Background: an optimization exercise with open tools, aiming at small area, a short achievable clock period and few clock cycles. Do not read the settings as production practice. RTL that was checked went through simulation tests only; none was proved equivalent to the original. Some runs may be left out. An edit can pass the tests and still lose a function that they never use. The RTL of runs 5 to 8 was laid out without a check of its function.

## flow/design.v

```verilog
module divider(
	input wire [31:0] dividend,
	input wire [31:0] divisor,
	input clk,
	input rst,
	input start,
	output wire [31:0] quotient,
	output wire [31:0] remainder,
	output wire busy,
	output wire done
);
	reg [31:0] q;
	reg [31:0] temp_dividend;
	reg [31:0] d;
	reg [31:0] i;
	reg running;
	reg done_r;
	assign quotient = q;
	assign remainder = temp_dividend;
	assign busy = running;
	assign done = done_r;
	always @(posedge clk) begin
		if (rst) begin
			running <= 1'b0;
			done_r <= 1'b0;
		end
		else if (!running) begin
			if (start) begin
				i <= 31;
				q <= 0;
				temp_dividend <= dividend;
				d <= divisor;
				running <= 1'b1;
				done_r <= 1'b0;
			end
		end
		else begin
			if ({32'b0, temp_dividend} >= ({32'b0, d} << i)) begin
				temp_dividend <= temp_dividend - (d << i);
				q <= q + (1 << i);
			end
			i <= i - 1;
			if (i == 0) begin
				running <= 1'b0;
				done_r <= 1'b1;
			end
		end
	end
endmodule
```

## flow/run.sh

```bash
#!/bin/bash
# synth_recipe.tcl (not shown) runs the flow's synth.tcl, then flattens the netlist and writes it again
# the make line also repeats each setting of config.mk as NAME=value (left out here)
make -C /OpenROAD-flow-scripts/flow DESIGN_CONFIG=/design/flow/config.mk WORK_HOME=/design/flow/orfs CLKGATE_MAP_FILE= SYNTH_SCRIPT=/design/flow/synth_recipe.tcl finish
```

## flow/config.mk

```make
export PLATFORM = sky130hd
export DESIGN_NAME = divider
export DESIGN_NICKNAME = divider
export VERILOG_FILES = /design/flow/design.v
export SDC_FILE = /design/flow/constraint.sdc
export NUM_CORES = 4
export LEC_CHECK = 0
export CAP_MARGIN = 20
export CORE_MARGIN = 2
export CORE_UTILIZATION = 40
export PLACE_DENSITY = 0.6
export SLEW_MARGIN = 20
```

## flow/constraint.sdc

```tcl
create_clock -name core_clock -period 8.0 [get_ports {clk}]
set_input_delay 1.6000 -clock core_clock [delete_from_list [all_inputs] [get_ports {clk}]]
set_output_delay 1.6000 -clock core_clock [all_outputs]
set_load 0.01 [all_outputs]
```

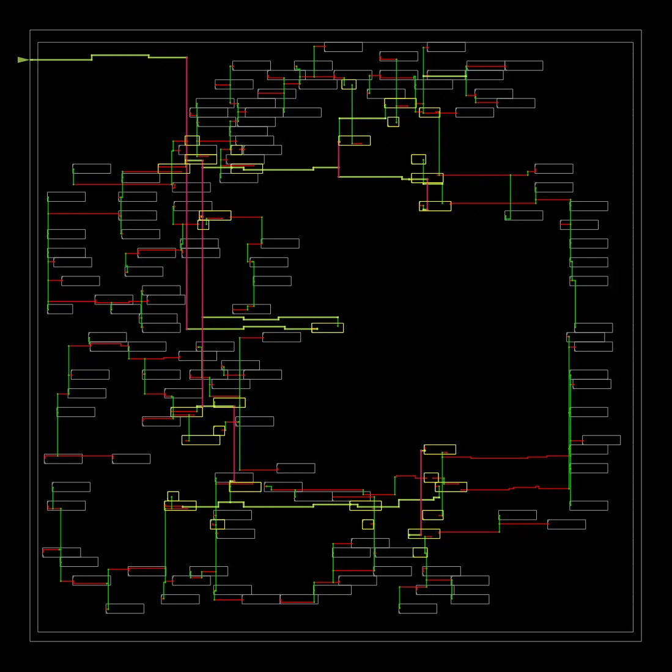
**Above:** run 1 (the clock network).
clk sinks: 130
Final Skew: 0.0140 ns
final sequential cell count: 130
clk latency of the worst-skew pair: 0.45 ns

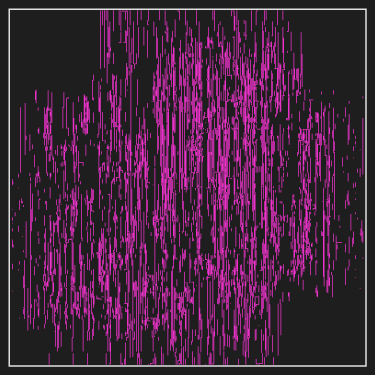
**Above:** run 1 (signal wires on met2).
(2 px per um)
The wires run mostly vertical. The layer carries 15900 um of wire. The longest straight run is 70.4 um.
routed wire length: 33600 um
vias: 10400
GR Layer Usage met2: 35.0%

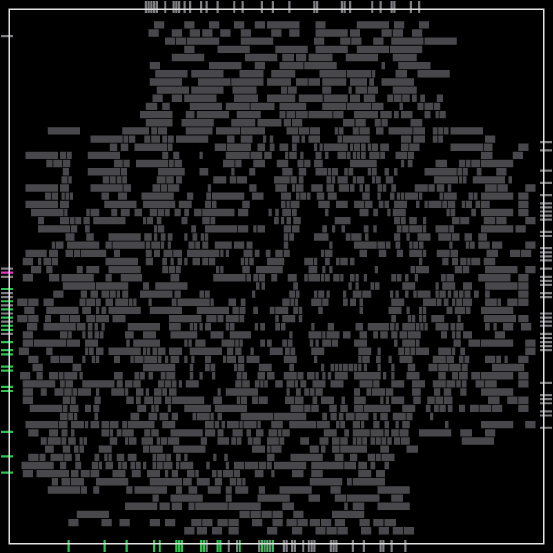
**Above:** run 1 (ports around the boundary).
(3 px per um) Pins as bars across the die edge, other pins in gray.
Key: green = `quotient` [pins 32, direction output, edge 16 west, 16 south]; magenta = `done` [pins 1, direction output, edge west]
All pins by edge: 39 south, 38 east, 30 north, 26 west.
Die W: 178 um
Die Height: 178 um
port bufs: 132

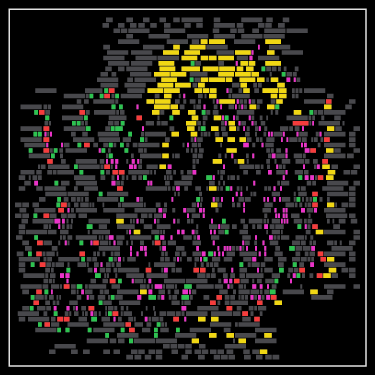
**Above:** run 1 (selected gate families).
(2 px per um)
Key: yellow = multiplexers [cells 108, most used mux2_2]; green = AND and OR gates [cells 100, most used and2_1, where all over the die]; red = XOR/XNOR gates [cells 59, most used xnor2_1]; magenta = NAND gates [cells 209, most used nand2_1]
commonest non-fill, non-tap cell in the layout: nand2_1
multi-input combinational area share: 54.4%
post-route insts no fill: 1798

==> results.json, run 1 <==
{
  "netlist_top_cells_area": "edfxtp_1 32%, ha_1 9.9%, mux4_2 5.2%",
  "hold_violations": 0,
  "fin_ws_ns": 1.30,
  "cts_tree": "built",
  "yosys.area.top_type_share_pct": 31.9,
  "synth_edf_count": 128,
  "synth_seq_cells": 130,
  "overflow": 0,
  "dpl_worst_slack_ns": 1.38,
  "r2r_slack_ns": 1.30,
  "synth_top_flop_cell": "edfxtp_1",
  "drive_above_1_share_pct": 10.3,
  "yosysWarnings": 1,
  "gp_congestion": 0.891,
  "nets": 1559,
  "dp_hpwl_um": 25200,
  "coreArea_um2": 29600,
  "dr.pass1.iters": 5,
  "cts_resized": 0,
  "numCtsBuffers": 17,
  "avgViaCountPerCell": 5.81,
  "grt_max_degree": 69,
  "clk_pin_slew_ns": 0.07,
  "required_ns": 8.20,
  "grt_pass1_vias": 10200,
  "max_freq_mhz": 149,
  "h-tree-depth": 4,
  "setup_viol": 0,
  "synthCells": 1290,
  "synth_area_leader_cell": "edfxtp_1",
  "place_inst": 1766,
  "netlist_top_cells_count": "139 x nand2_1, 128 x edfxtp_1, 97 x nor2_1, 95 x ha_1, 78 x a21oi_1",
  "num_rows": 63,
  "worst_pin_slew_ns": 0.779,
  "cp.arrival_ns": 6.89,
  "min_path_type": "flop to flop",
  "fin_setup_tns_ns": 0,
  "hold_buffers": 0,
  "clock_path_buffers": 2,
  "fin_area_um2": 14400,
  "cts_setup_buffers": 0,
  "wl_per_cell_um": 18.7,
  "syn_to_final_growth_pct": 19.0,
  "diodes": 0,
  "syn-cell-area_um2": 12100,
  "critPathCaptureType": "flop",
  "io_pins": 133,
  "crit_path_start_kind": "flop",
  "outcome": "complete, no violations",
  "antenna_found_initial": 0,
  "maxCapViolations": 0,
  "die-area_um2": 31600,
  "ant_nets": 0,
  "slew_headroom_pct": 48.0,
  "critical_path_class": "flop to flop",
  "grt_pass1_wl_um": 53300,
  "start_util_pct": 40.7,
  "drc": 0,
  "ys_async_sr_fraction_pct": 0,
  "timing.hold.ws_ns": 0.506,
  "crit_path_max_fanout": 32,
  "finalCriticalPeriod_ns": 6.70,
  "utilization_pct": 48.4,
  "grt_usage_pct": 21.5,
  "syn_avg_cell_area_um2": 9.35,
  "rsz0062_at_grt": "false",
  "final_max_slew_viol_count": 0,
  "yosys.cell_count.top_type": "nand2_1",
  "drt_iter0_drc": 887,
  "seq_area_frac_synth_pct": 32.2,
  "synth_fp_nets": 1454,
  "dpl-instance-area_um2": 13700,
  "synthDistinctLibCells": 85,
  "final.period_utilization_pct": 83.7,
  "cts.root.buffer_cell": "clkbuf_16"
}
Testbench counts for the RTL of run 1, summed over its fixed seeds: cycles 33,792.
==> run 1: worst max-delay path, cell delays in order, from the launching register on <==
cell	delay, ns
edfxtp_1	0.43
or4_1	0.58
or4_4	0.47
or3_1	0.46
nor2_1	0.12
buf_4	0.31
nand2_1	0.17
nor3_1	0.39
nand2_1	0.10
ha_1	0.34
nor2b_1	0.16
o31ai_1	0.49
a211oi_1	0.22
o41ai_1	0.74
a211oi_1	0.17
a2111oi_1	0.70
o21bai_1	0.15
xor2_1	0.16
mux2_2	0.27
==> run 1: layout make-up <==
| cell class | count | area, um2 |
|---|---|---|
| clock inverter | 15 | 183 |
| multi-input combinational | 1066 | 7810 |
| tap | 390 | 488 |
| fill | 2888 | 15300 |
| timing repair buffer | 144 | 1420 |
| inverter | 36 | 135 |
| sequential | 130 | 3890 |
| clock buffer | 17 | 425 |
==> run 1: routing by layer <==
| layer | track usage (%) | vias up | part of all wire [%] |
|---|---|---|---|
| met3 | 4.03 | 45 | 4.6 |
| met2 | 35.0 | 265 | 47 |
| met5 | 0 | - | 0 |
| met1 | 29.2 | 5016 | 46 |
| met4 | 5.77 | 0 | 1.8 |
| li1 | - | 5121 | - |
==> run 1: path summary, 6_finish.rpt <==
check                                          from                          end  cells after the start
worst max register to register  i[21]$_SDFFCE_PN0P_  temp_dividend[26]$_DFFE_PP_                     18
worst min-delay path            done_r$_SDFFE_PP0P_          done_r$_SDFFE_PP0P_                      2
worst max-delay path            i[21]$_SDFFCE_PN0P_  temp_dividend[26]$_DFFE_PP_                     18
worst min register to register  done_r$_SDFFE_PP0P_          done_r$_SDFFE_PP0P_                      2
==> run 1: cell families after synthesis <==
group	Yosys count	synth area share (%)
adders and majority gates	97	10.2
AOI/OAI and AO/OA	335	18.0
DFF	130	32.2
xor gates and xnor gates	59	4.40
and+or+nand+nor	467	19.4
muxes	108	12.6
buffers and inverters	94	3.18
==> run 1: cell usage in the layout (no fill, tap or decap), types with 30 or more instances in the layout <==
cell type,count
mux2_2,48
edfxtp_1,128
inv_1,32
nand3_1,34
a21oi_1,78
clkdlybuf4s50_1,132
ha_1,95
and2_1,43
xnor2_1,32
a21o_1,30
nand2_1,139
o21ai_0,71
nor2_1,96
**Run 1: routed metal, one color a layer**

(3 px per um)
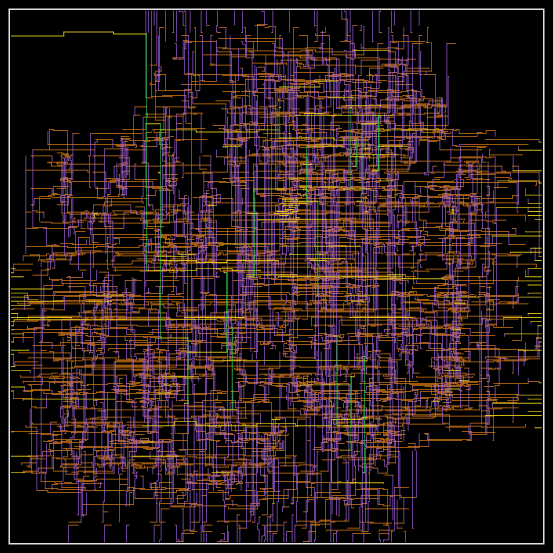

## Run 2: what changed since run 1
==> flow/design.v (replaced) <==
module divider(
	input wire [31:0] dividend,
	input wire [31:0] divisor,
	input clk,
	input rst,
	input start,
	output wire [31:0] quotient,
	output wire [31:0] remainder,
	output wire busy,
	output wire done
);
	reg [31:0] q;
	reg [31:0] r;
	reg [31:0] d;
	reg [4:0] cnt;
	reg running;
	reg align;
	reg done_r;
	assign quotient = q;
	assign remainder = r;
	assign busy = running;
	assign done = done_r;
	function [5:0] lzc;
		input [31:0] x;
		integer k;
		begin
			lzc = 6'd32;
			for (k = 0; k < 32; k = k + 1)
				if (x[k]) lzc = 6'd31 - k;
		end
	endfunction
	wire [5:0] zr = lzc(r);
	wire [5:0] zd = lzc(d);
	wire d_zero = (d == 32'd0);
	wire r_less = (zr > zd);            
	wire [4:0] sh = zd[4:0] - zr[4:0];   
	wire [32:0] diff = {1'b0, r} - {1'b0, d};
	wire ge = ~diff[32];
	always @(posedge clk) begin
		if (rst) begin
			running <= 1'b0;
			done_r <= 1'b0;
			align <= 1'b0;
		end
		else if (!running) begin
			if (start) begin
				r <= dividend;
				d <= divisor;
				running <= 1'b1;
				align <= 1'b1;
				done_r <= 1'b0;
			end
		end
		else if (align) begin
			align <= 1'b0;
			q <= {32{d_zero}};
			d <= d << sh;
			cnt <= sh;
			if (d_zero || r_less) begin
				running <= 1'b0;
				done_r <= 1'b1;
			end
		end
		else begin
			if (ge) r <= diff[31:0];
			q <= {q[30:0], ge};
			d <= d >> 1;
			cnt <= cnt - 5'd1;
			if (cnt == 5'd0) begin
				running <= 1'b0;
				done_r <= 1'b1;
			end
		end
	end
endmodule
--- a/flow/config.mk
+++ b/flow/config.mk
@@ -6,7 +6,9 @@
 export NUM_CORES = 4
 export LEC_CHECK = 0
+export ABC_CLOCK_PERIOD_IN_PS = 3000
 export CAP_MARGIN = 20
 export CORE_MARGIN = 2
 export CORE_UTILIZATION = 40
 export PLACE_DENSITY = 0.6
+export SETUP_SLACK_MARGIN = 4.5
 export SLEW_MARGIN = 20
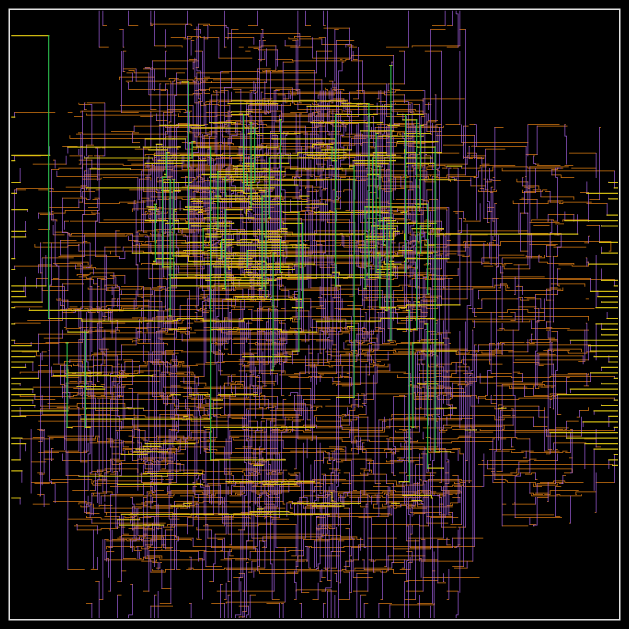
**Above:** run 2 (routed metal, one color a layer).
(4 px per um)
Key: green = met4 [wire length 1300 um]; purple = met2 [wire length 13600 um]; orange = met1 [wire length 12500 um]; yellow = met3 [wire length 2630 um]

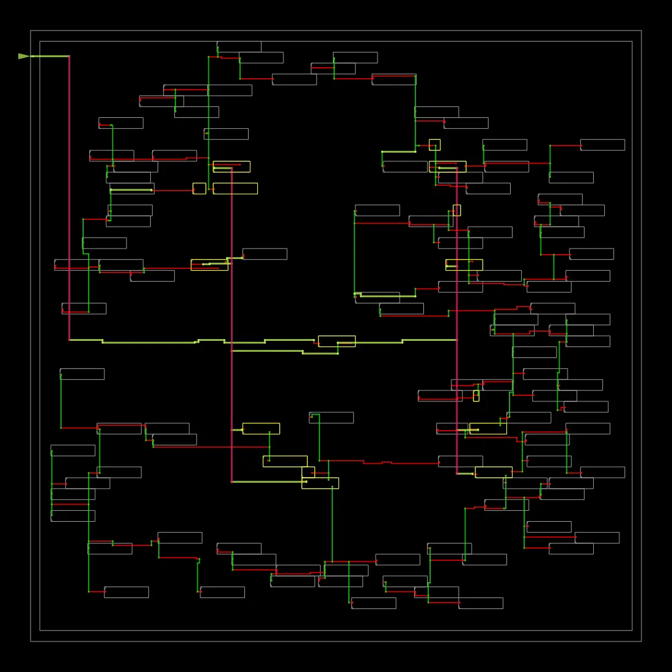
**Above:** run 2 (the clock network).
clk sinks: 104
final sequential cell count: 104
Final Skew: 0.0145 ns

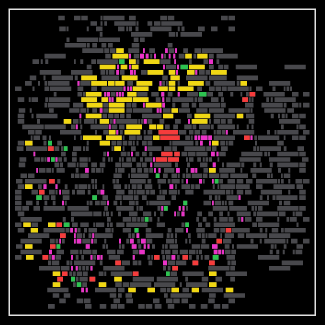
**Above:** run 2 (selected gate families).
(2 px per um)
Key: magenta = NAND gates [cells 128, most used nand2_1]; green = AND and OR gates [cells 21, most used or3_1]; yellow = multiplexers [cells 76, most used mux4_2]; red = XOR/XNOR gates [cells 28, most used xnor2_1]
multi-input combinational area share: 46.9%
commonest non-fill, non-tap cell in the layout: clkdlybuf4s50_1
post-route insts no fill: 1407

==> results.json, run 2 <==
{
  "insertion_delay_ns": 0.37,
  "hold_violations": 0,
  "final_cell_mix": "132 x clkdlybuf4s50_1, 101 x edfxtp_1, 92 x inv_1",
  "place.port_buffers": 132,
  "synth_top_flop_cell": "edfxtp_1",
  "rsz0062_at_grt": "true",
  "die-area_um2": 23200,
  "cp_slowest_cell": "fa_2",
  "synthDistinctLibCells": 82,
  "syn-cell-area_um2": 8790,
  "crit_chain": "inv_2 -> o311ai_2 -> a311oi_2 -> o31ai_1 -> a211oi_1 -> o311ai_1 -> a311o_1 -> a21o_1 -> fa_2 -> buf_12 -> mux4_2 -> mux2i_2 -> inv_1 -> mux2_4 -> nand2_1 -> a31oi_1 -> mux2_2",
  "via_count": 8560,
  "numCtsBuffers": 9,
  "h-tree-depth": 3,
  "final_max_slew_viol_count": 0,
  "drt_iter0_drc": 989,
  "maxCapViolations": 0,
  "dp_hpwl_um": 20300,
  "grt_usage_pct": 24.8,
  "fin_ws_ns": 3.48,
  "cp_top_family": "compound AO/OA/AOI/OAI gates",
  "gp_congestion": 0.925,
  "setup_viol": 0,
  "antenna_found_initial": 0,
  "r2r_slack_ns": 3.48,
  "crit_path_start_kind": "flop",
  "crit_buf_inv": 3,
  "cp_num_cells": 17,
  "wl_per_cell_um": 21.4,
  "netlist_top_cells_count": "101 x edfxtp_1, 95 x inv_1, 87 x nand2_1, 65 x o21ai_0, 62 x nor2_1",
  "final.period_utilization_pct": 56.5,
  "netlist_top_cells_area": "edfxtp_1 34%, ha_1 6.3%, inv_1 4.1%",
  "seq_area_frac_synth_pct": 35.2,
  "num_rows": 54,
  "yosys.area.top_type_share_pct": 34.5,
  "drc": 0,
  "io_pins": 133,
  "synth_fp_nets": 1062,
  "grt_max_degree": 85,
  "diodes": 0,
  "coreArea_um2": 21700,
  "drive_above_1_share_pct": 19.6,
  "nets": 1235,
  "totalWireLength_um": 30100,
  "overflow": 0,
  "ys_async_sr_fraction_pct": 0,
  "die_height_um": 152,
  "worst_pin_slew_ns": 1.04,
  "crit_path_max_fanout": 6,
  "hold_buffers": 0,
  "synth_edf_count": 101,
  "clock_path_buffers": 2,
  "slowest_delay_ns": 0.63,
  "timing.hold.ws_ns": 0.615,
  "finalCriticalPeriod_ns": 4.52,
  "ant_nets": 0,
  "min_path_type": "flop to flop",
  "syn_to_final_growth_pct": 33.1,
  "grt_pass1_wl_um": 45600,
  "yosys.cell_count.top_type": "edfxtp_1",
  "dpl_worst_slack_ns": 3.04,
  "die_w_um": 152,
  "dr.pass1.iters": 6,
  "syn_avg_cell_area_um2": 9.26,
  "holdPathStages": 2,
  "rr_worst_depth": 17,
  "cts.root.buffer_cell": "clkbuf_16",
  "synthCells": 949,
  "slew_headroom_pct": 30.4,
  "outcome": "complete, no violations",
  "required_ns": 8.12,
  "start_util_pct": 40.5,
  "critPathCaptureType": "flop",
  "largest_registers": "d: 32 flops, q: 32 flops, r: 32 flops",
  "synth_seq_cells": 104,
  "synth_area_leader_cell": "edfxtp_1",
  "yosysWarnings": 1,
  "grt_pass1_vias": 8071,
  "cp.arrival_ns": 4.64,
  "clk_pin_slew_ns": 0.08,
  "critical_path_class": "flop to flop",
  "num-fill-cells": 1923,
  "avgViaCountPerCell": 6.08,
  "fin_setup_tns_ns": 0,
  "max_freq_mhz": 221,
  "cts_tree": "built"
}
Testbench counts for the RTL of run 2, summed over its fixed seeds: cycles 12,180.
## run 2: cell count changes in the layout (fill, tap and decap cells not counted), sizes merged, moves of 27 or more
cell	previous run	this run
inv	48	99
and2	44	3
mux2	53	24
edfxtp	128	101
buf	12	76
nor2	98	63
nand2	139	87
ha	95	44
## run 2: final timing paths
kind	from	end
setup / recovery	d[5]$_DFFE_PP_	d[28]$_DFFE_PP_
hold / removal	q[29]$_DFFE_PP_	q[30]$_DFFE_PP_
setup reg to reg	d[5]$_DFFE_PP_	d[28]$_DFFE_PP_
hold reg to reg	q[29]$_DFFE_PP_	q[30]$_DFFE_PP_
## run 2: timing repair
item	4_1_cts	5_1_grt
pin swaps	41	18
gates cloned	2	3
gates resized for setup	80	36
endpoints found under the setup margin	72	72
setup buffers	49	13
## run 2: metal layers
layer  vias to the layer above  global-route usage, %  wire, um
met4                         0                   11.4      1300
met2                       536                   39.1     13600
met3                       113                   4.84      2630
met5                         -                      0         0
li1                       3895                      -         -
met1                      4016                   33.1     12500
## run 2: kinds of logic (layout without fill, tap and decap cells)
family	Yosys count	count (layout)	synth area share (%)
AOI/OAI and AO/OA	294	294	21.7
buffers and inverters	146	324	6.87
DFF	104	104	35.2
and+or+nand+nor	255	255	13.6
xor gates and xnor gates	28	28	3.26
adders and majority gates	46	46	6.72
muxes	76	76	12.7
## run 2: area by class of cell
type / count / area [um2] / share of cell area [%]
Timing Repair Buffer: 210 / 2080 / 17.7
Tap cell: 280 / 350 / 2.99
Multi-Input combinational cell: 699 / 5490 / 46.9
Sequential cell: 104 / 3100 / 26.5
Inverter: 98 / 373 / 3.19
Clock buffer: 10 / 229 / 1.96
Clock inverter: 6 / 90.1 / 0.770
## run 2: metrics by stage
step	utilization (%)	std cells	area, um2
floorplan	-	949	8860
global placement	47.8	1323	10400
detailed placement	47.9	1324	10400
CTS	52.5	1391	11400
global route	54.0	1407	11700
finish	54.0	1407	11700
## run 2: tightest hold or removal path, stage by stage, from the launching register on
cell and delay [ns]:
edfxtp_1 0.34, inv_1 0.05, o21ai_1 0.11
**Run 2: ports around the boundary**

(3 px per um) Pins as bars across the die edge, other pins in gray.
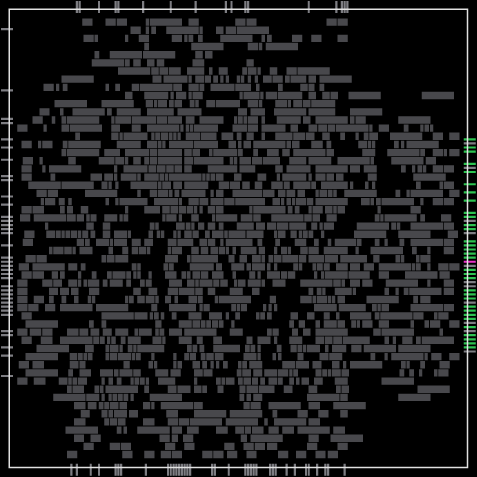

## Run 3: what changed since run 2
--- a/flow/config.mk
+++ b/flow/config.mk
@@ -6,9 +6,7 @@
 export NUM_CORES = 4
 export LEC_CHECK = 0
-export ABC_CLOCK_PERIOD_IN_PS = 3000
 export CAP_MARGIN = 20
 export CORE_MARGIN = 2
 export CORE_UTILIZATION = 40
 export PLACE_DENSITY = 0.6
-export SETUP_SLACK_MARGIN = 4.5
 export SLEW_MARGIN = 20
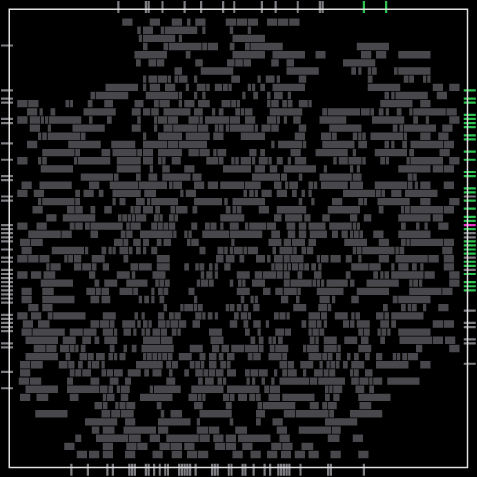
**Above:** run 3 (ports around the boundary).
(3 px per um) Pins as bars across the die edge, other pins in gray.
Key: green = `quotient` [pins 32, direction output, edge 30 east, 2 north]; magenta = `done` [pins 1, direction output, edge east]
All pins by edge: 42 east, 38 west, 38 south, 15 north.
Die Height: 152 um
Die W: 152 um

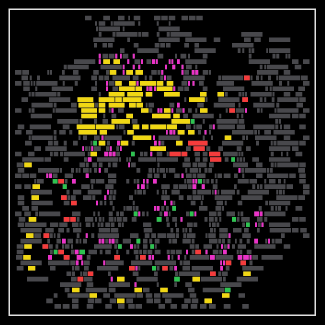
**Above:** run 3 (selected gate families).
(2 px per um)
Key: yellow = multiplexers [cells 76, most used mux2i_1]; red = XOR/XNOR gates [cells 28, most used xnor2_1]; green = AND and OR gates [cells 21, most used or3_1]; magenta = NAND gates [cells 128, most used nand2_1]

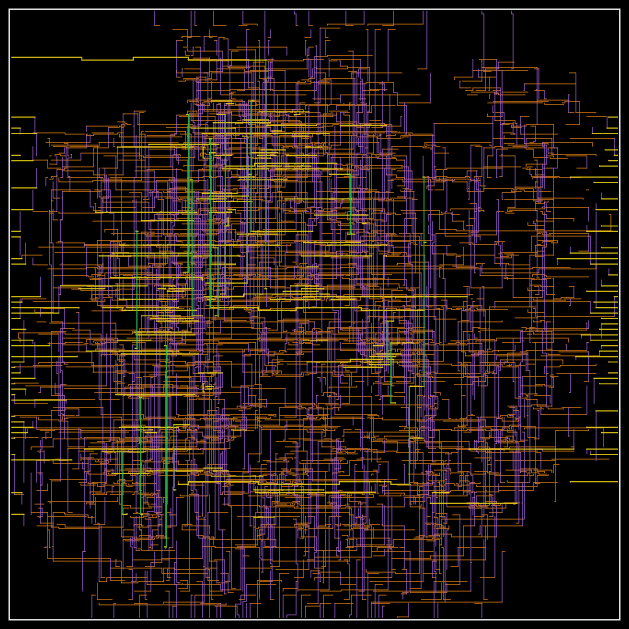
**Above:** run 3 (routed metal, one color a layer).
(4 px per um)
Key: orange = met1 [wire length 12000 um]; green = met4 [wire length 583 um]; yellow = met3 [wire length 1870 um]; purple = met2 [wire length 12300 um]

==> results.json, run 3 <==
{
  "outcome": "complete, no violations",
  "final_cell_mix": "132 x clkdlybuf4s50_1, 101 x edfxtp_1, 95 x inv_1",
  "diodes": 0,
  "numCtsBuffers": 9,
  "final_max_slew_viol_count": 0,
  "synth_fp_nets": 1062,
  "clock_sinks": 104,
  "critPathCaptureType": "flop",
  "coreArea_um2": 21700,
  "slowest_delay_ns": 0.67,
  "num_rows": 54,
  "insertion_delay_ns": 0.37,
  "hold_end": "q[28]$_DFFE_PP_",
  "syn-cell-area_um2": 8790,
  "crit_path_start_kind": "flop",
  "totalWireLength_um": 26700,
  "utilization_pct": 49.2,
  "drt_iter0_drc": 729,
  "via_count": 7853,
  "largest_registers": "d: 32 flops, q: 32 flops, r: 32 flops",
  "hold_violations": 0,
  "cts_setup_buffers": 0,
  "crit_path_max_fanout": 38,
  "io_pins": 133,
  "die-area_um2": 23200,
  "cts_tree": "built",
  "cp_common_cell": "o311ai_1",
  "synth_seq_cells": 104,
  "grt_pass1_vias": 7560,
  "cp_top_family": "compound AO/OA/AOI/OAI gates",
  "final_common_cell": "clkdlybuf4s50_1",
  "ys_async_sr_fraction_pct": 0,
  "cts.root.buffer_cell": "clkbuf_16",
  "yosys.area.top_type_share_pct": 34.5,
  "syn_avg_cell_area_um2": 9.26,
  "synthDistinctLibCells": 82,
  "overflow": 0,
  "r2r-start": "d[0]$_DFFE_PP_",
  "clk_pin_slew_ns": 0.08,
  "place.port_buffers": 132,
  "final.period_utilization_pct": 63.7,
  "syn_to_final_growth_pct": 21.4,
  "netlist_top_cells_count": "101 x edfxtp_1, 95 x inv_1, 87 x nand2_1, 65 x o21ai_0, 62 x nor2_1",
  "skew_ns": 0.0101,
  "required_ns": 8.11,
  "synth_top_flop_cell": "edfxtp_1",
  "crit_chain": "nor2_1 -> o311ai_1 -> a311oi_1 -> o31ai_1 -> a211oi_1 -> o311ai_1 -> a311o_1 -> a21o_1 -> fa_1 -> buf_4 -> mux4_1 -> mux4_2 -> mux2_4 -> mux2i_1 -> a21oi_1",
  "r2r_slack_ns": 2.91,
  "antenna_found_initial": 0,
  "crit_buf_inv": 1,
  "critical_path_class": "flop to flop",
  "cp_slowest_cell": "mux4_1",
  "cts_resized": 0,
  "dr.pass1.iters": 7,
  "drc": 0,
  "finalCriticalPeriod_ns": 5.09,
  "setup_viol": 0,
  "yosys.cell_count.top_type": "edfxtp_1",
  "synth_edf_count": 101,
  "synthCells": 949,
  "wl_per_cell_um": 20.0,
  "synth_area_leader_cell": "edfxtp_1",
  "seq_area_frac_synth_pct": 35.2,
  "holdPathStages": 2,
  "grt_max_degree": 85,
  "slew_headroom_pct": 31.3,
  "timing.rr.end": "d[30]$_DFFE_PP_",
  "nets": 1167,
  "clock_path_buffers": 2,
  "dp_hpwl_um": 20100,
  "rsz0062_at_grt": "false",
  "worst_pin_slew_ns": 1.03,
  "avgViaCountPerCell": 5.86,
  "grt_usage_pct": 22.5,
  "min_path_type": "flop to flop",
  "fin_setup_tns_ns": 0,
  "drive_above_1_share_pct": 8.12,
  "hold_buffers": 0,
  "min-delay-start": "q[27]$_DFFE_PP_",
  "start_util_pct": 40.5,
  "h-tree-depth": 3,
  "gp_congestion": 0.991,
  "grt_pass1_wl_um": 42000,
  "ant_nets": 0,
  "netlist_top_cells_area": "edfxtp_1 34%, ha_1 6.3%, inv_1 4.1%",
  "cp.arrival_ns": 5.20,
  "yosysWarnings": 1,
  "maxCapViolations": 0,
  "max_freq_mhz": 196,
  "rr_worst_depth": 15
}
==> run 3: worst max path at each step <==
stage                         startpoint         endpoint  slack, ns  cells past startpoint
final                     d[0]$_DFFE_PP_  d[30]$_DFFE_PP_       2.91                     15
after global routing      d[0]$_DFFE_PP_  d[30]$_DFFE_PP_       2.73                     15
after CTS                 d[0]$_DFFE_PP_  d[30]$_DFFE_PP_       2.96                     15
after detailed placement  d[0]$_DFFE_PP_  d[30]$_DFFE_PP_       2.96                     15
after global placement    d[0]$_DFFE_PP_  d[22]$_DFFE_PP_       3.04                     16
after floorplan           d[0]$_DFFE_PP_  d[30]$_DFFE_PP_       3.69                     16
==> run 3: cell type report <==
cell class	count	area, um2
Fill cell	2067	11000
Tap cell	280	350
Clock buffer	9	225
Timing Repair Buffer	142	1420
Multi-Input combinational cell	699	5120
Clock inverter	7	95.1
Sequential cell	104	3100
Inverter	98	368
==> run 3: layer usage <==
metal / part of all wire [%] / global-route usage, %
met5: 0 / 0
met4: 2.2 / 7.39
met3: 7.0 / 3.58
met2: 46 / 35.8
met1: 45 / 31.5
==> run 3: kinds of logic after synthesis <==
logic type	after synthesis	share of synthesized area [%]
buffers and inverters	146	6.87
flip-flops	104	35.2
multiplexers	76	12.7
XOR/XNOR	28	3.26
adder cells (fa/ha/maj)	46	6.72
AND/OR/NAND/NOR	255	13.6
AO/OA/AOI/OAI	294	21.7
==> run 3: worst register-to-register path: stages (launching register included) <==
cell and delay (ns):
edfxtp_1 0.52, nor2_1 0.20, o311ai_1 0.10, a311oi_1 0.34
o31ai_1 0.11, a211oi_1 0.28, o311ai_1 0.12, a311o_1 0.41
a21o_1 0.21, fa_1 0.50, buf_4 0.41, mux4_1 0.69
mux4_2 0.46, mux2_4 0.27, mux2i_1 0.14, a21oi_1 0.08
==> run 3: stage by stage <==
step	setup WS, ns	std cells	hold WS [ns]	instance area (um2)
2_1_floorplan	3.69	949	0.575	8790
3_3_place_gp	3.04	1322	0.587	10300
3_5_place_dp	2.96	1322	0.588	10300
4_1_cts	2.96	1338	0.613	10600
5_1_grt	2.73	1339	0.633	10700
6_report	2.91	1339	0.606	10700
## Run 4: what changed since run 3
--- a/flow/design.v
+++ b/flow/design.v
@@ -12,6 +12,6 @@
 	reg [31:0] q;
 	reg [31:0] r;
-	reg [31:0] d;
-	reg [4:0] cnt;
+	reg [32:0] d;
+	reg [3:0] cnt;
 	reg running;
 	reg align;
@@ -31,10 +31,15 @@
 	endfunction
 	wire [5:0] zr = lzc(r);
-	wire [5:0] zd = lzc(d);
-	wire d_zero = (d == 32'd0);
-	wire r_less = (zr > zd);            
-	wire [4:0] sh = zd[4:0] - zr[4:0];   
-	wire [32:0] diff = {1'b0, r} - {1'b0, d};
-	wire ge = ~diff[32];
+	wire [5:0] zd = lzc(d[31:0]);
+	wire d_zero = (d[31:0] == 32'd0);
+	wire r_less = (zr > zd);             
+	wire [4:0] sh = zd[4:0] - zr[4:0];    
+	wire [32:0] d1 = d >> 1;
+	wire [33:0] diff1 = {2'b0, r} - {1'b0, d};
+	wire ge1 = ~diff1[33];
+	wire [31:0] r1 = ge1 ? diff1[31:0] : r;
+	wire [32:0] diff2 = {1'b0, r1} - {1'b0, d1[31:0]};
+	wire ge2 = ~diff2[32];
+	wire [31:0] r2 = ge2 ? diff2[31:0] : r1;
 	always @(posedge clk) begin
 		if (rst) begin
@@ -46,5 +51,5 @@
 			if (start) begin
 				r <= dividend;
-				d <= divisor;
+				d <= {1'b0, divisor};
 				running <= 1'b1;
 				align <= 1'b1;
@@ -55,6 +60,6 @@
 			align <= 1'b0;
 			q <= {32{d_zero}};
-			d <= d << sh;
-			cnt <= sh;
+			d <= {d[31:0], 1'b0} << {sh[4:1], 1'b0};
+			cnt <= sh[4:1];
 			if (d_zero || r_less) begin
 				running <= 1'b0;
@@ -63,9 +68,9 @@
 		end
 		else begin
-			if (ge) r <= diff[31:0];
-			q <= {q[30:0], ge};
-			d <= d >> 1;
-			cnt <= cnt - 5'd1;
-			if (cnt == 5'd0) begin
+			r <= r2;
+			q <= {q[29:0], ge1, ge2};
+			d <= d >> 2;
+			cnt <= cnt - 4'd1;
+			if (cnt == 4'd0) begin
 				running <= 1'b0;
 				done_r <= 1'b1;
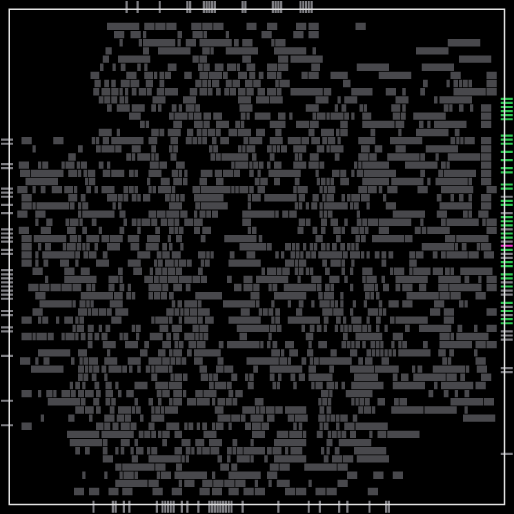
**Above:** run 4 (ports around the boundary).
(3 px per um) Pins as bars across the die edge, other pins in gray.
Key: magenta = `done` [pins 1, direction output, edge east]; green = `quotient` [pins 32, direction output, edge east]
All pins by edge: 50 east, 32 south, 30 west, 21 north.

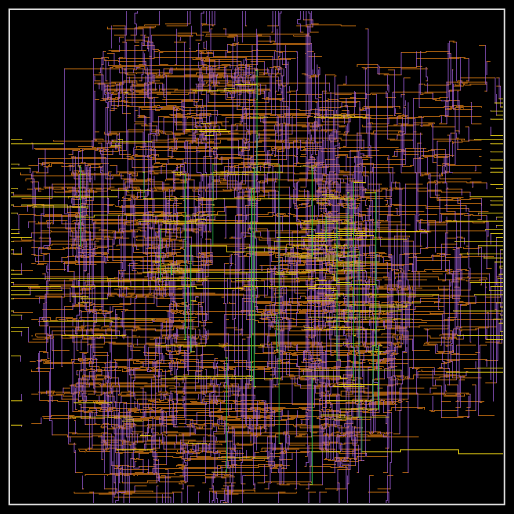
**Above:** run 4 (routed metal, one color a layer).
(3 px per um)
Key: purple = met2 [wire length 14900 um]; green = met4 [wire length 871 um]; orange = met1 [wire length 15800 um]; yellow = met3 [wire length 2260 um]
vias: 10200
aggregate global-route resource usage: 25.3%
DR WL/cell: 19.7 um
routed wire length: 33800 um

==> results.json, run 4 <==
{
  "hold_end": "align$_SDFFE_PP0P_",
  "multi_input_area_um2": 6610,
  "ys_async_sr_fraction_pct": 0,
  "required_ns": 8.13,
  "cts.root.buffer_cell": "clkbuf_16",
  "dpl_worst_slack_ns": 1.51,
  "seq_area_frac_synth_pct": 30.0,
  "largest_registers": "d: 33 flops, q: 32 flops, r: 32 flops",
  "die_w_um": 165,
  "cts_setup_buffers": 0,
  "multi_input_gates": 1014,
  "avgViaCountPerCell": 5.93,
  "multi_input_area_share_pct": 54.0,
  "ant_nets": 0,
  "min-delay-start": "running$_SDFF_PP0_",
  "cp.arrival_ns": 6.73,
  "critPathCaptureType": "flop",
  "coreArea_um2": 25300,
  "netlist_top_cells_area": "edfxtp_1 29%, ha_1 9.1%, a21oi_1 5.6%",
  "top_register": "d",
  "nonClockBufferCount": 150,
  "outcome": "complete, no violations",
  "utilization_pct": 48.5,
  "fin_area_um2": 12200,
  "numCtsBuffers": 9,
  "drc": 0,
  "buf_share_pct": 11.9,
  "place.port_buffers": 132,
  "maxCapViolations": 0,
  "h-tree-depth": 3,
  "rr_worst_depth": 25,
  "skew_ns": 0.0147,
  "final.period_utilization_pct": 82.5,
  "nFlopsAndLatches": 104,
  "die-area_um2": 27100,
  "start_util_pct": 40.8,
  "grt_max_degree": 75,
  "synth_fp_nets": 1423,
  "clkbuf_count": 10,
  "hold_buffers": 0,
  "io_pins": 133,
  "synth_area_leader_cell": "edfxtp_1",
  "yosysWarnings": 1,
  "setup_viol": 0,
  "hold_violations": 0,
  "dr.pass1.iters": 8,
  "critical_path_class": "flop to flop",
  "syn_avg_cell_area_um2": 8.07,
  "overflow": 0,
  "inverters": 102,
  "drive_above_1_share_pct": 4.91,
  "dpl-instance-area_um2": 12000,
  "tap_cells": 330,
  "r2r-start": "d[8]$_DFFE_PP_",
  "finalCriticalPeriod_ns": 6.60,
  "final_cell_mix": "150 x nand2_1, 132 x clkdlybuf4s50_1, 123 x nor2_1",
  "timing.rr.end": "r[0]$_DFFE_PP_",
  "fin_ws_ns": 1.40,
  "largest_reg_flops": 33,
  "synth_top_flop_cell": "edfxtp_1",
  "gp_congestion": 0.981,
  "final_max_slew_viol_count": 0,
  "diodes": 0,
  "biggestCellCategory": "multi-input combinational cells",
  "insertion_delay_ns": 0.37,
  "clkCellAreaFrac_pct": 2.34,
  "dp_hpwl_um": 26100,
  "grt_pass1_vias": 9737,
  "crit_path_start_kind": "flop",
  "seq_area_um2": 3100,
  "rsz0062_at_grt": "false",
  "die_height_um": 165,
  "num-fill-cells": 2538,
  "yosys.cell_count.top_type": "nand2_1",
  "num_rows": 58,
  "holdPathStages": 1,
  "cts_resized": 0,
  "drt_iter0_drc": 1060,
  "yosys.area.top_type_share_pct": 29.4,
  "slew_headroom_pct": 28.8,
  "netlist_top_cells_count": "150 x nand2_1, 124 x nor2_1, 115 x a21oi_1, 105 x o21ai_0, 102 x inv_1",
  "syn_to_final_growth_pct": 18.7,
  "grt_pass1_wl_um": 53300,
  "clk_pin_slew_ns": 0.08,
  "syn-cell-area_um2": 10300,
  "worst_pin_slew_ns": 1.06,
  "cts_tree": "built",
  "r2r_slack_ns": 1.40,
  "synthCells": 1278,
  "antenna_found_initial": 0,
  "crit_path_max_fanout": 39,
  "synthDistinctLibCells": 76,
  "min_path_type": "flop to flop",
  "max_freq_mhz": 152,
  "fin_setup_tns_ns": 0,
  "nets": 1526,
  "clock_sinks": 104,
  "synth_edf_count": 101,
  "synth_seq_cells": 104,
  "seq-cell-share_pct": 25.3,
  "clock_path_buffers": 2
}
Testbench counts for the RTL of run 4, summed over its fixed seeds: cycles 7,313.
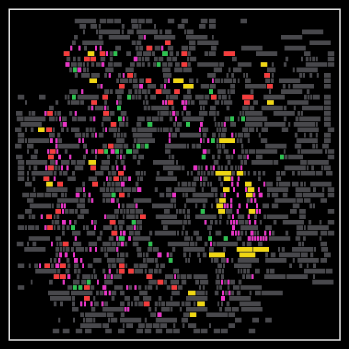
**Above:** run 4 (selected gate families).
(2 px per um)
Key: yellow = multiplexers [cells 28, most used mux2i_1]; magenta = NAND gates [cells 190, most used nand2_1]; green = AND and OR gates [cells 33, most used and2_1]; red = XOR/XNOR gates [cells 58, most used xnor2_1]
commonest non-fill, non-tap cell in the layout: nand2_1
post-route insts no fill: 1716

## run 4: routing by layer
layer / share of wire, % / global-route usage (%) / wire, um / vias up
li1: - / - / - / 4900
met1: 47 / 36.3 / 15800 / 4853
met2: 44 / 40.0 / 14900 / 371
met3: 6.7 / 2.91 / 2260 / 54
met4: 2.6 / 7.71 / 870 / 0
met5: 0 / 0 / 0 / -
## run 4: stage by stage
stage / hold slack, ns / std cells
floorplan: 0.492 / 1278
global placement: 0.462 / 1700
detailed placement: 0.457 / 1700
CTS: 0.464 / 1716
global route: 0.497 / 1716
finish: 0.455 / 1716
## run 4: cells by family (layout without fill, tap and decap cells)
| family | after synthesis | in the layout | share of synthesized area (%) |
|---|---|---|---|
| and+or+nand+nor | 405 | 405 | 17.5 |
| AOI/OAI and AO/OA | 445 | 445 | 28.1 |
| DFF | 104 | 104 | 30.0 |
| xor gates and xnor gates | 58 | 58 | 4.92 |
| adders and majority gates | 78 | 78 | 9.68 |
| buffers and inverters | 160 | 268 | 6.28 |
| muxes | 28 | 28 | 3.59 |
## run 4: worst max-delay path, stage by stage (launching register included)
cell and delay (ns):
edfxtp_1 0.50, inv_1 0.15, ha_1 0.38, a21oi_1 0.21
o211ai_1 0.14, o32ai_1 0.36, a21o_2 0.21, a2111oi_4 0.10
o41ai_4 0.31, buf_4 0.46, nor2_1 0.10, a21oi_2 0.14
ha_1 0.21, inv_1 0.06, fa_1 0.43, a211o_1 0.29
o211ai_1 0.16, a211oi_1 0.17, o21ai_1 0.37, a211oi_2 0.17
o21ai_1 0.30, a21oi_1 0.20, a21oi_2 0.17, buf_4 0.34
mux2i_1 0.13, mux2_2 0.27
## run 4: how the worst max path moves through the flow
stage	from	cells after the start	endpoint
detailed placement	d[8]$_DFFE_PP_	25	r[0]$_DFFE_PP_
global placement	d[8]$_DFFE_PP_	25	r[0]$_DFFE_PP_
global route	d[8]$_DFFE_PP_	25	r[0]$_DFFE_PP_
floorplan	r[14]$_DFFE_PP_	21	r[0]$_DFFE_PP_
finish	d[8]$_DFFE_PP_	25	r[0]$_DFFE_PP_
CTS	d[8]$_DFFE_PP_	25	r[0]$_DFFE_PP_
## Run 5: what changed since run 4
--- a/flow/design.v
+++ b/flow/design.v
@@ -15,5 +15,4 @@
 	reg [3:0] cnt;
 	reg running;
-	reg align;
 	reg done_r;
 	assign quotient = q;
@@ -30,9 +29,14 @@
 		end
 	endfunction
-	wire [5:0] zr = lzc(r);
-	wire [5:0] zd = lzc(d[31:0]);
-	wire d_zero = (d[31:0] == 32'd0);
-	wire r_less = (zr > zd);             
-	wire [4:0] sh = zd[4:0] - zr[4:0];    
+	wire [5:0] za = lzc(dividend);
+	wire [5:0] zb = lzc(divisor);
+	wire b_zero = (divisor == 32'd0);
+	wire a_less = (za > zb);              
+	wire [4:0] sh = zb[4:0] - za[4:0];    
+	wire [32:0] s0 = {divisor, 1'b0};
+	wire [32:0] s1 = sh[1] ? {s0[30:0], 2'b0} : s0;
+	wire [32:0] s2 = sh[2] ? {s1[28:0], 4'b0} : s1;
+	wire [32:0] s3 = sh[3] ? {s2[24:0], 8'b0} : s2;
+	wire [32:0] s4 = sh[4] ? {s3[16:0], 16'b0} : s3;
 	wire [32:0] d1 = d >> 1;
 	wire [33:0] diff1 = {2'b0, r} - {1'b0, d};
@@ -46,23 +50,13 @@
 			running <= 1'b0;
 			done_r <= 1'b0;
-			align <= 1'b0;
 		end
 		else if (!running) begin
 			if (start) begin
 				r <= dividend;
-				d <= {1'b0, divisor};
-				running <= 1'b1;
-				align <= 1'b1;
-				done_r <= 1'b0;
-			end
-		end
-		else if (align) begin
-			align <= 1'b0;
-			q <= {32{d_zero}};
-			d <= {d[31:0], 1'b0} << {sh[4:1], 1'b0};
-			cnt <= sh[4:1];
-			if (d_zero || r_less) begin
-				running <= 1'b0;
-				done_r <= 1'b1;
+				d <= s4;
+				cnt <= sh[4:1];
+				q <= {32{b_zero}};
+				running <= ~(b_zero | a_less);
+				done_r <= b_zero | a_less;
 			end
 		end
==> results.json, run 5 <==
{
  "rsz0062_at_grt": "false",
  "required_ns": 8.12,
  "yosys.area.top_type_share_pct": 29.5,
  "grt_max_degree": 66,
  "yosys.cell_count.top_type": "nand2_1",
  "setup_viol": 0,
  "insertion_delay_ns": 0.37,
  "cp.arrival_ns": 6.43,
  "overflow": 0,
  "cts_tree": "built",
  "die-area_um2": 27000,
  "cts.root.buffer_cell": "clkbuf_16",
  "cts_resized": 0,
  "holdPathStages": 2,
  "timing.rr.end": "r[29]$_DFFE_PP_",
  "largest_registers": "d: 33 flops, q: 32 flops, r: 32 flops",
  "antenna_found_initial": 0,
  "synth_seq_cells": 103,
  "seq_area_frac_synth_pct": 29.9,
  "slowest_delay_ns": 0.51,
  "grt_util_met1_pct": 36.0,
  "die_w_um": 164,
  "min-delay-start": "done_r$_SDFFE_PP0P_",
  "clk_pin_slew_ns": 0.09,
  "drive_above_1_share_pct": 5.97,
  "io_pins": 133,
  "grtUsageMet3_pct": 2.45,
  "via_count": 9893,
  "crit_path_start_kind": "flop",
  "netlist_top_cells_area": "edfxtp_1 30%, ha_1 9.1%, a21oi_1 5.2%",
  "drt_iter0_drc": 1012,
  "top_register": "d",
  "met2_usage_pct": 38.7,
  "wl_per_cell_um": 20.1,
  "syn_avg_cell_area_um2": 8.52,
  "dr.pass1.iters": 5,
  "slew_headroom_pct": 31.5,
  "hold_buffers": 0,
  "max_freq_mhz": 159,
  "die_height_um": 164,
  "cp_slowest_cell": "a2111oi_0",
  "coreArea_um2": 25200,
  "rr_worst_depth": 21,
  "diodes": 0,
  "timing.hold.ws_ns": 0.551,
  "final.period_utilization_pct": 78.9,
  "crit_path_max_fanout": 22,
  "outcome": "complete, no violations",
  "finalCriticalPeriod_ns": 6.31,
  "hold_end": "done_r$_SDFFE_PP0P_",
  "drc": 0,
  "r2r_slack_ns": 1.69,
  "syn_to_final_growth_pct": 19.5,
  "yosysWarnings": 1,
  "syn-cell-area_um2": 10300,
  "ys_async_sr_fraction_pct": 0,
  "place.port_buffers": 132,
  "grt_pass1_vias": 9192,
  "synthCells": 1206,
  "largest_reg_flops": 33,
  "synthDistinctLibCells": 78,
  "netlist_top_cells_count": "110 x nand2_1, 107 x a21oi_1, 101 x edfxtp_1, 89 x nor2_1",
  "grt_usage_pct": 24.7,
  "r2r-start": "r[1]$_DFFE_PP_",
  "dp_hpwl_um": 26000,
  "synth_edf_count": 101,
  "h-tree-depth": 3,
  "crit_chain": "ha_1 -> nor2b_1 -> o2111ai_1 -> a211o_1 -> a2111oi_2 -> a211o_1 -> o211ai_2 -> nand2_2 -> buf_4 -> mux2_2 -> inv_1 -> ha_1 -> or3_1 -> a21oi_1 -> nor3_1 -> a2111oi_0 -> buf_4 -> o31ai_1 -> a211oi_1 -> o41ai_1 -> a221o_1",
  "nets": 1463,
  "min_path_type": "flop to flop",
  "hold_violations": 0,
  "maxCapViolations": 0,
  "grt-busiest-layer": "met2",
  "worst_pin_slew_ns": 1.02,
  "clock_path_buffers": 2,
  "critPathCaptureType": "flop",
  "cts_setup_buffers": 0,
  "grt_pass1_wl_um": 51500,
  "num_rows": 58,
  "critical_path_class": "flop to flop",
  "ant_nets": 0,
  "avgViaCountPerCell": 5.98,
  "synth_area_leader_cell": "edfxtp_1",
  "synth_top_flop_cell": "edfxtp_1",
  "final_cell_mix": "132 x clkdlybuf4s50_1, 110 x nand2_1, 107 x a21oi_1",
  "fin_setup_tns_ns": 0,
  "final_max_slew_viol_count": 0,
  "synth_fp_nets": 1351,
  "start_util_pct": 40.8,
  "final_common_cell": "clkdlybuf4s50_1",
  "gp_congestion": 0.984,
  "totalWireLength_um": 33300
}
==> run 5: final cells by class <==
class                      instances  area, um2
fill                            2480      12900
sequential                       103       3080
timing repair buffer             151       1460
clock inverter                     7       86.3
multi-input combinational        977       6720
inverter                          76        285
clock buffer                       9        225
tap                              330        413
==> run 5: how the worst max path moves through the flow <==
stage | to | from
2_1_floorplan | cnt[0]$_DFFE_PP_ | start
3_3_place_gp | d[31]$_SDFFCE_PP0P_ | dividend[5]
3_5_place_dp | d[31]$_SDFFCE_PP0P_ | dividend[5]
4_1_cts | r[29]$_DFFE_PP_ | r[1]$_DFFE_PP_
5_1_grt | r[12]$_DFFE_PP_ | r[1]$_DFFE_PP_
6_report | r[29]$_DFFE_PP_ | r[1]$_DFFE_PP_
==> run 5: kinds of logic after synthesis <==
family                     Yosys count  share of synthesized area [%]
adders and majority gates           78                           9.72
and+or+nand+nor                    375                           17.3
DFF                                103                           29.9
buffers and inverters              126                           4.91
muxes                               58                           6.03
xor gates and xnor gates            52                           4.43
AOI/OAI and AO/OA                  414                           27.6
==> run 5: worst max-delay path: cells and delay by family (launching register included) <==
| kind | cells | cell delay (ns) |
|---|---|---|
| fa+ha+maj | 2 | 0.55 |
| buf+inv | 3 | 0.61 |
| simple gates | 4 | 0.82 |
| compound gates | 11 | 3.21 |
| mux | 1 | 0.40 |
| flops | 1 | 0.45 |
==> run 5: per-stage QoR <==
step                worst slack [ns]  instances  cell area (um2)  util, %
floorplan                       1.59       1206            10300        -
global placement                1.46       1637            12000     47.5
detailed placement              1.38       1637            12000     47.5
CTS                             1.66       1653            12300     48.7
global route                    1.25       1653            12300     48.7
finish                          1.69       1653            12300     48.7
==> run 5: layer usage <==
metal / routed length, um / up-vias
met5: 0 / -
li1: - / 4789
met4: 833 / 0
met3: 1890 / 45
met2: 14900 / 348
met1: 15600 / 4711
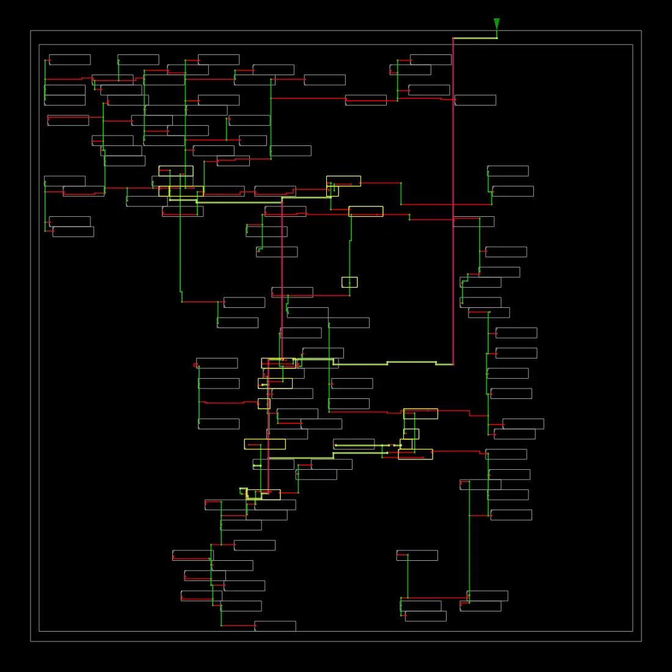
**Above:** run 5 (the clock network).
clk sinks: 103
Num CTS Buffers: 9
final sequential cell count: 103
Final Skew: 0.0231 ns

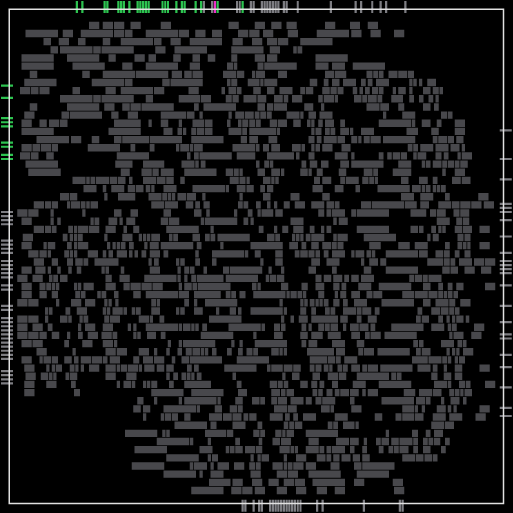
**Above:** run 5 (ports around the boundary).
(3 px per um) Pins as bars across the die edge, other pins in gray.
Key: magenta = `done` [pins 1, direction output, edge north]; green = `quotient` [pins 32, direction output, edge 23 north, 9 west]
All pins by edge: 47 north, 41 west, 23 east, 22 south.

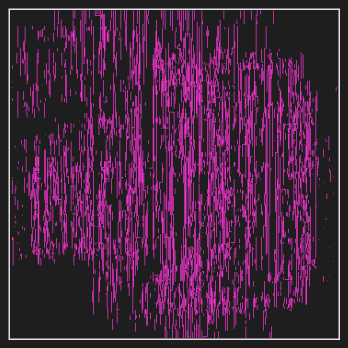
**Above:** run 5 (signal wires on met2).
(2 px per um)
The longest straight run is 72.8 um. The wires run mostly vertical. The layer carries 14900 um of wire.

## Run 6: what changed since run 5
--- a/flow/config.mk
+++ b/flow/config.mk
@@ -6,7 +6,9 @@
 export NUM_CORES = 4
 export LEC_CHECK = 0
+export ABC_CLOCK_PERIOD_IN_PS = 3000
 export CAP_MARGIN = 20
 export CORE_MARGIN = 2
 export CORE_UTILIZATION = 40
 export PLACE_DENSITY = 0.6
+export SETUP_SLACK_MARGIN = 4.5
 export SLEW_MARGIN = 20
==> results.json, run 6 <==
{
  "outcome": "complete, no violations",
  "hold_violations": 0,
  "largest_reg_flops": 33,
  "rsz0062_at_grt": "true",
  "top_register": "d",
  "fin_ws_ns": 2.55,
  "utilization_pct": 61.5,
  "dr.max_layer_used": "met4",
  "syn-cell-area_um2": 10300,
  "synth_edf_count": 101,
  "avgViaCountPerCell": 6.09,
  "setup_viol": 0,
  "synth_area_leader_cell": "edfxtp_1",
  "wl_met1_um": 17400,
  "yosysWarnings": 1,
  "synthCells": 1206,
  "hold_buffers": 0,
  "h-tree-depth": 3,
  "start_util_pct": 40.8,
  "critPathCaptureType": "flop",
  "grt-busiest-layer": "met2",
  "drc": 0,
  "slowest_delay_ns": 0.47,
  "place_inst": 1631,
  "synth_fp_nets": 1351,
  "cp.arrival_ns": 5.56,
  "ys_async_sr_fraction_pct": 0,
  "max_freq_mhz": 184,
  "crit_path_start_kind": "flop",
  "overflow": 0,
  "grt_pass1_wl_um": 57400,
  "yosys.cell_count.top_type": "nand2_1",
  "grt_util_met1_pct": 37.9,
  "num_rows": 58,
  "drt_iter0_drc": 1073,
  "seq_area_um2": 3080,
  "drive_above_1_share_pct": 33.4,
  "worst_pin_slew_ns": 0.911,
  "routed-wl-met3_um": 2270,
  "crit_chain": "ha_4 -> nor2b_4 -> o2111ai_4 -> a211o_4 -> a2111oi_4 -> a211o_1 -> o211a_4 -> buf_6 -> o21ai_2 -> o21ai_4 -> ha_4 -> inv_2 -> fa_2 -> a211o_1 -> a21o_1 -> a21oi_4 -> a211oi_4 -> a211o_4 -> a31oi_4 -> buf_12 -> nor2_4 -> a221o_1",
  "dp_hpwl_um": 26100,
  "die-area_um2": 27000,
  "yosys.area.top_type_share_pct": 29.5,
  "netlist_top_cells_area": "edfxtp_1 30%, ha_1 9.1%, a21oi_1 5.2%",
  "cts.root.buffer_cell": "clkbuf_16",
  "ant_nets": 0,
  "synth_top_flop_cell": "edfxtp_1",
  "cts_tree": "built",
  "min_path_type": "flop to flop",
  "finalCriticalPeriod_ns": 5.45,
  "syn_avg_cell_area_um2": 8.52,
  "final_max_slew_viol_count": 0,
  "required_ns": 8.12,
  "gp_congestion": 0.953,
  "dpl_worst_slack_ns": 1.23,
  "maxCapViolations": 0,
  "place.port_buffers": 132,
  "seq_area_frac_synth_pct": 29.9,
  "num-fill-cells": 2028,
  "synthDistinctLibCells": 78,
  "dr.pass1.iters": 5,
  "grt_max_degree": 64,
  "min-delay-start": "done_r$_SDFFE_PP0P_",
  "numCtsBuffers": 9,
  "cp_slowest_cell": "edfxtp_1",
  "netlist_top_cells_count": "110 x nand2_1, 107 x a21oi_1, 101 x edfxtp_1, 89 x nor2_1",
  "critical_path_class": "flop to flop",
  "grt_usage_pct": 27.4,
  "startpoint": "r[1]$_DFFE_PP_",
  "totalWireLength_um": 39700,
  "clk_pin_slew_ns": 0.09,
  "clock_path_buffers": 2,
  "r2r-start": "r[1]$_DFFE_PP_",
  "largest_registers": "d: 33 flops, q: 32 flops, r: 32 flops",
  "fin_setup_tns_ns": 0,
  "synth_seq_cells": 103,
  "antenna_found_initial": 0,
  "wl_per_cell_um": 22.1,
  "crit_path_max_fanout": 6,
  "wl_met2_um": 18600,
  "io_pins": 133,
  "nets": 1603
}
## run 6: cell count changes in the layout (fill, tap and decap cells not counted), sizes merged
cell           delta
nand2             +1
clkdlybuf4s15     +3
nor2              +1
clkinvlp          -1
a31oi             +1
dlymetal6s2s     +16
clkinv            +3
bufinv            -1
clkdlybuf4s50    -45
clkbuf            +5
dlygate4sd2      +11
buf             +146
## run 6: final cells by class
type	count	share of cell area [%]
clock inverter	7	0.525
sequential	103	19.9
inverter	76	1.89
multi-input combinational	980	55.1
timing repair inverter	1	0.105
timing repair buffer	287	18.4
clock buffer	9	1.46
tap	330	2.67
## run 6: worst max-delay path, delay by kind of cell (launching register included)
| kind | cells | cell delay (ns) |
|---|---|---|
| AO/OA/AOI/OAI | 14 | 3.37 |
| adder cells (fa/ha/maj) | 3 | 0.80 |
| flip-flops | 1 | 0.47 |
| buffers and inverters | 3 | 0.34 |
| AND/OR/NAND/NOR | 2 | 0.22 |
## run 6: what timing repair did
item / 4_1_cts / 5_1_grt
hold endpoints to repair: 0 / 0
buffers inserted: 87 / 47
gates resized for setup: 272 / 188
pin swaps: 86 / 81
setup endpoints to repair: 165 / 96
cloned: 9 / 3
## run 6: path summary, 6_finish.rpt
check                   endpoint  slack (ns)  depth (start not counted)
max reg2reg      r[19]$_DFFE_PP_        2.55                         22
min          done_r$_SDFFE_PP0P_        0.56                          2
min reg2reg  done_r$_SDFFE_PP0P_        0.56                          2
max              r[19]$_DFFE_PP_        2.55                         22
## run 6: logic make-up after synthesis
kind of cell | after synthesis | share of synthesized area (%)
muxes | 58 | 6.03
buffers and inverters | 126 | 4.91
DFF | 103 | 29.9
adders and majority gates | 78 | 9.72
AOI/OAI and AO/OA | 414 | 27.6
xor gates and xnor gates | 52 | 4.43
and+or+nand+nor | 375 | 17.3
## run 6: through the flow
stage,area [um2],hold slack (ns)
2_1_floorplan,10700,0.524
3_5_place_dp,12200,0.533
5_1_grt,15500,0.586
4_1_cts,14300,0.555
3_3_place_gp,12200,0.530
6_report,15500,0.556
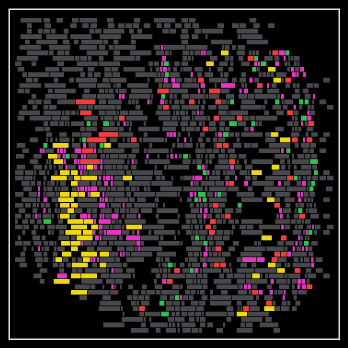
**Above:** run 6 (selected gate families).
(2 px per um)
Key: green = AND and OR gates [cells 46, most used and3_1]; red = XOR/XNOR gates [cells 52, most used xnor2_1]; yellow = multiplexers [cells 58, most used mux2i_2]; magenta = NAND gates [cells 179, most used nand2_1]
multi-input combinational area share: 55.1%
post-route insts no fill: 1793
commonest non-fill, non-tap cell in the layout: buf_4

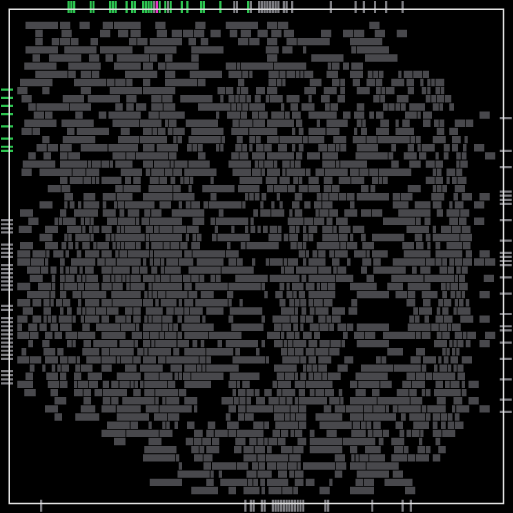
**Above:** run 6 (ports around the boundary).
(3 px per um) Pins as bars across the die edge, other pins in gray.
Key: magenta = `done` [pins 1, direction output, edge north]; green = `quotient` [pins 32, direction output, edge 24 north, 8 west]
All pins by edge: 47 north, 40 west, 23 south, 23 east.

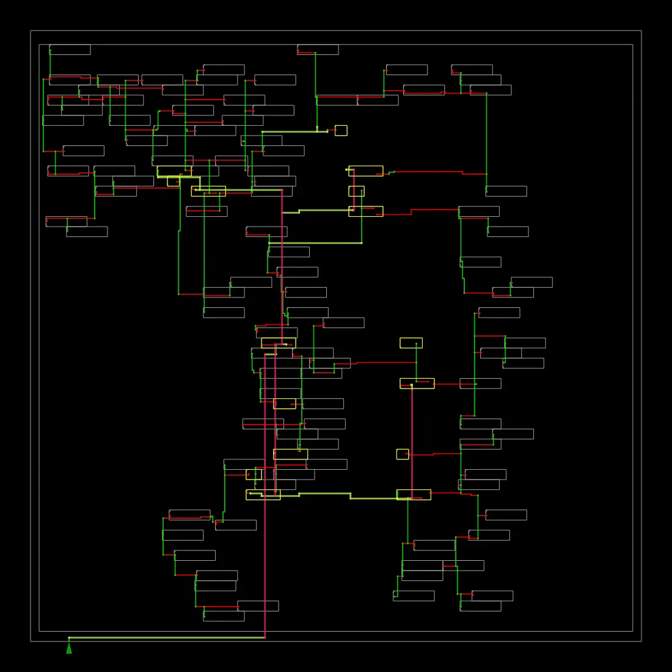
**Above:** run 6 (the clock network).
clock buffers: 9
Final Skew: 0.0212 ns
clk latency of the worst-skew pair: 0.37 ns

**Run 6: signal wires on met2**

(2 px per um)
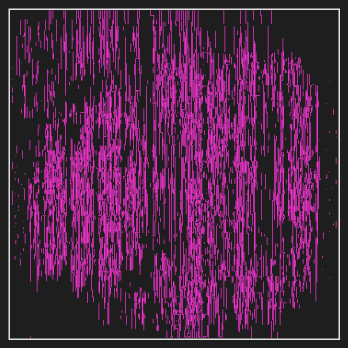

## Run 7: what changed since run 6
==> flow/flow/run.sh (new file) <==
#!/bin/bash
set -euo pipefail
export BUFFER_PORTS_ARGS="-buffer_cell sky130_fd_sc_hd__buf_1"
bash standard.sh > standard_flow.log 2>&1
==> flow/standard.sh (new file) <==
#!/bin/bash
# synth_recipe.tcl (not shown) runs the flow's synth.tcl, then flattens the netlist and writes it again
# the make line also repeats each setting of config.mk as NAME=value (left out here)
make -C /OpenROAD-flow-scripts/flow DESIGN_CONFIG=/design/flow/config.mk WORK_HOME=/design/flow/orfs CLKGATE_MAP_FILE= SYNTH_SCRIPT=/design/flow/synth_recipe.tcl "${@:-finish}"
--- a/flow/config.mk
+++ b/flow/config.mk
@@ -6,9 +6,7 @@
 export NUM_CORES = 4
 export LEC_CHECK = 0
-export ABC_CLOCK_PERIOD_IN_PS = 3000
 export CAP_MARGIN = 20
 export CORE_MARGIN = 2
 export CORE_UTILIZATION = 40
 export PLACE_DENSITY = 0.6
-export SETUP_SLACK_MARGIN = 4.5
 export SLEW_MARGIN = 20
removed: flow/run.sh
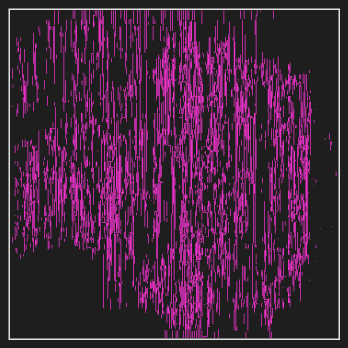
**Above:** run 7 (signal wires on met2).
(2 px per um)
The longest straight run is 66.6 um. 1242 nets have wire on it. The layer holds 43% of the routed length.

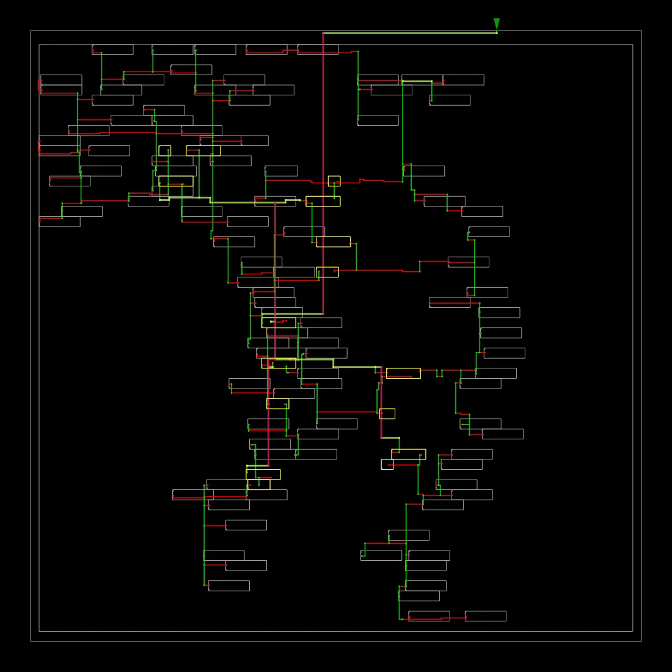
**Above:** run 7 (the clock network).
Final Skew: 0.0176 ns

==> results.json, run 7 <==
{
  "synth_edf_count": 101,
  "final.period_utilization_pct": 85.2,
  "dp_hpwl_um": 25800,
  "numCtsBuffers": 9,
  "critPathCapture": "r[27]$_DFFE_PP_",
  "die_height_um": 164,
  "grt_pass1_vias": 9101,
  "synth_area_leader_cell": "edfxtp_1",
  "drt_iter0_drc": 1010,
  "synth_fp_nets": 1351,
  "io_pins": 133,
  "met2_usage_pct": 36.2,
  "drive_above_1_share_pct": 5.69,
  "yosys.cell_count.top_type": "nand2_1",
  "netlist_top_cells_area": "edfxtp_1 30%, ha_1 9.1%, a21oi_1 5.2%",
  "worst_pin_slew_ns": 0.864,
  "place.port_buffers": 132,
  "dpl_worst_slack_ns": 1.29,
  "die_w_um": 164,
  "crit_path_max_fanout": 24,
  "r2r_slack_ns": 1.18,
  "synth_top_flop_cell": "edfxtp_1",
  "syn_avg_cell_area_um2": 8.52,
  "grt-busiest-layer": "met1",
  "clock_sinks": 103,
  "cp.arrival_ns": 7.00,
  "grt_util_met1_pct": 36.4,
  "gp_congestion": 1.03,
  "antenna_found_initial": 0,
  "synth_seq_cells": 103,
  "coreArea_um2": 25200,
  "timing.rr.end": "r[27]$_DFFE_PP_",
  "critical_path_class": "flop to flop",
  "syn_to_final_growth_pct": 11.2,
  "nets": 1459,
  "max_freq_mhz": 147,
  "largest_reg_flops": 33,
  "wl_met2_um": 14200,
  "largest_registers": "d: 33 flops, q: 32 flops, r: 32 flops",
  "min_path_type": "flop to flop",
  "rsz0062_at_grt": "false",
  "fin_ws_ns": 1.18,
  "diodes": 0,
  "seq_area_frac_synth_pct": 29.9,
  "via_count": 9870,
  "final_common_cell": "buf_1",
  "final_max_slew_viol_count": 0,
  "cts.root.buffer_cell": "clkbuf_16",
  "cts_resized": 0,
  "grt_usage_pct": 24.2,
  "rr_worst_depth": 22,
  "setup_viol": 0,
  "clock_path_buffers": 2,
  "hold_buffers": 0,
  "fin_setup_tns_ns": 0,
  "syn-cell-area_um2": 10300,
  "outcome": "complete, no violations",
  "crit_path_start_kind": "flop",
  "finalCriticalPeriod_ns": 6.82,
  "grtUsageMet3_pct": 2.98,
  "overflow": 0,
  "grt_pass1_wl_um": 50900,
  "required_ns": 8.19,
  "ant_nets": 0,
  "wl_met1_um": 16000,
  "netlist_top_cells_count": "110 x nand2_1, 107 x a21oi_1, 101 x edfxtp_1, 89 x nor2_1",
  "clk_pin_slew_ns": 0.09,
  "wl_per_cell_um": 19.9,
  "maxCapViolations": 0,
  "insertion_delay_ns": 0.37,
  "totalWireLength_um": 32700,
  "cts_tree": "built",
  "ys_async_sr_fraction_pct": 0,
  "grt_max_degree": 65,
  "routed-wl-met3_um": 1740,
  "synthDistinctLibCells": 78,
  "h-tree-depth": 3,
  "yosys.area.top_type_share_pct": 29.5,
  "cts_setup_buffers": 0,
  "yosysWarnings": 1,
  "r2r-start": "d[8]$_DFFE_PP_",
  "hold_violations": 0,
  "die-area_um2": 27000,
  "num_rows": 58,
  "start_util_pct": 40.8,
  "synthCells": 1206,
  "num-fill-cells": 2536,
  "dr.max_layer_used": "met4",
  "final_cell_mix": "132 x buf_1, 110 x nand2_1, 107 x a21oi_1",
  "slew_headroom_pct": 40.9,
  "drc": 0,
  "top_register": "d",
  "startpoint": "d[8]$_DFFE_PP_",
  "avgViaCountPerCell": 5.99,
  "critPathCaptureType": "flop",
  "dr.pass1.iters": 5
}
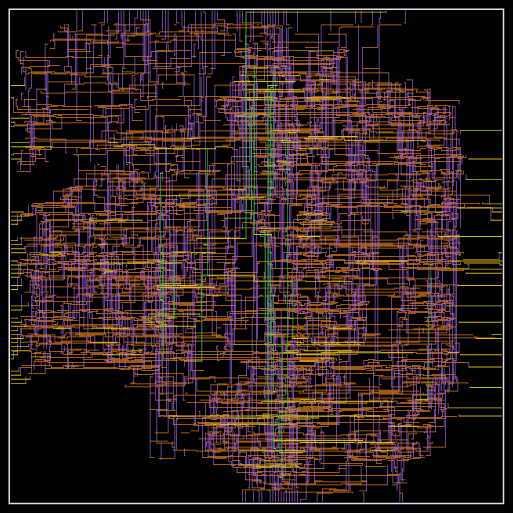
**Above:** run 7 (routed metal, one color a layer).
(3 px per um)
Key: orange = met1 [wire length 16000 um]; purple = met2 [wire length 14200 um]; yellow = met3 [wire length 1740 um]; green = met4 [wire length 835 um]

-- run 7: critical path, stage by stage (launching register included) --
cell and delay (ns):
edfxtp_1 0.43, inv_1 0.16, ha_1 0.35, a21oi_2 0.17, o211ai_2 0.12, a31oi_2 0.35, a2111oi_2 0.15, a211o_1 0.33
o211ai_2 0.17, buf_4 0.24, nand2_2 0.38, o21ai_0 0.39, ha_1 0.27, inv_1 0.07, fa_1 0.42, a211o_1 0.32
a21o_1 0.20, a21oi_4 0.24, a211oi_2 0.16, a211o_1 0.40, a31oi_4 0.62, nand2_1 0.38, o21ai_0 0.32
-- run 7: how the worst min path moves through the flow --
stage                         start              end  cells after the start  slack (ns)
CTS                 q[21]$_DFFE_PP_  q[23]$_DFFE_PP_                      1        0.56
floorplan            d[7]$_DFFE_PP_   d[5]$_DFFE_PP_                      2        0.52
finish               q[3]$_DFFE_PP_   q[5]$_DFFE_PP_                      1        0.55
detailed placement  q[21]$_DFFE_PP_  q[23]$_DFFE_PP_                      1        0.54
global placement    q[22]$_DFFE_PP_  q[24]$_DFFE_PP_                      1        0.53
global route        q[21]$_DFFE_PP_  q[23]$_DFFE_PP_                      1        0.57
-- run 7: through the flow --
stage	hold slack [ns]	cells	utilization (%)	cell area, um2
finish	0.554	1649	45.4	11400
global route	0.570	1649	45.4	11400
CTS	0.558	1648	45.3	11400
detailed placement	0.535	1632	44.1	11100
global placement	0.528	1632	44.1	11100
floorplan	0.524	1206	-	10300
-- run 7: cell families after synthesis --
logic type	count (synthesis)	share of synthesized area [%]
compound gates	414	27.6
fa+ha+maj	78	9.72
flops	103	29.9
xor+xnor	52	4.43
buf+inv	126	4.91
mux	58	6.03
simple gates	375	17.3
-- run 7: area by class of cell --
class | count | area (um2) | share of cell area, %
inverters | 76 | 285 | 2.50
clock buffers | 9 | 225 | 1.97
well taps | 330 | 413 | 3.61
clock inverters | 7 | 86.3 | 0.756
repair buffers | 147 | 621 | 5.43
flip-flops and latches | 103 | 3080 | 26.9
multi-input cells | 977 | 6720 | 58.8
## Run 8: what changed since run 7
--- a/flow/design.v
+++ b/flow/design.v
@@ -12,5 +12,5 @@
 	reg [31:0] q;
 	reg [31:0] r;
-	reg [32:0] d;
+	reg [32:0] d;         
 	reg [3:0] cnt;
 	reg running;
@@ -39,11 +39,19 @@
 	wire [32:0] s3 = sh[3] ? {s2[24:0], 8'b0} : s2;
 	wire [32:0] s4 = sh[4] ? {s3[16:0], 16'b0} : s3;
-	wire [32:0] d1 = d >> 1;
-	wire [33:0] diff1 = {2'b0, r} - {1'b0, d};
-	wire ge1 = ~diff1[33];
-	wire [31:0] r1 = ge1 ? diff1[31:0] : r;
-	wire [32:0] diff2 = {1'b0, r1} - {1'b0, d1[31:0]};
-	wire ge2 = ~diff2[32];
-	wire [31:0] r2 = ge2 ? diff2[31:0] : r1;
+	wire [31:0] h = d[32:1];
+	wire [32:0] t1 = {1'b0, r} - {1'b0, h};
+	wire [33:0] t2 = {2'b0, r} - {1'b0, d};
+	wire [34:0] xr = {3'b0, r};
+	wire [34:0] xd = ~{2'b0, d};
+	wire [34:0] xh = ~{3'b0, h};
+	wire [34:0] cs_s = xr ^ xd ^ xh;
+	wire [34:0] cs_c = (xr & xd) | (xr & xh) | (xd & xh);
+	wire [34:0] t3 = cs_s - ~{cs_c[33:0], 1'b1};
+	wire g1 = ~t1[32];
+	wire g2 = ~t2[33];
+	wire g3 = ~t3[34];
+	wire q1 = g2;
+	wire q0 = g3 | (g1 & ~g2);
+	wire [31:0] rn = g3 ? t3[31:0] : g2 ? t2[31:0] : g1 ? t1[31:0] : r;
 	always @(posedge clk) begin
 		if (rst) begin
@@ -62,6 +70,6 @@
 		end
 		else begin
-			r <= r2;
-			q <= {q[29:0], ge1, ge2};
+			r <= rn;
+			q <= {q[29:0], q1, q0};
 			d <= d >> 2;
 			cnt <= cnt - 4'd1;
==> flow/run.sh (new file) <==
#!/bin/bash
# synth_recipe.tcl (not shown) runs the flow's synth.tcl, then flattens the netlist and writes it again
# the make line also repeats each setting of config.mk as NAME=value (left out here)
make -C /OpenROAD-flow-scripts/flow DESIGN_CONFIG=/design/flow/config.mk WORK_HOME=/design/flow/orfs CLKGATE_MAP_FILE= SYNTH_SCRIPT=/design/flow/synth_recipe.tcl finish
removed: flow/flow/run.sh
removed: flow/standard.sh
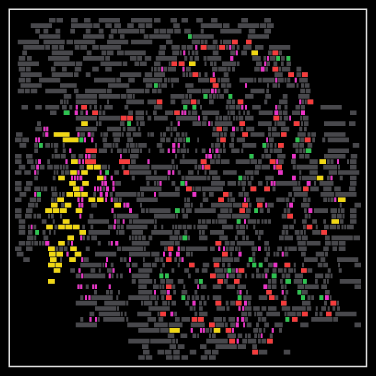
**Above:** run 8 (selected gate families).
(2 px per um)
Key: red = XOR/XNOR gates [cells 82, most used xnor2_1]; green = AND and OR gates [cells 42, most used and3_1]; magenta = NAND gates [cells 180, most used nand2_1]; yellow = multiplexers [cells 53, most used mux2i_1, where west]

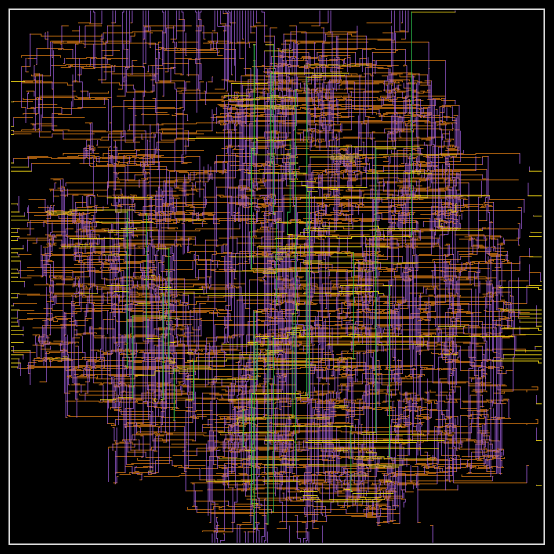
**Above:** run 8 (routed metal, one color a layer).
(3 px per um)
Key: yellow = met3 [wire length 2420 um]; orange = met1 [wire length 18200 um]; purple = met2 [wire length 18800 um]; green = met4 [wire length 1300 um]
vias: 11500
aggregate global-route resource usage: 25.7%
routed wire length: 40700 um
DR WL/cell: 21.1 um

==> results.json, run 8 <==
{
  "final_max_slew_viol_count": 0,
  "slew_headroom_pct": 37.6,
  "slowest_delay_ns": 0.66,
  "cts_setup_buffers": 0,
  "crit_path_start_kind": "input pin",
  "drive_above_1_share_pct": 4.35,
  "multi_input_area_um2": 8520,
  "cp_slowest_cell": "xnor2_2",
  "outcome": "complete, no violations",
  "cts_tree": "built",
  "min_path_type": "flop to flop",
  "dr.pass1.iters": 6,
  "die_w_um": 178,
  "h-tree-depth": 3,
  "synth_seq_cells": 103,
  "synthDistinctLibCells": 76,
  "diodes": 0,
  "synth_edf_count": 101,
  "cp.arrival_ns": 6.73,
  "maxCapViolations": 0,
  "clock_path_buffers": 2,
  "ys_async_sr_fraction_pct": 0,
  "worst_pin_slew_ns": 0.936,
  "synth_adder_area_share_pct": 17.0,
  "setup_viol": 0,
  "seq_area_um2": 3080,
  "top_register": "d",
  "syn_to_final_growth_pct": 17.6,
  "critical_path_class": "input pin to flop",
  "largest_reg_flops": 33,
  "grt_max_degree": 70,
  "gp_congestion": 1.03,
  "crit_path_max_fanout": 16,
  "clock_sinks": 103,
  "ant_nets": 0,
  "cp_common_cell": "a21oi_1",
  "final.period_utilization_pct": 82.7,
  "max_freq_mhz": 151,
  "drt_iter0_drc": 921,
  "synthCells": 1419,
  "grt_pass1_wl_um": 62700,
  "synth_top_flop_cell": "edfxtp_1",
  "num-fill-cells": 2882,
  "insertion_delay_ns": 0.38,
  "synthMuxAreaShare_pct": 4.66,
  "synth_top_family_by_area": "compound AO/OA/AOI/OAI gates",
  "syn_avg_cell_area_um2": 8.52,
  "netlist_top_cells_area": "edfxtp_1 25%, ha_1 11%, fa_1 6.0%",
  "num_rows": 63,
  "die-area_um2": 31600,
  "skew_ns": 0.0230,
  "place.port_buffers": 132,
  "cts_resized": 0,
  "avgViaCountPerCell": 5.95,
  "required_ns": 8.11,
  "numCtsBuffers": 9,
  "grt_pass1_vias": 11000,
  "rsz0062_at_grt": "false",
  "drc": 0,
  "start_util_pct": 40.7,
  "largest_registers": "d: 33 flops, q: 32 flops, r: 32 flops",
  "syn-cell-area_um2": 12100,
  "hold_violations": 0,
  "dp_hpwl_um": 32100,
  "overflow": 0,
  "crit_chain": "clkdlybuf4s50_1 -> nor2_1 -> o31ai_1 -> a211oi_1 -> nor3_1 -> nor3_1 -> o31a_1 -> o31ai_1 -> a211oi_1 -> nor3_1 -> o31ai_1 -> inv_1 -> ha_1 -> a21oi_1 -> o21bai_1 -> xnor2_2 -> buf_4 -> nor2_1 -> a21oi_1 -> nand2_1 -> a21oi_1 -> a21oi_1",
  "final_common_cell": "nand2_1",
  "dpl_worst_slack_ns": 1.19,
  "clk_pin_slew_ns": 0.10,
  "antenna_found_initial": 0,
  "fin_setup_tns_ns": 0,
  "yosysWarnings": 1,
  "final_cell_mix": "133 x nand2_1, 132 x a21oi_1, 132 x clkdlybuf4s50_1",
  "hold_buffers": 0,
  "die_height_um": 178,
  "seq_area_frac_synth_pct": 25.4,
  "synth_xor_xnor_area_share_pct": 5.94,
  "netlist_top_cells_count": "133 x a21oi_1, 133 x nand2_1, 112 x nor2_1, 107 x ha_1, 101 x edfxtp_1",
  "coreArea_um2": 29700,
  "synth_fp_nets": 1629,
  "synth-simple-area-share_pct": 15.3,
  "cts.root.buffer_cell": "clkbuf_16",
  "yosys.area.top_type_share_pct": 25.1,
  "io_pins": 133,
  "synth_area_leader_cell": "edfxtp_1",
  "finalCriticalPeriod_ns": 6.62,
  "utilization_pct": 47.8
}
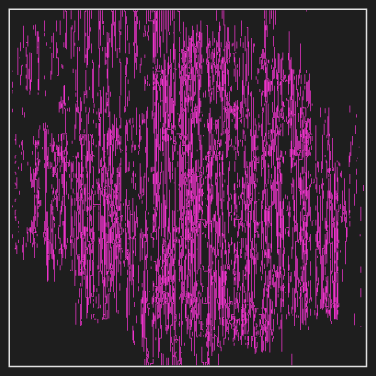
**Above:** run 8 (signal wires on met2).
(2 px per um)
The layer holds 46% of the routed length. The wires run mostly vertical.

run 8: cell types whose count changed after synthesis, moves of 11 or more:
cell	before	now
fa_1	3	36
ha_1	75	107
xnor2_1	31	61
o21ai_0	66	95
a21oi_1	107	133
nand2_1	110	133
nor2_1	89	112
a221o_1	17	2
inv_1	75	90
o21a_1	11	24
mux2_2	13	2
run 8: worst paths after layout:
| check | startpoint | to | slack (ns) | cells after the start |
|---|---|---|---|---|
| hold reg to reg | q[13]$_DFFE_PP_ | q[15]$_DFFE_PP_ | 0.55 | 1 |
| setup / recovery | dividend[5] | d[29]$_DFFE_PP_ | 1.38 | 22 |
| setup reg to reg | d[21]$_DFFE_PP_ | r[3]$_DFFE_PP_ | 2.57 | 12 |
| hold / removal | q[13]$_DFFE_PP_ | q[15]$_DFFE_PP_ | 0.55 | 1 |
run 8: logic make-up after synthesis:
| kind of cell | Yosys count |
|---|---|
| buffers and inverters | 138 |
| adder cells (fa/ha/maj) | 143 |
| AO/OA/AOI/OAI | 497 |
| multiplexers | 53 |
| XOR/XNOR | 82 |
| AND/OR/NAND/NOR | 403 |
| flip-flops | 103 |
run 8: area by class of cell:
| cell class | count | area share [%] |
|---|---|---|
| Sequential cell | 103 | 21.6 |
| Tap cell | 390 | 3.43 |
| Inverter | 91 | 2.40 |
| Clock inverter | 7 | 0.660 |
| Multi-Input combinational cell | 1178 | 59.9 |
| Timing Repair Buffer | 152 | 10.3 |
| Clock buffer | 9 | 1.58 |
run 8: per-stage QoR:
stage               cells  hold WS (ns)  cell area [um2]
floorplan            1419         0.524            12100
global placement     1914         0.530            13900
detailed placement   1914         0.535            13900
CTS                  1930         0.552            14200
global route         1930         0.578            14200
finish               1930         0.551            14200
run 8: worst max-delay path: cells and delay by family:
family	cells	cell delay [ns]
AND/OR/NAND/NOR	6	0.84
AO/OA/AOI/OAI	11	2.40
buffers and inverters	3	0.87
adder cells (fa/ha/maj)	1	0.33
XOR/XNOR	1	0.66
run 8: metal layers:
layer / routed length, um / part of all wire, % / vias up / track usage, %
li1: - / - / 5498 / -
met1: 18200 / 45 / 5510 / 35.6
met2: 18800 / 46 / 409 / 41.5
met3: 2420 / 5.9 / 67 / 2.96
met4: 1300 / 3.2 / 0 / 9.05
met5: 0 / 0 / - / 0
## Run 9: what changed since run 8
--- a/flow/design.v
+++ b/flow/design.v
@@ -12,5 +12,5 @@
 	reg [31:0] q;
 	reg [31:0] r;
-	reg [32:0] d;         
+	reg [32:0] d;
 	reg [3:0] cnt;
 	reg running;
@@ -22,9 +22,30 @@
 	function [5:0] lzc;
 		input [31:0] x;
+		reg [15:0] v1; reg [15:0] c1;
+		reg [7:0] v2; reg [15:0] c2;
+		reg [3:0] v3; reg [11:0] c3;
+		reg [1:0] v4; reg [7:0] c4;
+		reg v5; reg [4:0] c5;
 		integer k;
 		begin
-			lzc = 6'd32;
-			for (k = 0; k < 32; k = k + 1)
-				if (x[k]) lzc = 6'd31 - k;
+			for (k = 0; k < 16; k = k + 1) begin
+				v1[k] = x[2*k+1] | x[2*k];
+				c1[k] = ~x[2*k+1];
+			end
+			for (k = 0; k < 8; k = k + 1) begin
+				v2[k] = v1[2*k+1] | v1[2*k];
+				c2[2*k+:2] = v1[2*k+1] ? {1'b0, c1[2*k+1]} : {1'b1, c1[2*k]};
+			end
+			for (k = 0; k < 4; k = k + 1) begin
+				v3[k] = v2[2*k+1] | v2[2*k];
+				c3[3*k+:3] = v2[2*k+1] ? {1'b0, c2[4*k+2+:2]} : {1'b1, c2[4*k+:2]};
+			end
+			for (k = 0; k < 2; k = k + 1) begin
+				v4[k] = v3[2*k+1] | v3[2*k];
+				c4[4*k+:4] = v3[2*k+1] ? {1'b0, c3[6*k+3+:3]} : {1'b1, c3[6*k+:3]};
+			end
+			v5 = v4[1] | v4[0];
+			c5 = v4[1] ? {1'b0, c4[7:4]} : {1'b1, c4[3:0]};
+			lzc = v5 ? {1'b0, c5} : 6'd32;
 		end
 	endfunction
@@ -39,19 +60,11 @@
 	wire [32:0] s3 = sh[3] ? {s2[24:0], 8'b0} : s2;
 	wire [32:0] s4 = sh[4] ? {s3[16:0], 16'b0} : s3;
-	wire [31:0] h = d[32:1];
-	wire [32:0] t1 = {1'b0, r} - {1'b0, h};
-	wire [33:0] t2 = {2'b0, r} - {1'b0, d};
-	wire [34:0] xr = {3'b0, r};
-	wire [34:0] xd = ~{2'b0, d};
-	wire [34:0] xh = ~{3'b0, h};
-	wire [34:0] cs_s = xr ^ xd ^ xh;
-	wire [34:0] cs_c = (xr & xd) | (xr & xh) | (xd & xh);
-	wire [34:0] t3 = cs_s - ~{cs_c[33:0], 1'b1};
-	wire g1 = ~t1[32];
-	wire g2 = ~t2[33];
-	wire g3 = ~t3[34];
-	wire q1 = g2;
-	wire q0 = g3 | (g1 & ~g2);
-	wire [31:0] rn = g3 ? t3[31:0] : g2 ? t2[31:0] : g1 ? t1[31:0] : r;
+	wire [32:0] d1 = d >> 1;
+	wire [33:0] diff1 = {2'b0, r} - {1'b0, d};
+	wire ge1 = ~diff1[33];
+	wire [31:0] r1 = ge1 ? diff1[31:0] : r;
+	wire [32:0] diff2 = {1'b0, r1} - {1'b0, d1[31:0]};
+	wire ge2 = ~diff2[32];
+	wire [31:0] r2 = ge2 ? diff2[31:0] : r1;
 	always @(posedge clk) begin
 		if (rst) begin
@@ -70,6 +83,6 @@
 		end
 		else begin
-			r <= rn;
-			q <= {q[29:0], q1, q0};
+			r <= r2;
+			q <= {q[29:0], ge1, ge2};
 			d <= d >> 2;
 			cnt <= cnt - 4'd1;
==> results.json, run 9 <==
{
  "cp_slowest_cell": "xnor2_2",
  "die_height_um": 164,
  "top_register": "d",
  "synth_xor_xnor_area_share_pct": 5.19,
  "critPathCaptureType": "flop",
  "final_max_slew_viol_count": 0,
  "ant_nets": 0,
  "utilization_pct": 48.5,
  "synth_top_flop_cell": "edfxtp_1",
  "slowest_delay_ns": 0.61,
  "largest_registers": "d: 33 flops, q: 32 flops, r: 32 flops",
  "hold_buffers": 0,
  "die-area_um2": 27000,
  "h-tree-depth": 3,
  "yosysWarnings": 1,
  "netlist_top_cells_area": "edfxtp_1 29%, ha_1 9.1%, a21oi_1 6.6%",
  "yosys.area.top_type_share_pct": 29.5,
  "dr.pass1.iters": 5,
  "max_freq_mhz": 153,
  "fin_setup_tns_ns": 0,
  "crit_path_max_fanout": 12,
  "antenna_found_initial": 0,
  "overflow": 0,
  "outcome": "complete, no violations",
  "synth_adder_area_share_pct": 9.70,
  "insertion_delay_ns": 0.37,
  "final.period_utilization_pct": 81.5,
  "seq_area_frac_synth_pct": 29.9,
  "place.port_buffers": 132,
  "cts_setup_buffers": 0,
  "io_pins": 133,
  "synth_top_family_by_area": "compound AO/OA/AOI/OAI gates",
  "ys_async_sr_fraction_pct": 0,
  "cts_resized": 0,
  "clk_pin_slew_ns": 0.09,
  "grt_usage_pct": 25.3,
  "synthDistinctLibCells": 77,
  "clock_path_buffers": 2,
  "synth_fp_nets": 1392,
  "start_util_pct": 40.8,
  "grt_pass1_wl_um": 52900,
  "crit_chain": "clkdlybuf4s50_1 -> or4_1 -> or4b_1 -> or2_2 -> nor2b_2 -> o22a_1 -> o21ai_1 -> inv_1 -> ha_1 -> inv_1 -> fa_2 -> xnor2_2 -> buf_4 -> mux2i_1 -> mux2i_1 -> nand2_1 -> o21ai_0 -> a221oi_1 -> a21oi_1",
  "worst_pin_slew_ns": 0.958,
  "final_common_cell": "a21oi_1",
  "diodes": 0,
  "syn_to_final_growth_pct": 19.1,
  "maxCapViolations": 0,
  "synthMuxAreaShare_pct": 5.68,
  "syn_avg_cell_area_um2": 8.25,
  "synth_seq_cells": 103,
  "numCtsBuffers": 9,
  "wl_per_cell_um": 20.3,
  "final_cell_mix": "135 x a21oi_1, 132 x clkdlybuf4s50_1, 117 x nand2_1",
  "cts.root.buffer_cell": "clkbuf_16",
  "avgViaCountPerCell": 5.92,
  "synth_edf_count": 101,
  "yosys.cell_count.top_type": "a21oi_1",
  "required_ns": 8.08,
  "finalCriticalPeriod_ns": 6.52,
  "cts_tree": "built",
  "synthCells": 1247,
  "synth_compound_area_share_pct": 27.7,
  "crit_buf_inv": 4,
  "gp_congestion": 0.959,
  "min_path_type": "flop to flop",
  "clock_sinks": 103,
  "drc": 0,
  "num_rows": 58,
  "slew_headroom_pct": 36.1,
  "netlist_top_cells_count": "135 x a21oi_1, 117 x nand2_1, 116 x nor2_1, 101 x edfxtp_1, 77 x o21ai_0",
  "largest_reg_flops": 33,
  "crit_path_start_kind": "input pin",
  "drt_iter0_drc": 933,
  "syn-cell-area_um2": 10300,
  "rsz0062_at_grt": "false",
  "drive_above_1_share_pct": 5.08,
  "setup_viol": 0,
  "grt_max_degree": 64,
  "die_w_um": 164,
  "nets": 1498,
  "coreArea_um2": 25300,
  "grt_pass1_vias": 9454,
  "dp_hpwl_um": 26800,
  "cp.arrival_ns": 6.60,
  "synth_area_leader_cell": "edfxtp_1",
  "cp_top_family": "simple AND/OR/NAND/NOR gates",
  "hold_violations": 0,
  "critical_path_class": "input pin to flop",
  "synth-simple-area-share_pct": 16.9
}
Testbench counts for the RTL of run 9, summed over its fixed seeds: cycles 6,289.
[run 9: changes by cell type in the layout (fill, tap and decap cells not counted), moves of 10 or more]
cell | previous run | this run
inv_1 | 90 | 69
fa_1 | 36 | 2
xnor2_1 | 59 | 31
o21ai_0 | 95 | 77
nand2_1 | 133 | 117
a211oi_1 | 27 | 13
o21bai_1 | 17 | 7
nor2b_1 | 23 | 11
ha_1 | 107 | 75
[run 9: area by class of cell]
class	instances	area, um2
multi-input cells	1017	6740
clock buffers	9	225
well taps	330	413
flip-flops and latches	103	3080
fillers	2550	13000
clock inverters	7	71.3
inverters	70	263
repair buffers	152	1470
[run 9: per-stage QoR]
step | cell area [um2] | hold slack [ns] | cells | worst slack, ns
final | 12300 | 0.557 | 1688 | 1.48
after global routing | 12300 | 0.577 | 1688 | 1.13
after CTS | 12300 | 0.558 | 1688 | 1.50
after detailed placement | 12000 | 0.540 | 1672 | 1.14
after global placement | 12000 | 0.530 | 1672 | 1.25
after floorplan | 10300 | 0.524 | 1247 | 1.59
[run 9: per-layer routing]
| layer | routed length [um] | GRT usage [%] | up-vias |
|---|---|---|---|
| met2 | 15400 | 40.8 | 317 |
| met3 | 1580 | 2.54 | 58 |
| li1 | - | - | 4856 |
| met1 | 16200 | 35.6 | 4758 |
| met4 | 1040 | 8.18 | 0 |
| met5 | 0 | 0 | - |
[run 9: kinds of logic after synthesis]
| kind of cell | count (synthesis) |
|---|---|
| buf+inv | 127 |
| flops | 103 |
| simple gates | 376 |
| mux | 57 |
| fa+ha+maj | 78 |
| compound gates | 445 |
| xor+xnor | 61 |
[run 9: final timing paths]
check / startpoint / end / slack, ns / cells past startpoint
setup / recovery: dividend[30] / d[22]$_DFFE_PP_ / 1.48 / 19
hold / removal: q[10]$_DFFE_PP_ / q[12]$_DFFE_PP_ / 0.56 / 1
setup reg to reg: d[4]$_DFFE_PP_ / r[30]$_DFFE_PP_ / 1.53 / 20
hold reg to reg: q[10]$_DFFE_PP_ / q[12]$_DFFE_PP_ / 0.56 / 1
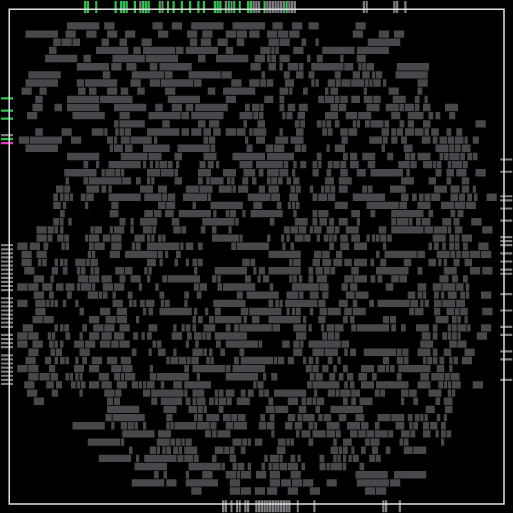
**Above:** run 9 (ports around the boundary).
(3 px per um) Pins as bars across the die edge, other pins in gray.
Key: magenta = `done` [pins 1, direction output, edge west]; green = `quotient` [pins 32, direction output, edge 28 north, 4 west]
All pins by edge: 50 north, 38 west, 25 south, 20 east.

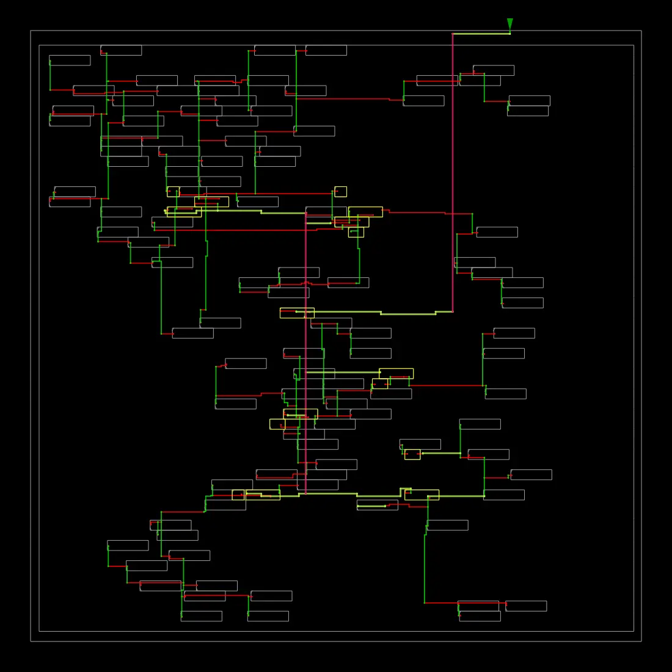
**Above:** run 9 (the clock network).
Final Skew: 0.0139 ns

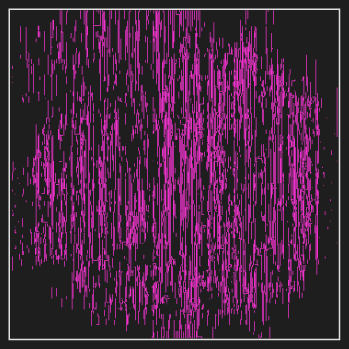
**Above:** run 9 (signal wires on met2).
(2 px per um)
The layer carries 15400 um of wire. The longest straight run is 67.3 um. The layer holds 45% of the routed length. 1269 nets have wire on it.
routed wire length: 34200 um
vias: 9989
GR Layer Usage met2: 40.8%

## Run 10: what changed since run 9
--- a/flow/config.mk
+++ b/flow/config.mk
@@ -10,3 +10,4 @@
 export CORE_UTILIZATION = 40
 export PLACE_DENSITY = 0.6
+export SETUP_SLACK_MARGIN = 2
 export SLEW_MARGIN = 20
==> results.json, run 10 <==
{
  "grt_max_degree": 70,
  "final_cell_mix": "130 x a21oi_1, 129 x clkdlybuf4s50_1, 116 x nand2_1",
  "clock_path_buffers": 2,
  "maxCapViolations": 0,
  "cts_tree": "built",
  "diodes": 0,
  "cp_slowest_cell": "or4b_4",
  "syn_avg_cell_area_um2": 8.25,
  "clk_pin_slew_ns": 0.09,
  "dpl_worst_slack_ns": 1.32,
  "yosys.area.top_type_share_pct": 29.5,
  "numCtsBuffers": 9,
  "top_register": "d",
  "num-fill-cells": 2486,
  "yosys.cell_count.top_type": "a21oi_1",
  "r2r-start": "d[8]$_DFFE_PP_",
  "drt_iter0_drc": 902,
  "grt_pass1_vias": 9747,
  "hold_end": "q[5]$_DFFE_PP_",
  "place_inst": 1672,
  "fin_setup_tns_ns": 0,
  "drc": 0,
  "max_freq_mhz": 170,
  "rsz0062_at_grt": "false",
  "seq_area_frac_synth_pct": 29.9,
  "drive_above_1_share_pct": 8.15,
  "fin_area_um2": 12600,
  "die_w_um": 164,
  "num_rows": 58,
  "slowest_delay_ns": 0.54,
  "crit_chain": "clkdlybuf4s50_1 -> or4_4 -> or4b_4 -> or2_4 -> nor2b_4 -> o22a_1 -> o21ai_1 -> inv_1 -> ha_1 -> inv_1 -> fa_2 -> xnor2_4 -> buf_12 -> mux2i_2 -> nor2_1 -> a31oi_2 -> nor2_1 -> a21oi_2 -> nand2_1 -> a21oi_1 -> a21oi_1",
  "wl_per_cell_um": 20.7,
  "synth_top_flop_cell": "edfxtp_1",
  "yosysWarnings": 1,
  "outcome": "complete, no violations",
  "cp.arrival_ns": 5.98,
  "critical_path_class": "input pin to flop",
  "crit_buf_inv": 4,
  "utilization_pct": 50.0,
  "grt_pass1_wl_um": 54500,
  "crit_path_max_fanout": 7,
  "synthDistinctLibCells": 77,
  "synth_edf_count": 101,
  "largest_registers": "d: 33 flops, q: 32 flops, r: 32 flops",
  "synth_seq_cells": 103,
  "cts.root.buffer_cell": "clkbuf_16",
  "required_ns": 8.09,
  "nets": 1514,
  "antenna_found_initial": 0,
  "critPathCapture": "d[30]$_DFFE_PP_",
  "startpoint": "dividend[31]",
  "largest_reg_flops": 33,
  "cp_num_cells": 21,
  "final_max_slew_viol_count": 0,
  "dr.pass1.iters": 6,
  "r2r_slack_ns": 2.25,
  "ys_async_sr_fraction_pct": 0,
  "synthCells": 1247,
  "io_pins": 133,
  "die-area_um2": 27000,
  "crit_path_start_kind": "input pin",
  "synth_fp_nets": 1392,
  "dp_hpwl_um": 27300,
  "rr_worst_depth": 22,
  "cp_top_family": "simple AND/OR/NAND/NOR gates",
  "grt_usage_pct": 26.0,
  "die_height_um": 164,
  "start_util_pct": 40.8,
  "insertion_delay_ns": 0.37,
  "slew_headroom_pct": 38.7,
  "ant_nets": 0,
  "gp_congestion": 0.983,
  "avgViaCountPerCell": 5.93,
  "dpl-instance-area_um2": 12000,
  "holdPathStages": 1,
  "clock_sinks": 103,
  "critPathCaptureType": "flop",
  "syn-cell-area_um2": 10300,
  "h-tree-depth": 3,
  "place.port_buffers": 132,
  "finalCriticalPeriod_ns": 5.89,
  "worst_pin_slew_ns": 0.917,
  "syn_to_final_growth_pct": 22.6,
  "fin_ws_ns": 2.11,
  "overflow": 0,
  "final.period_utilization_pct": 73.6
}
[run 10: cell counts after synthesis]
Identical to the previous run, type by type.
[run 10: cell type report]
type / instances / area (um2) / area share (%)
multi-input combinational: 1017 / 6890 / 54.6
sequential: 103 / 3080 / 24.4
timing repair buffer: 168 / 1670 / 13.2
tap: 330 / 413 / 3.27
inverter: 70 / 263 / 2.08
clock buffer: 9 / 225 / 1.78
clock inverter: 7 / 86.3 / 0.684
[run 10: stage by stage]
stage	hold slack [ns]
final	0.556
after detailed placement	0.537
after global placement	0.530
after floorplan	0.524
after global routing	0.576
after CTS	0.561
[run 10: routing by layer]
metal,GRT usage [%],up-vias,share of wire (%)
li1,-,4871,-
met1,36.2,4831,46
met2,41.9,343,46
met3,3.77,54,5.5
met4,7.67,0,2.6
met5,0,-,0
[run 10: kinds of logic (layout without fill, tap and decap cells)]
| kind of cell | after synthesis | count (layout) | synth area share, % |
|---|---|---|---|
| flops | 103 | 103 | 29.9 |
| simple gates | 376 | 376 | 16.9 |
| compound gates | 445 | 445 | 27.7 |
| fa+ha+maj | 78 | 78 | 9.70 |
| xor+xnor | 61 | 61 | 5.19 |
| mux | 57 | 57 | 5.68 |
| buf+inv | 127 | 254 | 4.98 |
[run 10: worst reg2reg max path, cell delays in order (launching register included)]
cell      delay [ns]
edfxtp_1        0.40
inv_1           0.19
ha_1            0.33
a21o_1          0.20
o21bai_1        0.23
a211oi_2        0.25
nand3_1         0.15
and3b_4         0.25
o31ai_4         0.32
buf_4           0.29
a21oi_1         0.11
or2_2           0.34
ha_1            0.41
nand4_1         0.15
nor3_1          0.21
a21oi_1         0.09
buf_4           0.16
a21oi_1         0.21
a21bo_2         0.23
a21o_1          0.16
buf_4           0.29
nor2_2          0.16
a221o_1         0.36
[run 10: repair_timing]
| action | in CTS | in global routing |
|---|---|---|
| hold buffers | 0 | 0 |
| endpoints found under the setup margin | 21 | 58 |
| pin swaps | 2 | 6 |
| gates cloned | 1 | 1 |
| buffers inserted | 6 | 8 |
| resized for setup | 15 | 29 |
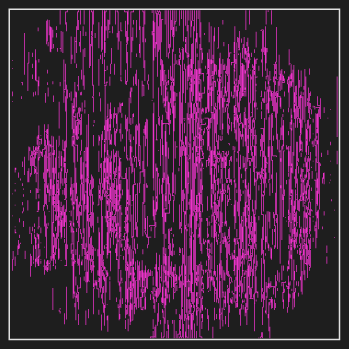
**Above:** run 10 (signal wires on met2).
(2 px per um)
1282 nets have wire on it. The layer carries 16300 um of wire. The layer holds 46% of the routed length. The longest straight run is 71.7 um. The wires run mostly vertical.
routed wire length: 35200 um
vias: 10100
GR Layer Usage met2: 41.9%

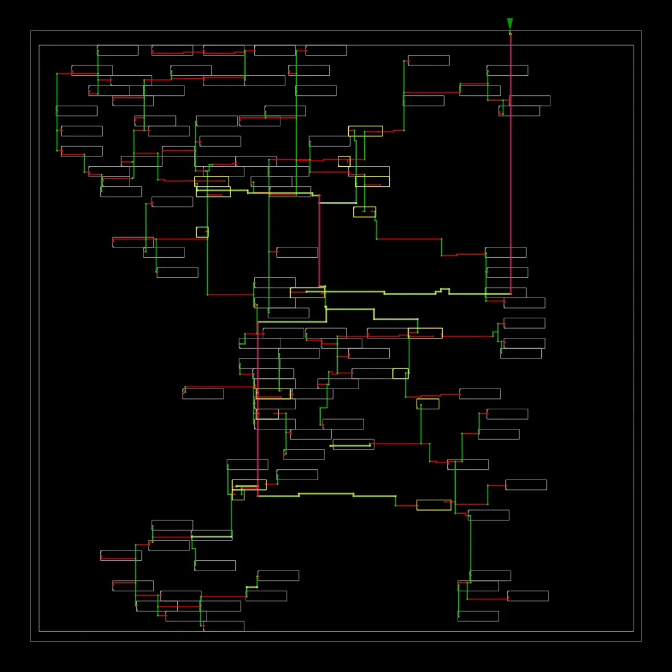
**Above:** run 10 (the clock network).
Final Skew: 0.0162 ns

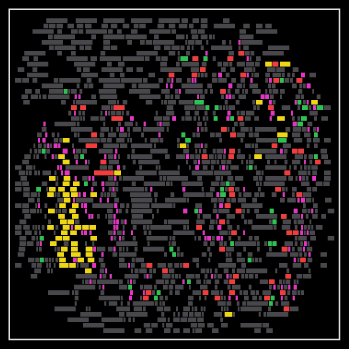
**Above:** run 10 (selected gate families).
(2 px per um)
Key: yellow = multiplexers [cells 57, most used mux2i_1]; magenta = NAND gates [cells 167, most used nand2_1]; red = XOR/XNOR gates [cells 61, most used xnor2_1]; green = AND and OR gates [cells 44, most used and3_1]
commonest non-fill, non-tap cell in the layout: a21oi_1
multi-input combinational area share: 54.6%
post-route insts no fill: 1704

**Run 10: routed metal, one color a layer**

(3 px per um)
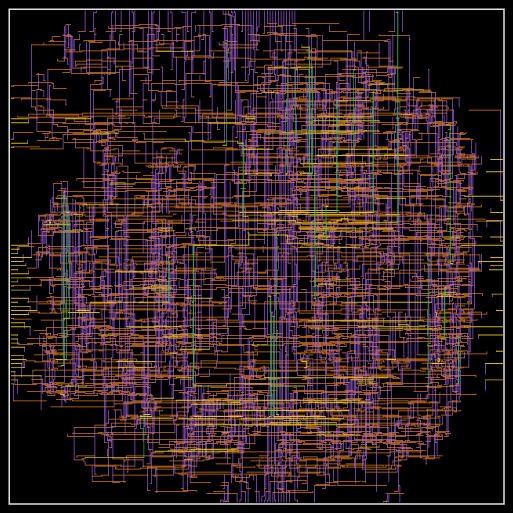

## Run 11: what changed since run 10
--- a/flow/config.mk
+++ b/flow/config.mk
@@ -10,4 +10,4 @@
 export CORE_UTILIZATION = 40
 export PLACE_DENSITY = 0.6
-export SETUP_SLACK_MARGIN = 2
+export SETUP_SLACK_MARGIN = 3
 export SLEW_MARGIN = 20
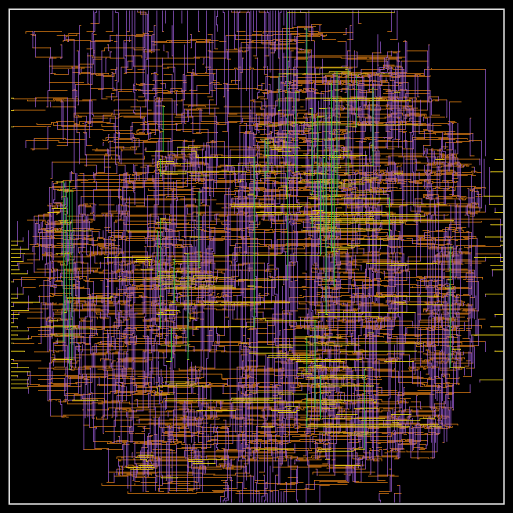
**Above:** run 11 (routed metal, one color a layer).
(3 px per um)
Key: green = met4 [wire length 1120 um]; purple = met2 [wire length 19100 um]; yellow = met3 [wire length 2650 um]; orange = met1 [wire length 17000 um]
vias: 11000
DR WL/cell: 22.1 um
aggregate global-route resource usage: 27.9%
routed wire length: 39900 um

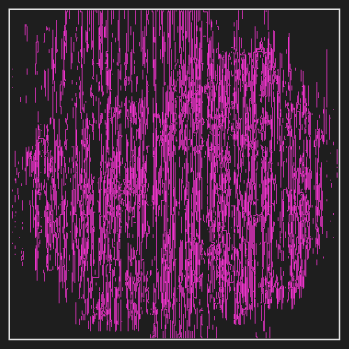
**Above:** run 11 (signal wires on met2).
(2 px per um)
1445 nets have wire on it. The longest straight run is 62.2 um.
GR Layer Usage met2: 46.3%

==> results.json, run 11 <==
{
  "drt_iter0_drc": 988,
  "critPathCaptureType": "flop",
  "syn-cell-area_um2": 10300,
  "final_cell_mix": "123 x clkdlybuf4s50_1, 101 x nand2_1, 101 x edfxtp_1",
  "numCtsBuffers": 9,
  "timing.hold.ws_ns": 0.558,
  "finalCriticalPeriod_ns": 5.57,
  "avgViaCountPerCell": 6.07,
  "rsz0062_at_grt": "true",
  "slew_headroom_pct": 40.8,
  "grt-busiest-layer": "met2",
  "crit_path_start_kind": "input pin",
  "ys_async_sr_fraction_pct": 0,
  "largest_registers": "d: 33 flops, q: 32 flops, r: 32 flops",
  "fin_setup_tns_ns": 0,
  "overflow": 0,
  "clk_pin_slew_ns": 0.09,
  "num_rows": 58,
  "synth_fp_nets": 1392,
  "final.period_utilization_pct": 69.6,
  "slowest_delay_ns": 0.58,
  "synth_edf_count": 101,
  "diodes": 0,
  "crit_path_max_fanout": 5,
  "yosys.cell_count.top_type": "a21oi_1",
  "cts.root.buffer_cell": "clkbuf_16",
  "drc": 0,
  "outcome": "complete, no violations",
  "synthCells": 1247,
  "hold_violations": 0,
  "cp_slowest_cell": "clkdlybuf4s50_1",
  "grt_pass1_wl_um": 58400,
  "h-tree-depth": 3,
  "setup_viol": 0,
  "netlist_top_cells_count": "135 x a21oi_1, 117 x nand2_1, 116 x nor2_1, 101 x edfxtp_1, 77 x o21ai_0",
  "yosys.area.top_type_share_pct": 29.5,
  "cp.arrival_ns": 5.66,
  "antenna_found_initial": 0,
  "cp_top_family": "simple AND/OR/NAND/NOR gates",
  "synth_top_flop_cell": "edfxtp_1",
  "die_height_um": 164,
  "seq_area_frac_synth_pct": 29.9,
  "die-area_um2": 27000,
  "ant_nets": 0,
  "worst_pin_slew_ns": 0.889,
  "netlist_top_cells_area": "edfxtp_1 29%, ha_1 9.1%, a21oi_1 6.6%",
  "syn_to_final_growth_pct": 50.0,
  "io_pins": 133,
  "min_path_type": "flop to flop",
  "grtUsageMet3_pct": 2.79,
  "top_register": "d",
  "insertion_delay_ns": 0.37,
  "grt_max_degree": 69,
  "max_freq_mhz": 180,
  "final_common_cell": "clkdlybuf4s50_1",
  "critical_path_class": "input pin to flop",
  "cts_tree": "built",
  "clock_sinks": 103,
  "dr.pass1.iters": 5,
  "yosysWarnings": 1,
  "grt_pass1_vias": 10500,
  "synthDistinctLibCells": 77,
  "place.port_buffers": 132,
  "largest_reg_flops": 33,
  "nets": 1619
}
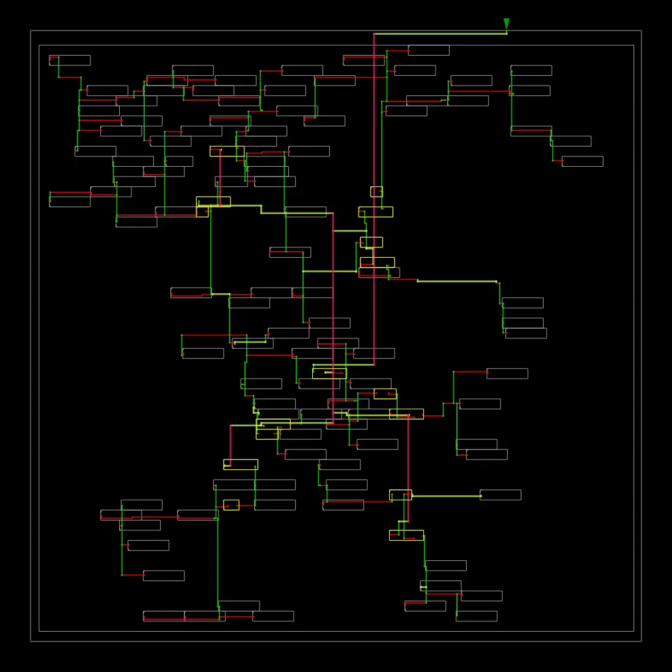
**Above:** run 11 (the clock network).
Final Skew: 0.0152 ns

## run 11: final timing paths
check             startpoint         endpoint  slack (ns)  cells past startpoint
max reg2reg   d[1]$_DFFE_PP_   r[9]$_DFFE_PP_        2.77                     26
min reg2reg  q[25]$_DFFE_PP_  q[27]$_DFFE_PP_        0.56                      1
max              divisor[11]  d[30]$_DFFE_PP_        2.43                     18
min          q[25]$_DFFE_PP_  q[27]$_DFFE_PP_        0.56                      1
## run 11: timing repair
item | 4_1_cts | 5_1_grt
pin swaps | 68 | 89
cloned | 7 | 0
hold buffers | 0 | 0
gates resized for setup | 270 | 180
endpoints found under the setup margin | 71 | 70
buffers inserted | 84 | 32
## run 11: logic make-up after synthesis
group                      after synthesis  synth area share (%)
AOI/OAI and AO/OA                      445                  27.7
and+or+nand+nor                        376                  16.9
buffers and inverters                  127                  4.98
DFF                                    103                  29.9
adders and majority gates               78                  9.70
xor gates and xnor gates                61                  5.19
muxes                                   57                  5.68
## run 11: layer usage
layer  wire length [um]  vias to the layer above
met5                  0                        -
met4               1120                        0
met3               2650                       85
met2              19100                      506
met1              17000                     5300
li1                   -                     5094
## run 11: area by class of cell
class,count,area (um2)
Clock inverter,7,93.8
Sequential cell,103,3080
Fill cell,2111,9810
Timing Repair Buffer,271,2730
Tap cell,330,413
Multi-Input combinational cell,1019,8640
Clock buffer,9,225
Inverter,70,263
## run 11: stage by stage
step | worst slack [ns] | utilization [%] | std cells | instance area [um2]
2_1_floorplan | 2.59 | - | 1247 | 10400
3_3_place_gp | 1.44 | 47.6 | 1669 | 12000
3_5_place_dp | 1.32 | 47.6 | 1669 | 12000
4_1_cts | 2.61 | 56.5 | 1776 | 14300
5_1_grt | 2.32 | 61.1 | 1809 | 15400
6_report | 2.43 | 61.1 | 1809 | 15400
**Run 11: selected gate families**

(2 px per um)
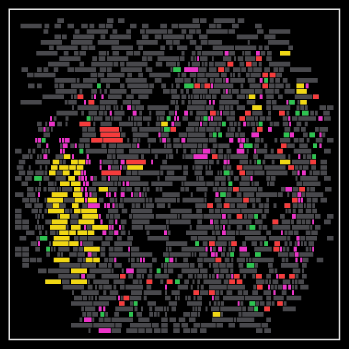

## Run 12: what changed since run 11
==> flow/flow/run.sh (new file) <==
#!/bin/bash
set -euo pipefail
export BUFFER_PORTS_ARGS="-buffer_cell sky130_fd_sc_hd__buf_2"
bash standard.sh > standard_flow.log 2>&1
==> flow/standard.sh (new file) <==
#!/bin/bash
# synth_recipe.tcl (not shown) runs the flow's synth.tcl, then flattens the netlist and writes it again
# the make line also repeats each setting of config.mk as NAME=value (left out here)
make -C /OpenROAD-flow-scripts/flow DESIGN_CONFIG=/design/flow/config.mk WORK_HOME=/design/flow/orfs CLKGATE_MAP_FILE= SYNTH_SCRIPT=/design/flow/synth_recipe.tcl "${@:-finish}"
--- a/flow/config.mk
+++ b/flow/config.mk
@@ -10,4 +10,4 @@
 export CORE_UTILIZATION = 40
 export PLACE_DENSITY = 0.6
-export SETUP_SLACK_MARGIN = 3
+export SETUP_SLACK_MARGIN = 2
 export SLEW_MARGIN = 20
removed: flow/run.sh
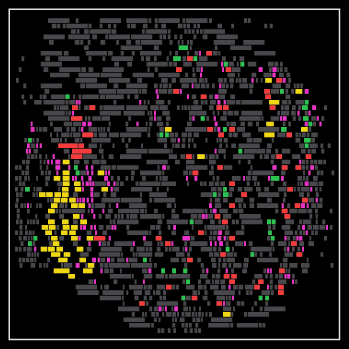
**Above:** run 12 (selected gate families).
(2 px per um)
Key: yellow = multiplexers [cells 57, most used mux2i_1]; magenta = NAND gates [cells 167, most used nand2_1]; red = XOR/XNOR gates [cells 62, most used xnor2_1]; green = AND and OR gates [cells 44, most used and3_1, where all over the die]

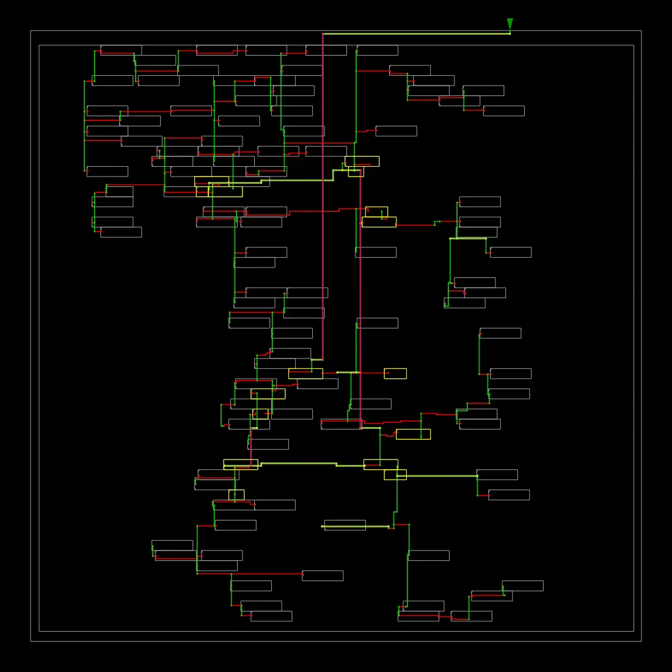
**Above:** run 12 (the clock network).
Final Skew: 0.0112 ns

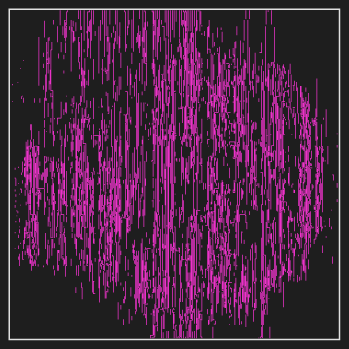
**Above:** run 12 (signal wires on met2).
(2 px per um)
The wires run mostly vertical. The layer carries 15400 um of wire. The layer holds 44% of the routed length. 1285 nets have wire on it. The longest straight run is 83.3 um.

==> results.json, run 12 <==
{
  "outcome": "complete, no violations",
  "crit_path_start_kind": "input pin",
  "hold_buffers": 0,
  "final_max_slew_viol_count": 0,
  "die_height_um": 164,
  "cp_slowest_cell": "or4_4",
  "overflow": 0,
  "maxCapViolations": 0,
  "die_w_um": 164,
  "clock_sinks": 103,
  "totalWireLength_um": 34800,
  "timing.rr.end": "r[2]$_DFFE_PP_",
  "final_cell_mix": "132 x buf_2, 127 x a21oi_1, 116 x nand2_1",
  "setup_viol": 0,
  "ys_async_sr_fraction_pct": 0,
  "grt_pass1_vias": 9460,
  "rsz0062_at_grt": "true",
  "critPathCaptureType": "flop",
  "slew_headroom_pct": 41.2,
  "wl_per_cell_um": 20.4,
  "io_pins": 133,
  "synthDistinctLibCells": 77,
  "avgViaCountPerCell": 5.86,
  "fin_area_um2": 12000,
  "grt_util_met1_pct": 36.3,
  "numCtsBuffers": 9,
  "largest_registers": "d: 33 flops, q: 32 flops, r: 32 flops",
  "nets": 1513,
  "finalCriticalPeriod_ns": 5.86,
  "cts.root.buffer_cell": "clkbuf_16",
  "grt_max_degree": 77,
  "cts_tree": "built",
  "grt-busiest-layer": "met2",
  "grt_usage_pct": 25.5,
  "max_freq_mhz": 171,
  "slowest_delay_ns": 0.55,
  "antenna_found_initial": 0,
  "netlist_top_cells_area": "edfxtp_1 29%, ha_1 9.1%, a21oi_1 6.6%",
  "r2r-start": "r[0]$_DFFE_PP_",
  "yosys.cell_count.top_type": "a21oi_1",
  "dp_hpwl_um": 26900,
  "place.port_buffers": 132,
  "drt_iter0_drc": 990,
  "holdPathStages": 1,
  "start_util_pct": 40.8,
  "syn_avg_cell_area_um2": 8.25,
  "coreArea_um2": 25300,
  "seq_area_frac_synth_pct": 29.9,
  "netlist_top_cells_count": "135 x a21oi_1, 117 x nand2_1, 116 x nor2_1, 101 x edfxtp_1, 77 x o21ai_0",
  "dr.pass1.iters": 6,
  "synth_edf_count": 101,
  "final_common_cell": "buf_2",
  "grt_pass1_wl_um": 53400,
  "fin_setup_tns_ns": 0,
  "synth_seq_cells": 103,
  "gp_congestion": 0.928,
  "grtUsageMet3_pct": 3.82,
  "yosysWarnings": 1,
  "crit_chain": "buf_2 -> or4_4 -> or4b_4 -> or2_2 -> nor2b_4 -> o22a_1 -> o21ai_1 -> inv_1 -> ha_1 -> inv_1 -> fa_4 -> xnor2_4 -> buf_12 -> mux2i_4 -> nor2_1 -> a31oi_2 -> nor2_1 -> a21oi_2 -> nand2_1 -> a21oi_2 -> a21oi_1",
  "worst_pin_slew_ns": 0.882,
  "hold_violations": 0,
  "critical_path_class": "input pin to flop",
  "ant_nets": 0,
  "required_ns": 8.08,
  "yosys.area.top_type_share_pct": 29.5,
  "clock_path_buffers": 2,
  "via_count": 9980,
  "final.period_utilization_pct": 73.2,
  "syn_to_final_growth_pct": 16.7,
  "top_register": "d",
  "clk_pin_slew_ns": 0.09,
  "synth_area_leader_cell": "edfxtp_1",
  "min_path_type": "flop to flop",
  "drc": 0,
  "syn-cell-area_um2": 10300,
  "crit_path_max_fanout": 12,
  "synth_top_flop_cell": "edfxtp_1",
  "cp.arrival_ns": 5.94,
  "rr_worst_depth": 21,
  "min-delay-start": "q[17]$_DFFE_PP_",
  "hold_end": "q[19]$_DFFE_PP_",
  "largest_reg_flops": 33,
  "insertion_delay_ns": 0.37,
  "met2_usage_pct": 39.7,
  "h-tree-depth": 3,
  "drive_above_1_share_pct": 17.8,
  "dpl-instance-area_um2": 11300,
  "r2r_slack_ns": 2.35,
  "synthCells": 1247,
  "diodes": 0,
  "utilization_pct": 47.6,
  "num_rows": 58,
  "die-area_um2": 27000,
  "synth_fp_nets": 1392
}
run 12: cell counts after synthesis:
Identical to the previous run, type by type.
run 12: critical path, delay by kind of cell:
| kind | cells | cell delay (ns) |
|---|---|---|
| XOR/XNOR | 1 | 0.24 |
| multiplexers | 1 | 0.24 |
| adder cells (fa/ha/maj) | 2 | 0.62 |
| AND/OR/NAND/NOR | 7 | 1.85 |
| AO/OA/AOI/OAI | 6 | 0.95 |
| buffers and inverters | 4 | 0.44 |
run 12: per-layer routing:
metal / wire length, um / up-vias
met3: 2240 / 63
met2: 15400 / 358
li1: - / 4859
met5: 0 / -
met4: 1110 / 0
met1: 16000 / 4700
run 12: worst max-delay path by stage:
stage | from | endpoint
after global routing | r[0]$_DFFE_PP_ | r[0]$_DFFE_PP_
after floorplan | dividend[30] | d[30]$_DFFE_PP_
after detailed placement | dividend[30] | d[22]$_DFFE_PP_
after global placement | dividend[30] | d[22]$_DFFE_PP_
final | dividend[30] | d[30]$_DFFE_PP_
after CTS | dividend[30] | d[22]$_DFFE_PP_
run 12: stage by stage:
stage          setup slack (ns)  std cells  hold WS (ns)
3_3_place_gp              0.983       1668         0.524
3_5_place_dp               1.00       1669         0.532
6_report                   2.14       1703         0.549
5_1_grt                    1.97       1703         0.567
4_1_cts                    2.01       1691         0.548
2_1_floorplan              2.09       1247         0.524
run 12: cell type report:
| type | count | area [um2] |
|---|---|---|
| fillers | 2518 | 13200 |
| multi-input cells | 1018 | 6950 |
| flip-flops and latches | 103 | 3080 |
| repair buffers | 166 | 992 |
| well taps | 330 | 413 |
| inverters | 70 | 263 |
| clock buffers | 9 | 225 |
| clock inverters | 7 | 91.3 |
run 12: cell families (layout without fill, tap and decap cells):
logic type	after synthesis	in the layout	share of synthesized area [%]
buffers and inverters	127	252	4.98
flip-flops	103	103	29.9
adder cells (fa/ha/maj)	78	78	9.70
AND/OR/NAND/NOR	376	376	16.9
XOR/XNOR	61	62	5.19
multiplexers	57	57	5.68
AO/OA/AOI/OAI	445	445	27.7
run 12: timing repair:
item | CTS | global route
pin swaps | 3 | 5
gates resized for setup | 17 | 29
buffers inserted | 5 | 11
gates cloned | 1 | 1
endpoints found under the setup margin | 26 | 48

-- port drivers added, routing unchanged --
In the flow no input, the clock included, has a driving cell. The finished layouts below were timed again as built, in two steps. Step 1 (the two cells are an assumption about what drives the block):
set clk [get_ports {clk}]
set_driving_cell -lib_cell sky130_fd_sc_hd__clkbuf_16 $clk
set_driving_cell -lib_cell sky130_fd_sc_hd__buf_2 [delete_from_list [all_inputs] $clk]
Step 2 also shifts input and output timing later by t, the mid clock arrival at the registers, as if the neighbouring blocks saw the same clock. Slacks: ideal ports / drivers / drivers and shift; pairs: ideal ports / drivers.
| run | shift t [ns] | setup slack, ns | clock arrival spread, ns |
|---|---|---|---|
| run 1 | 0.490 | 1.304 / 1.304 / 1.304 | 0.014 / 0.014 |
| run 2 | 0.412 | 3.480 / 3.480 / 3.480 | 0.014 / 0.014 |
| run 3 | 0.412 | 2.906 / 2.906 / 2.906 | 0.011 / 0.010 |
| run 4 | 0.411 | 1.402 / 1.402 / 1.402 | 0.015 / 0.015 |
| run 5 | 0.407 | 1.692 / 1.692 / 1.350 | 0.023 / 0.023 |
| run 6 | 0.406 | 2.552 / 2.552 / 2.252 | 0.021 / 0.021 |
| run 7 | 0.404 | 1.182 / 1.182 / 1.182 | 0.018 / 0.018 |
| run 8 | 0.417 | 1.382 / 1.402 / 0.984 | 0.023 / 0.023 |
| run 9 | 0.407 | 1.482 / 1.504 / 1.097 | 0.014 / 0.014 |
| run 10 | 0.411 | 2.108 / 2.127 / 1.715 | 0.017 / 0.017 |
| run 11 | 0.416 | 2.435 / 2.437 / 2.021 | 0.018 / 0.018 |
| run 12 | 0.408 | 2.143 / 2.166 / 1.758 | 0.014 / 0.014 |
After both steps every run listed still meets setup and hold. For run 11, which loses most, drivers alone change the setup slack by +0.002 ns; drivers and shift together by -0.414 ns.
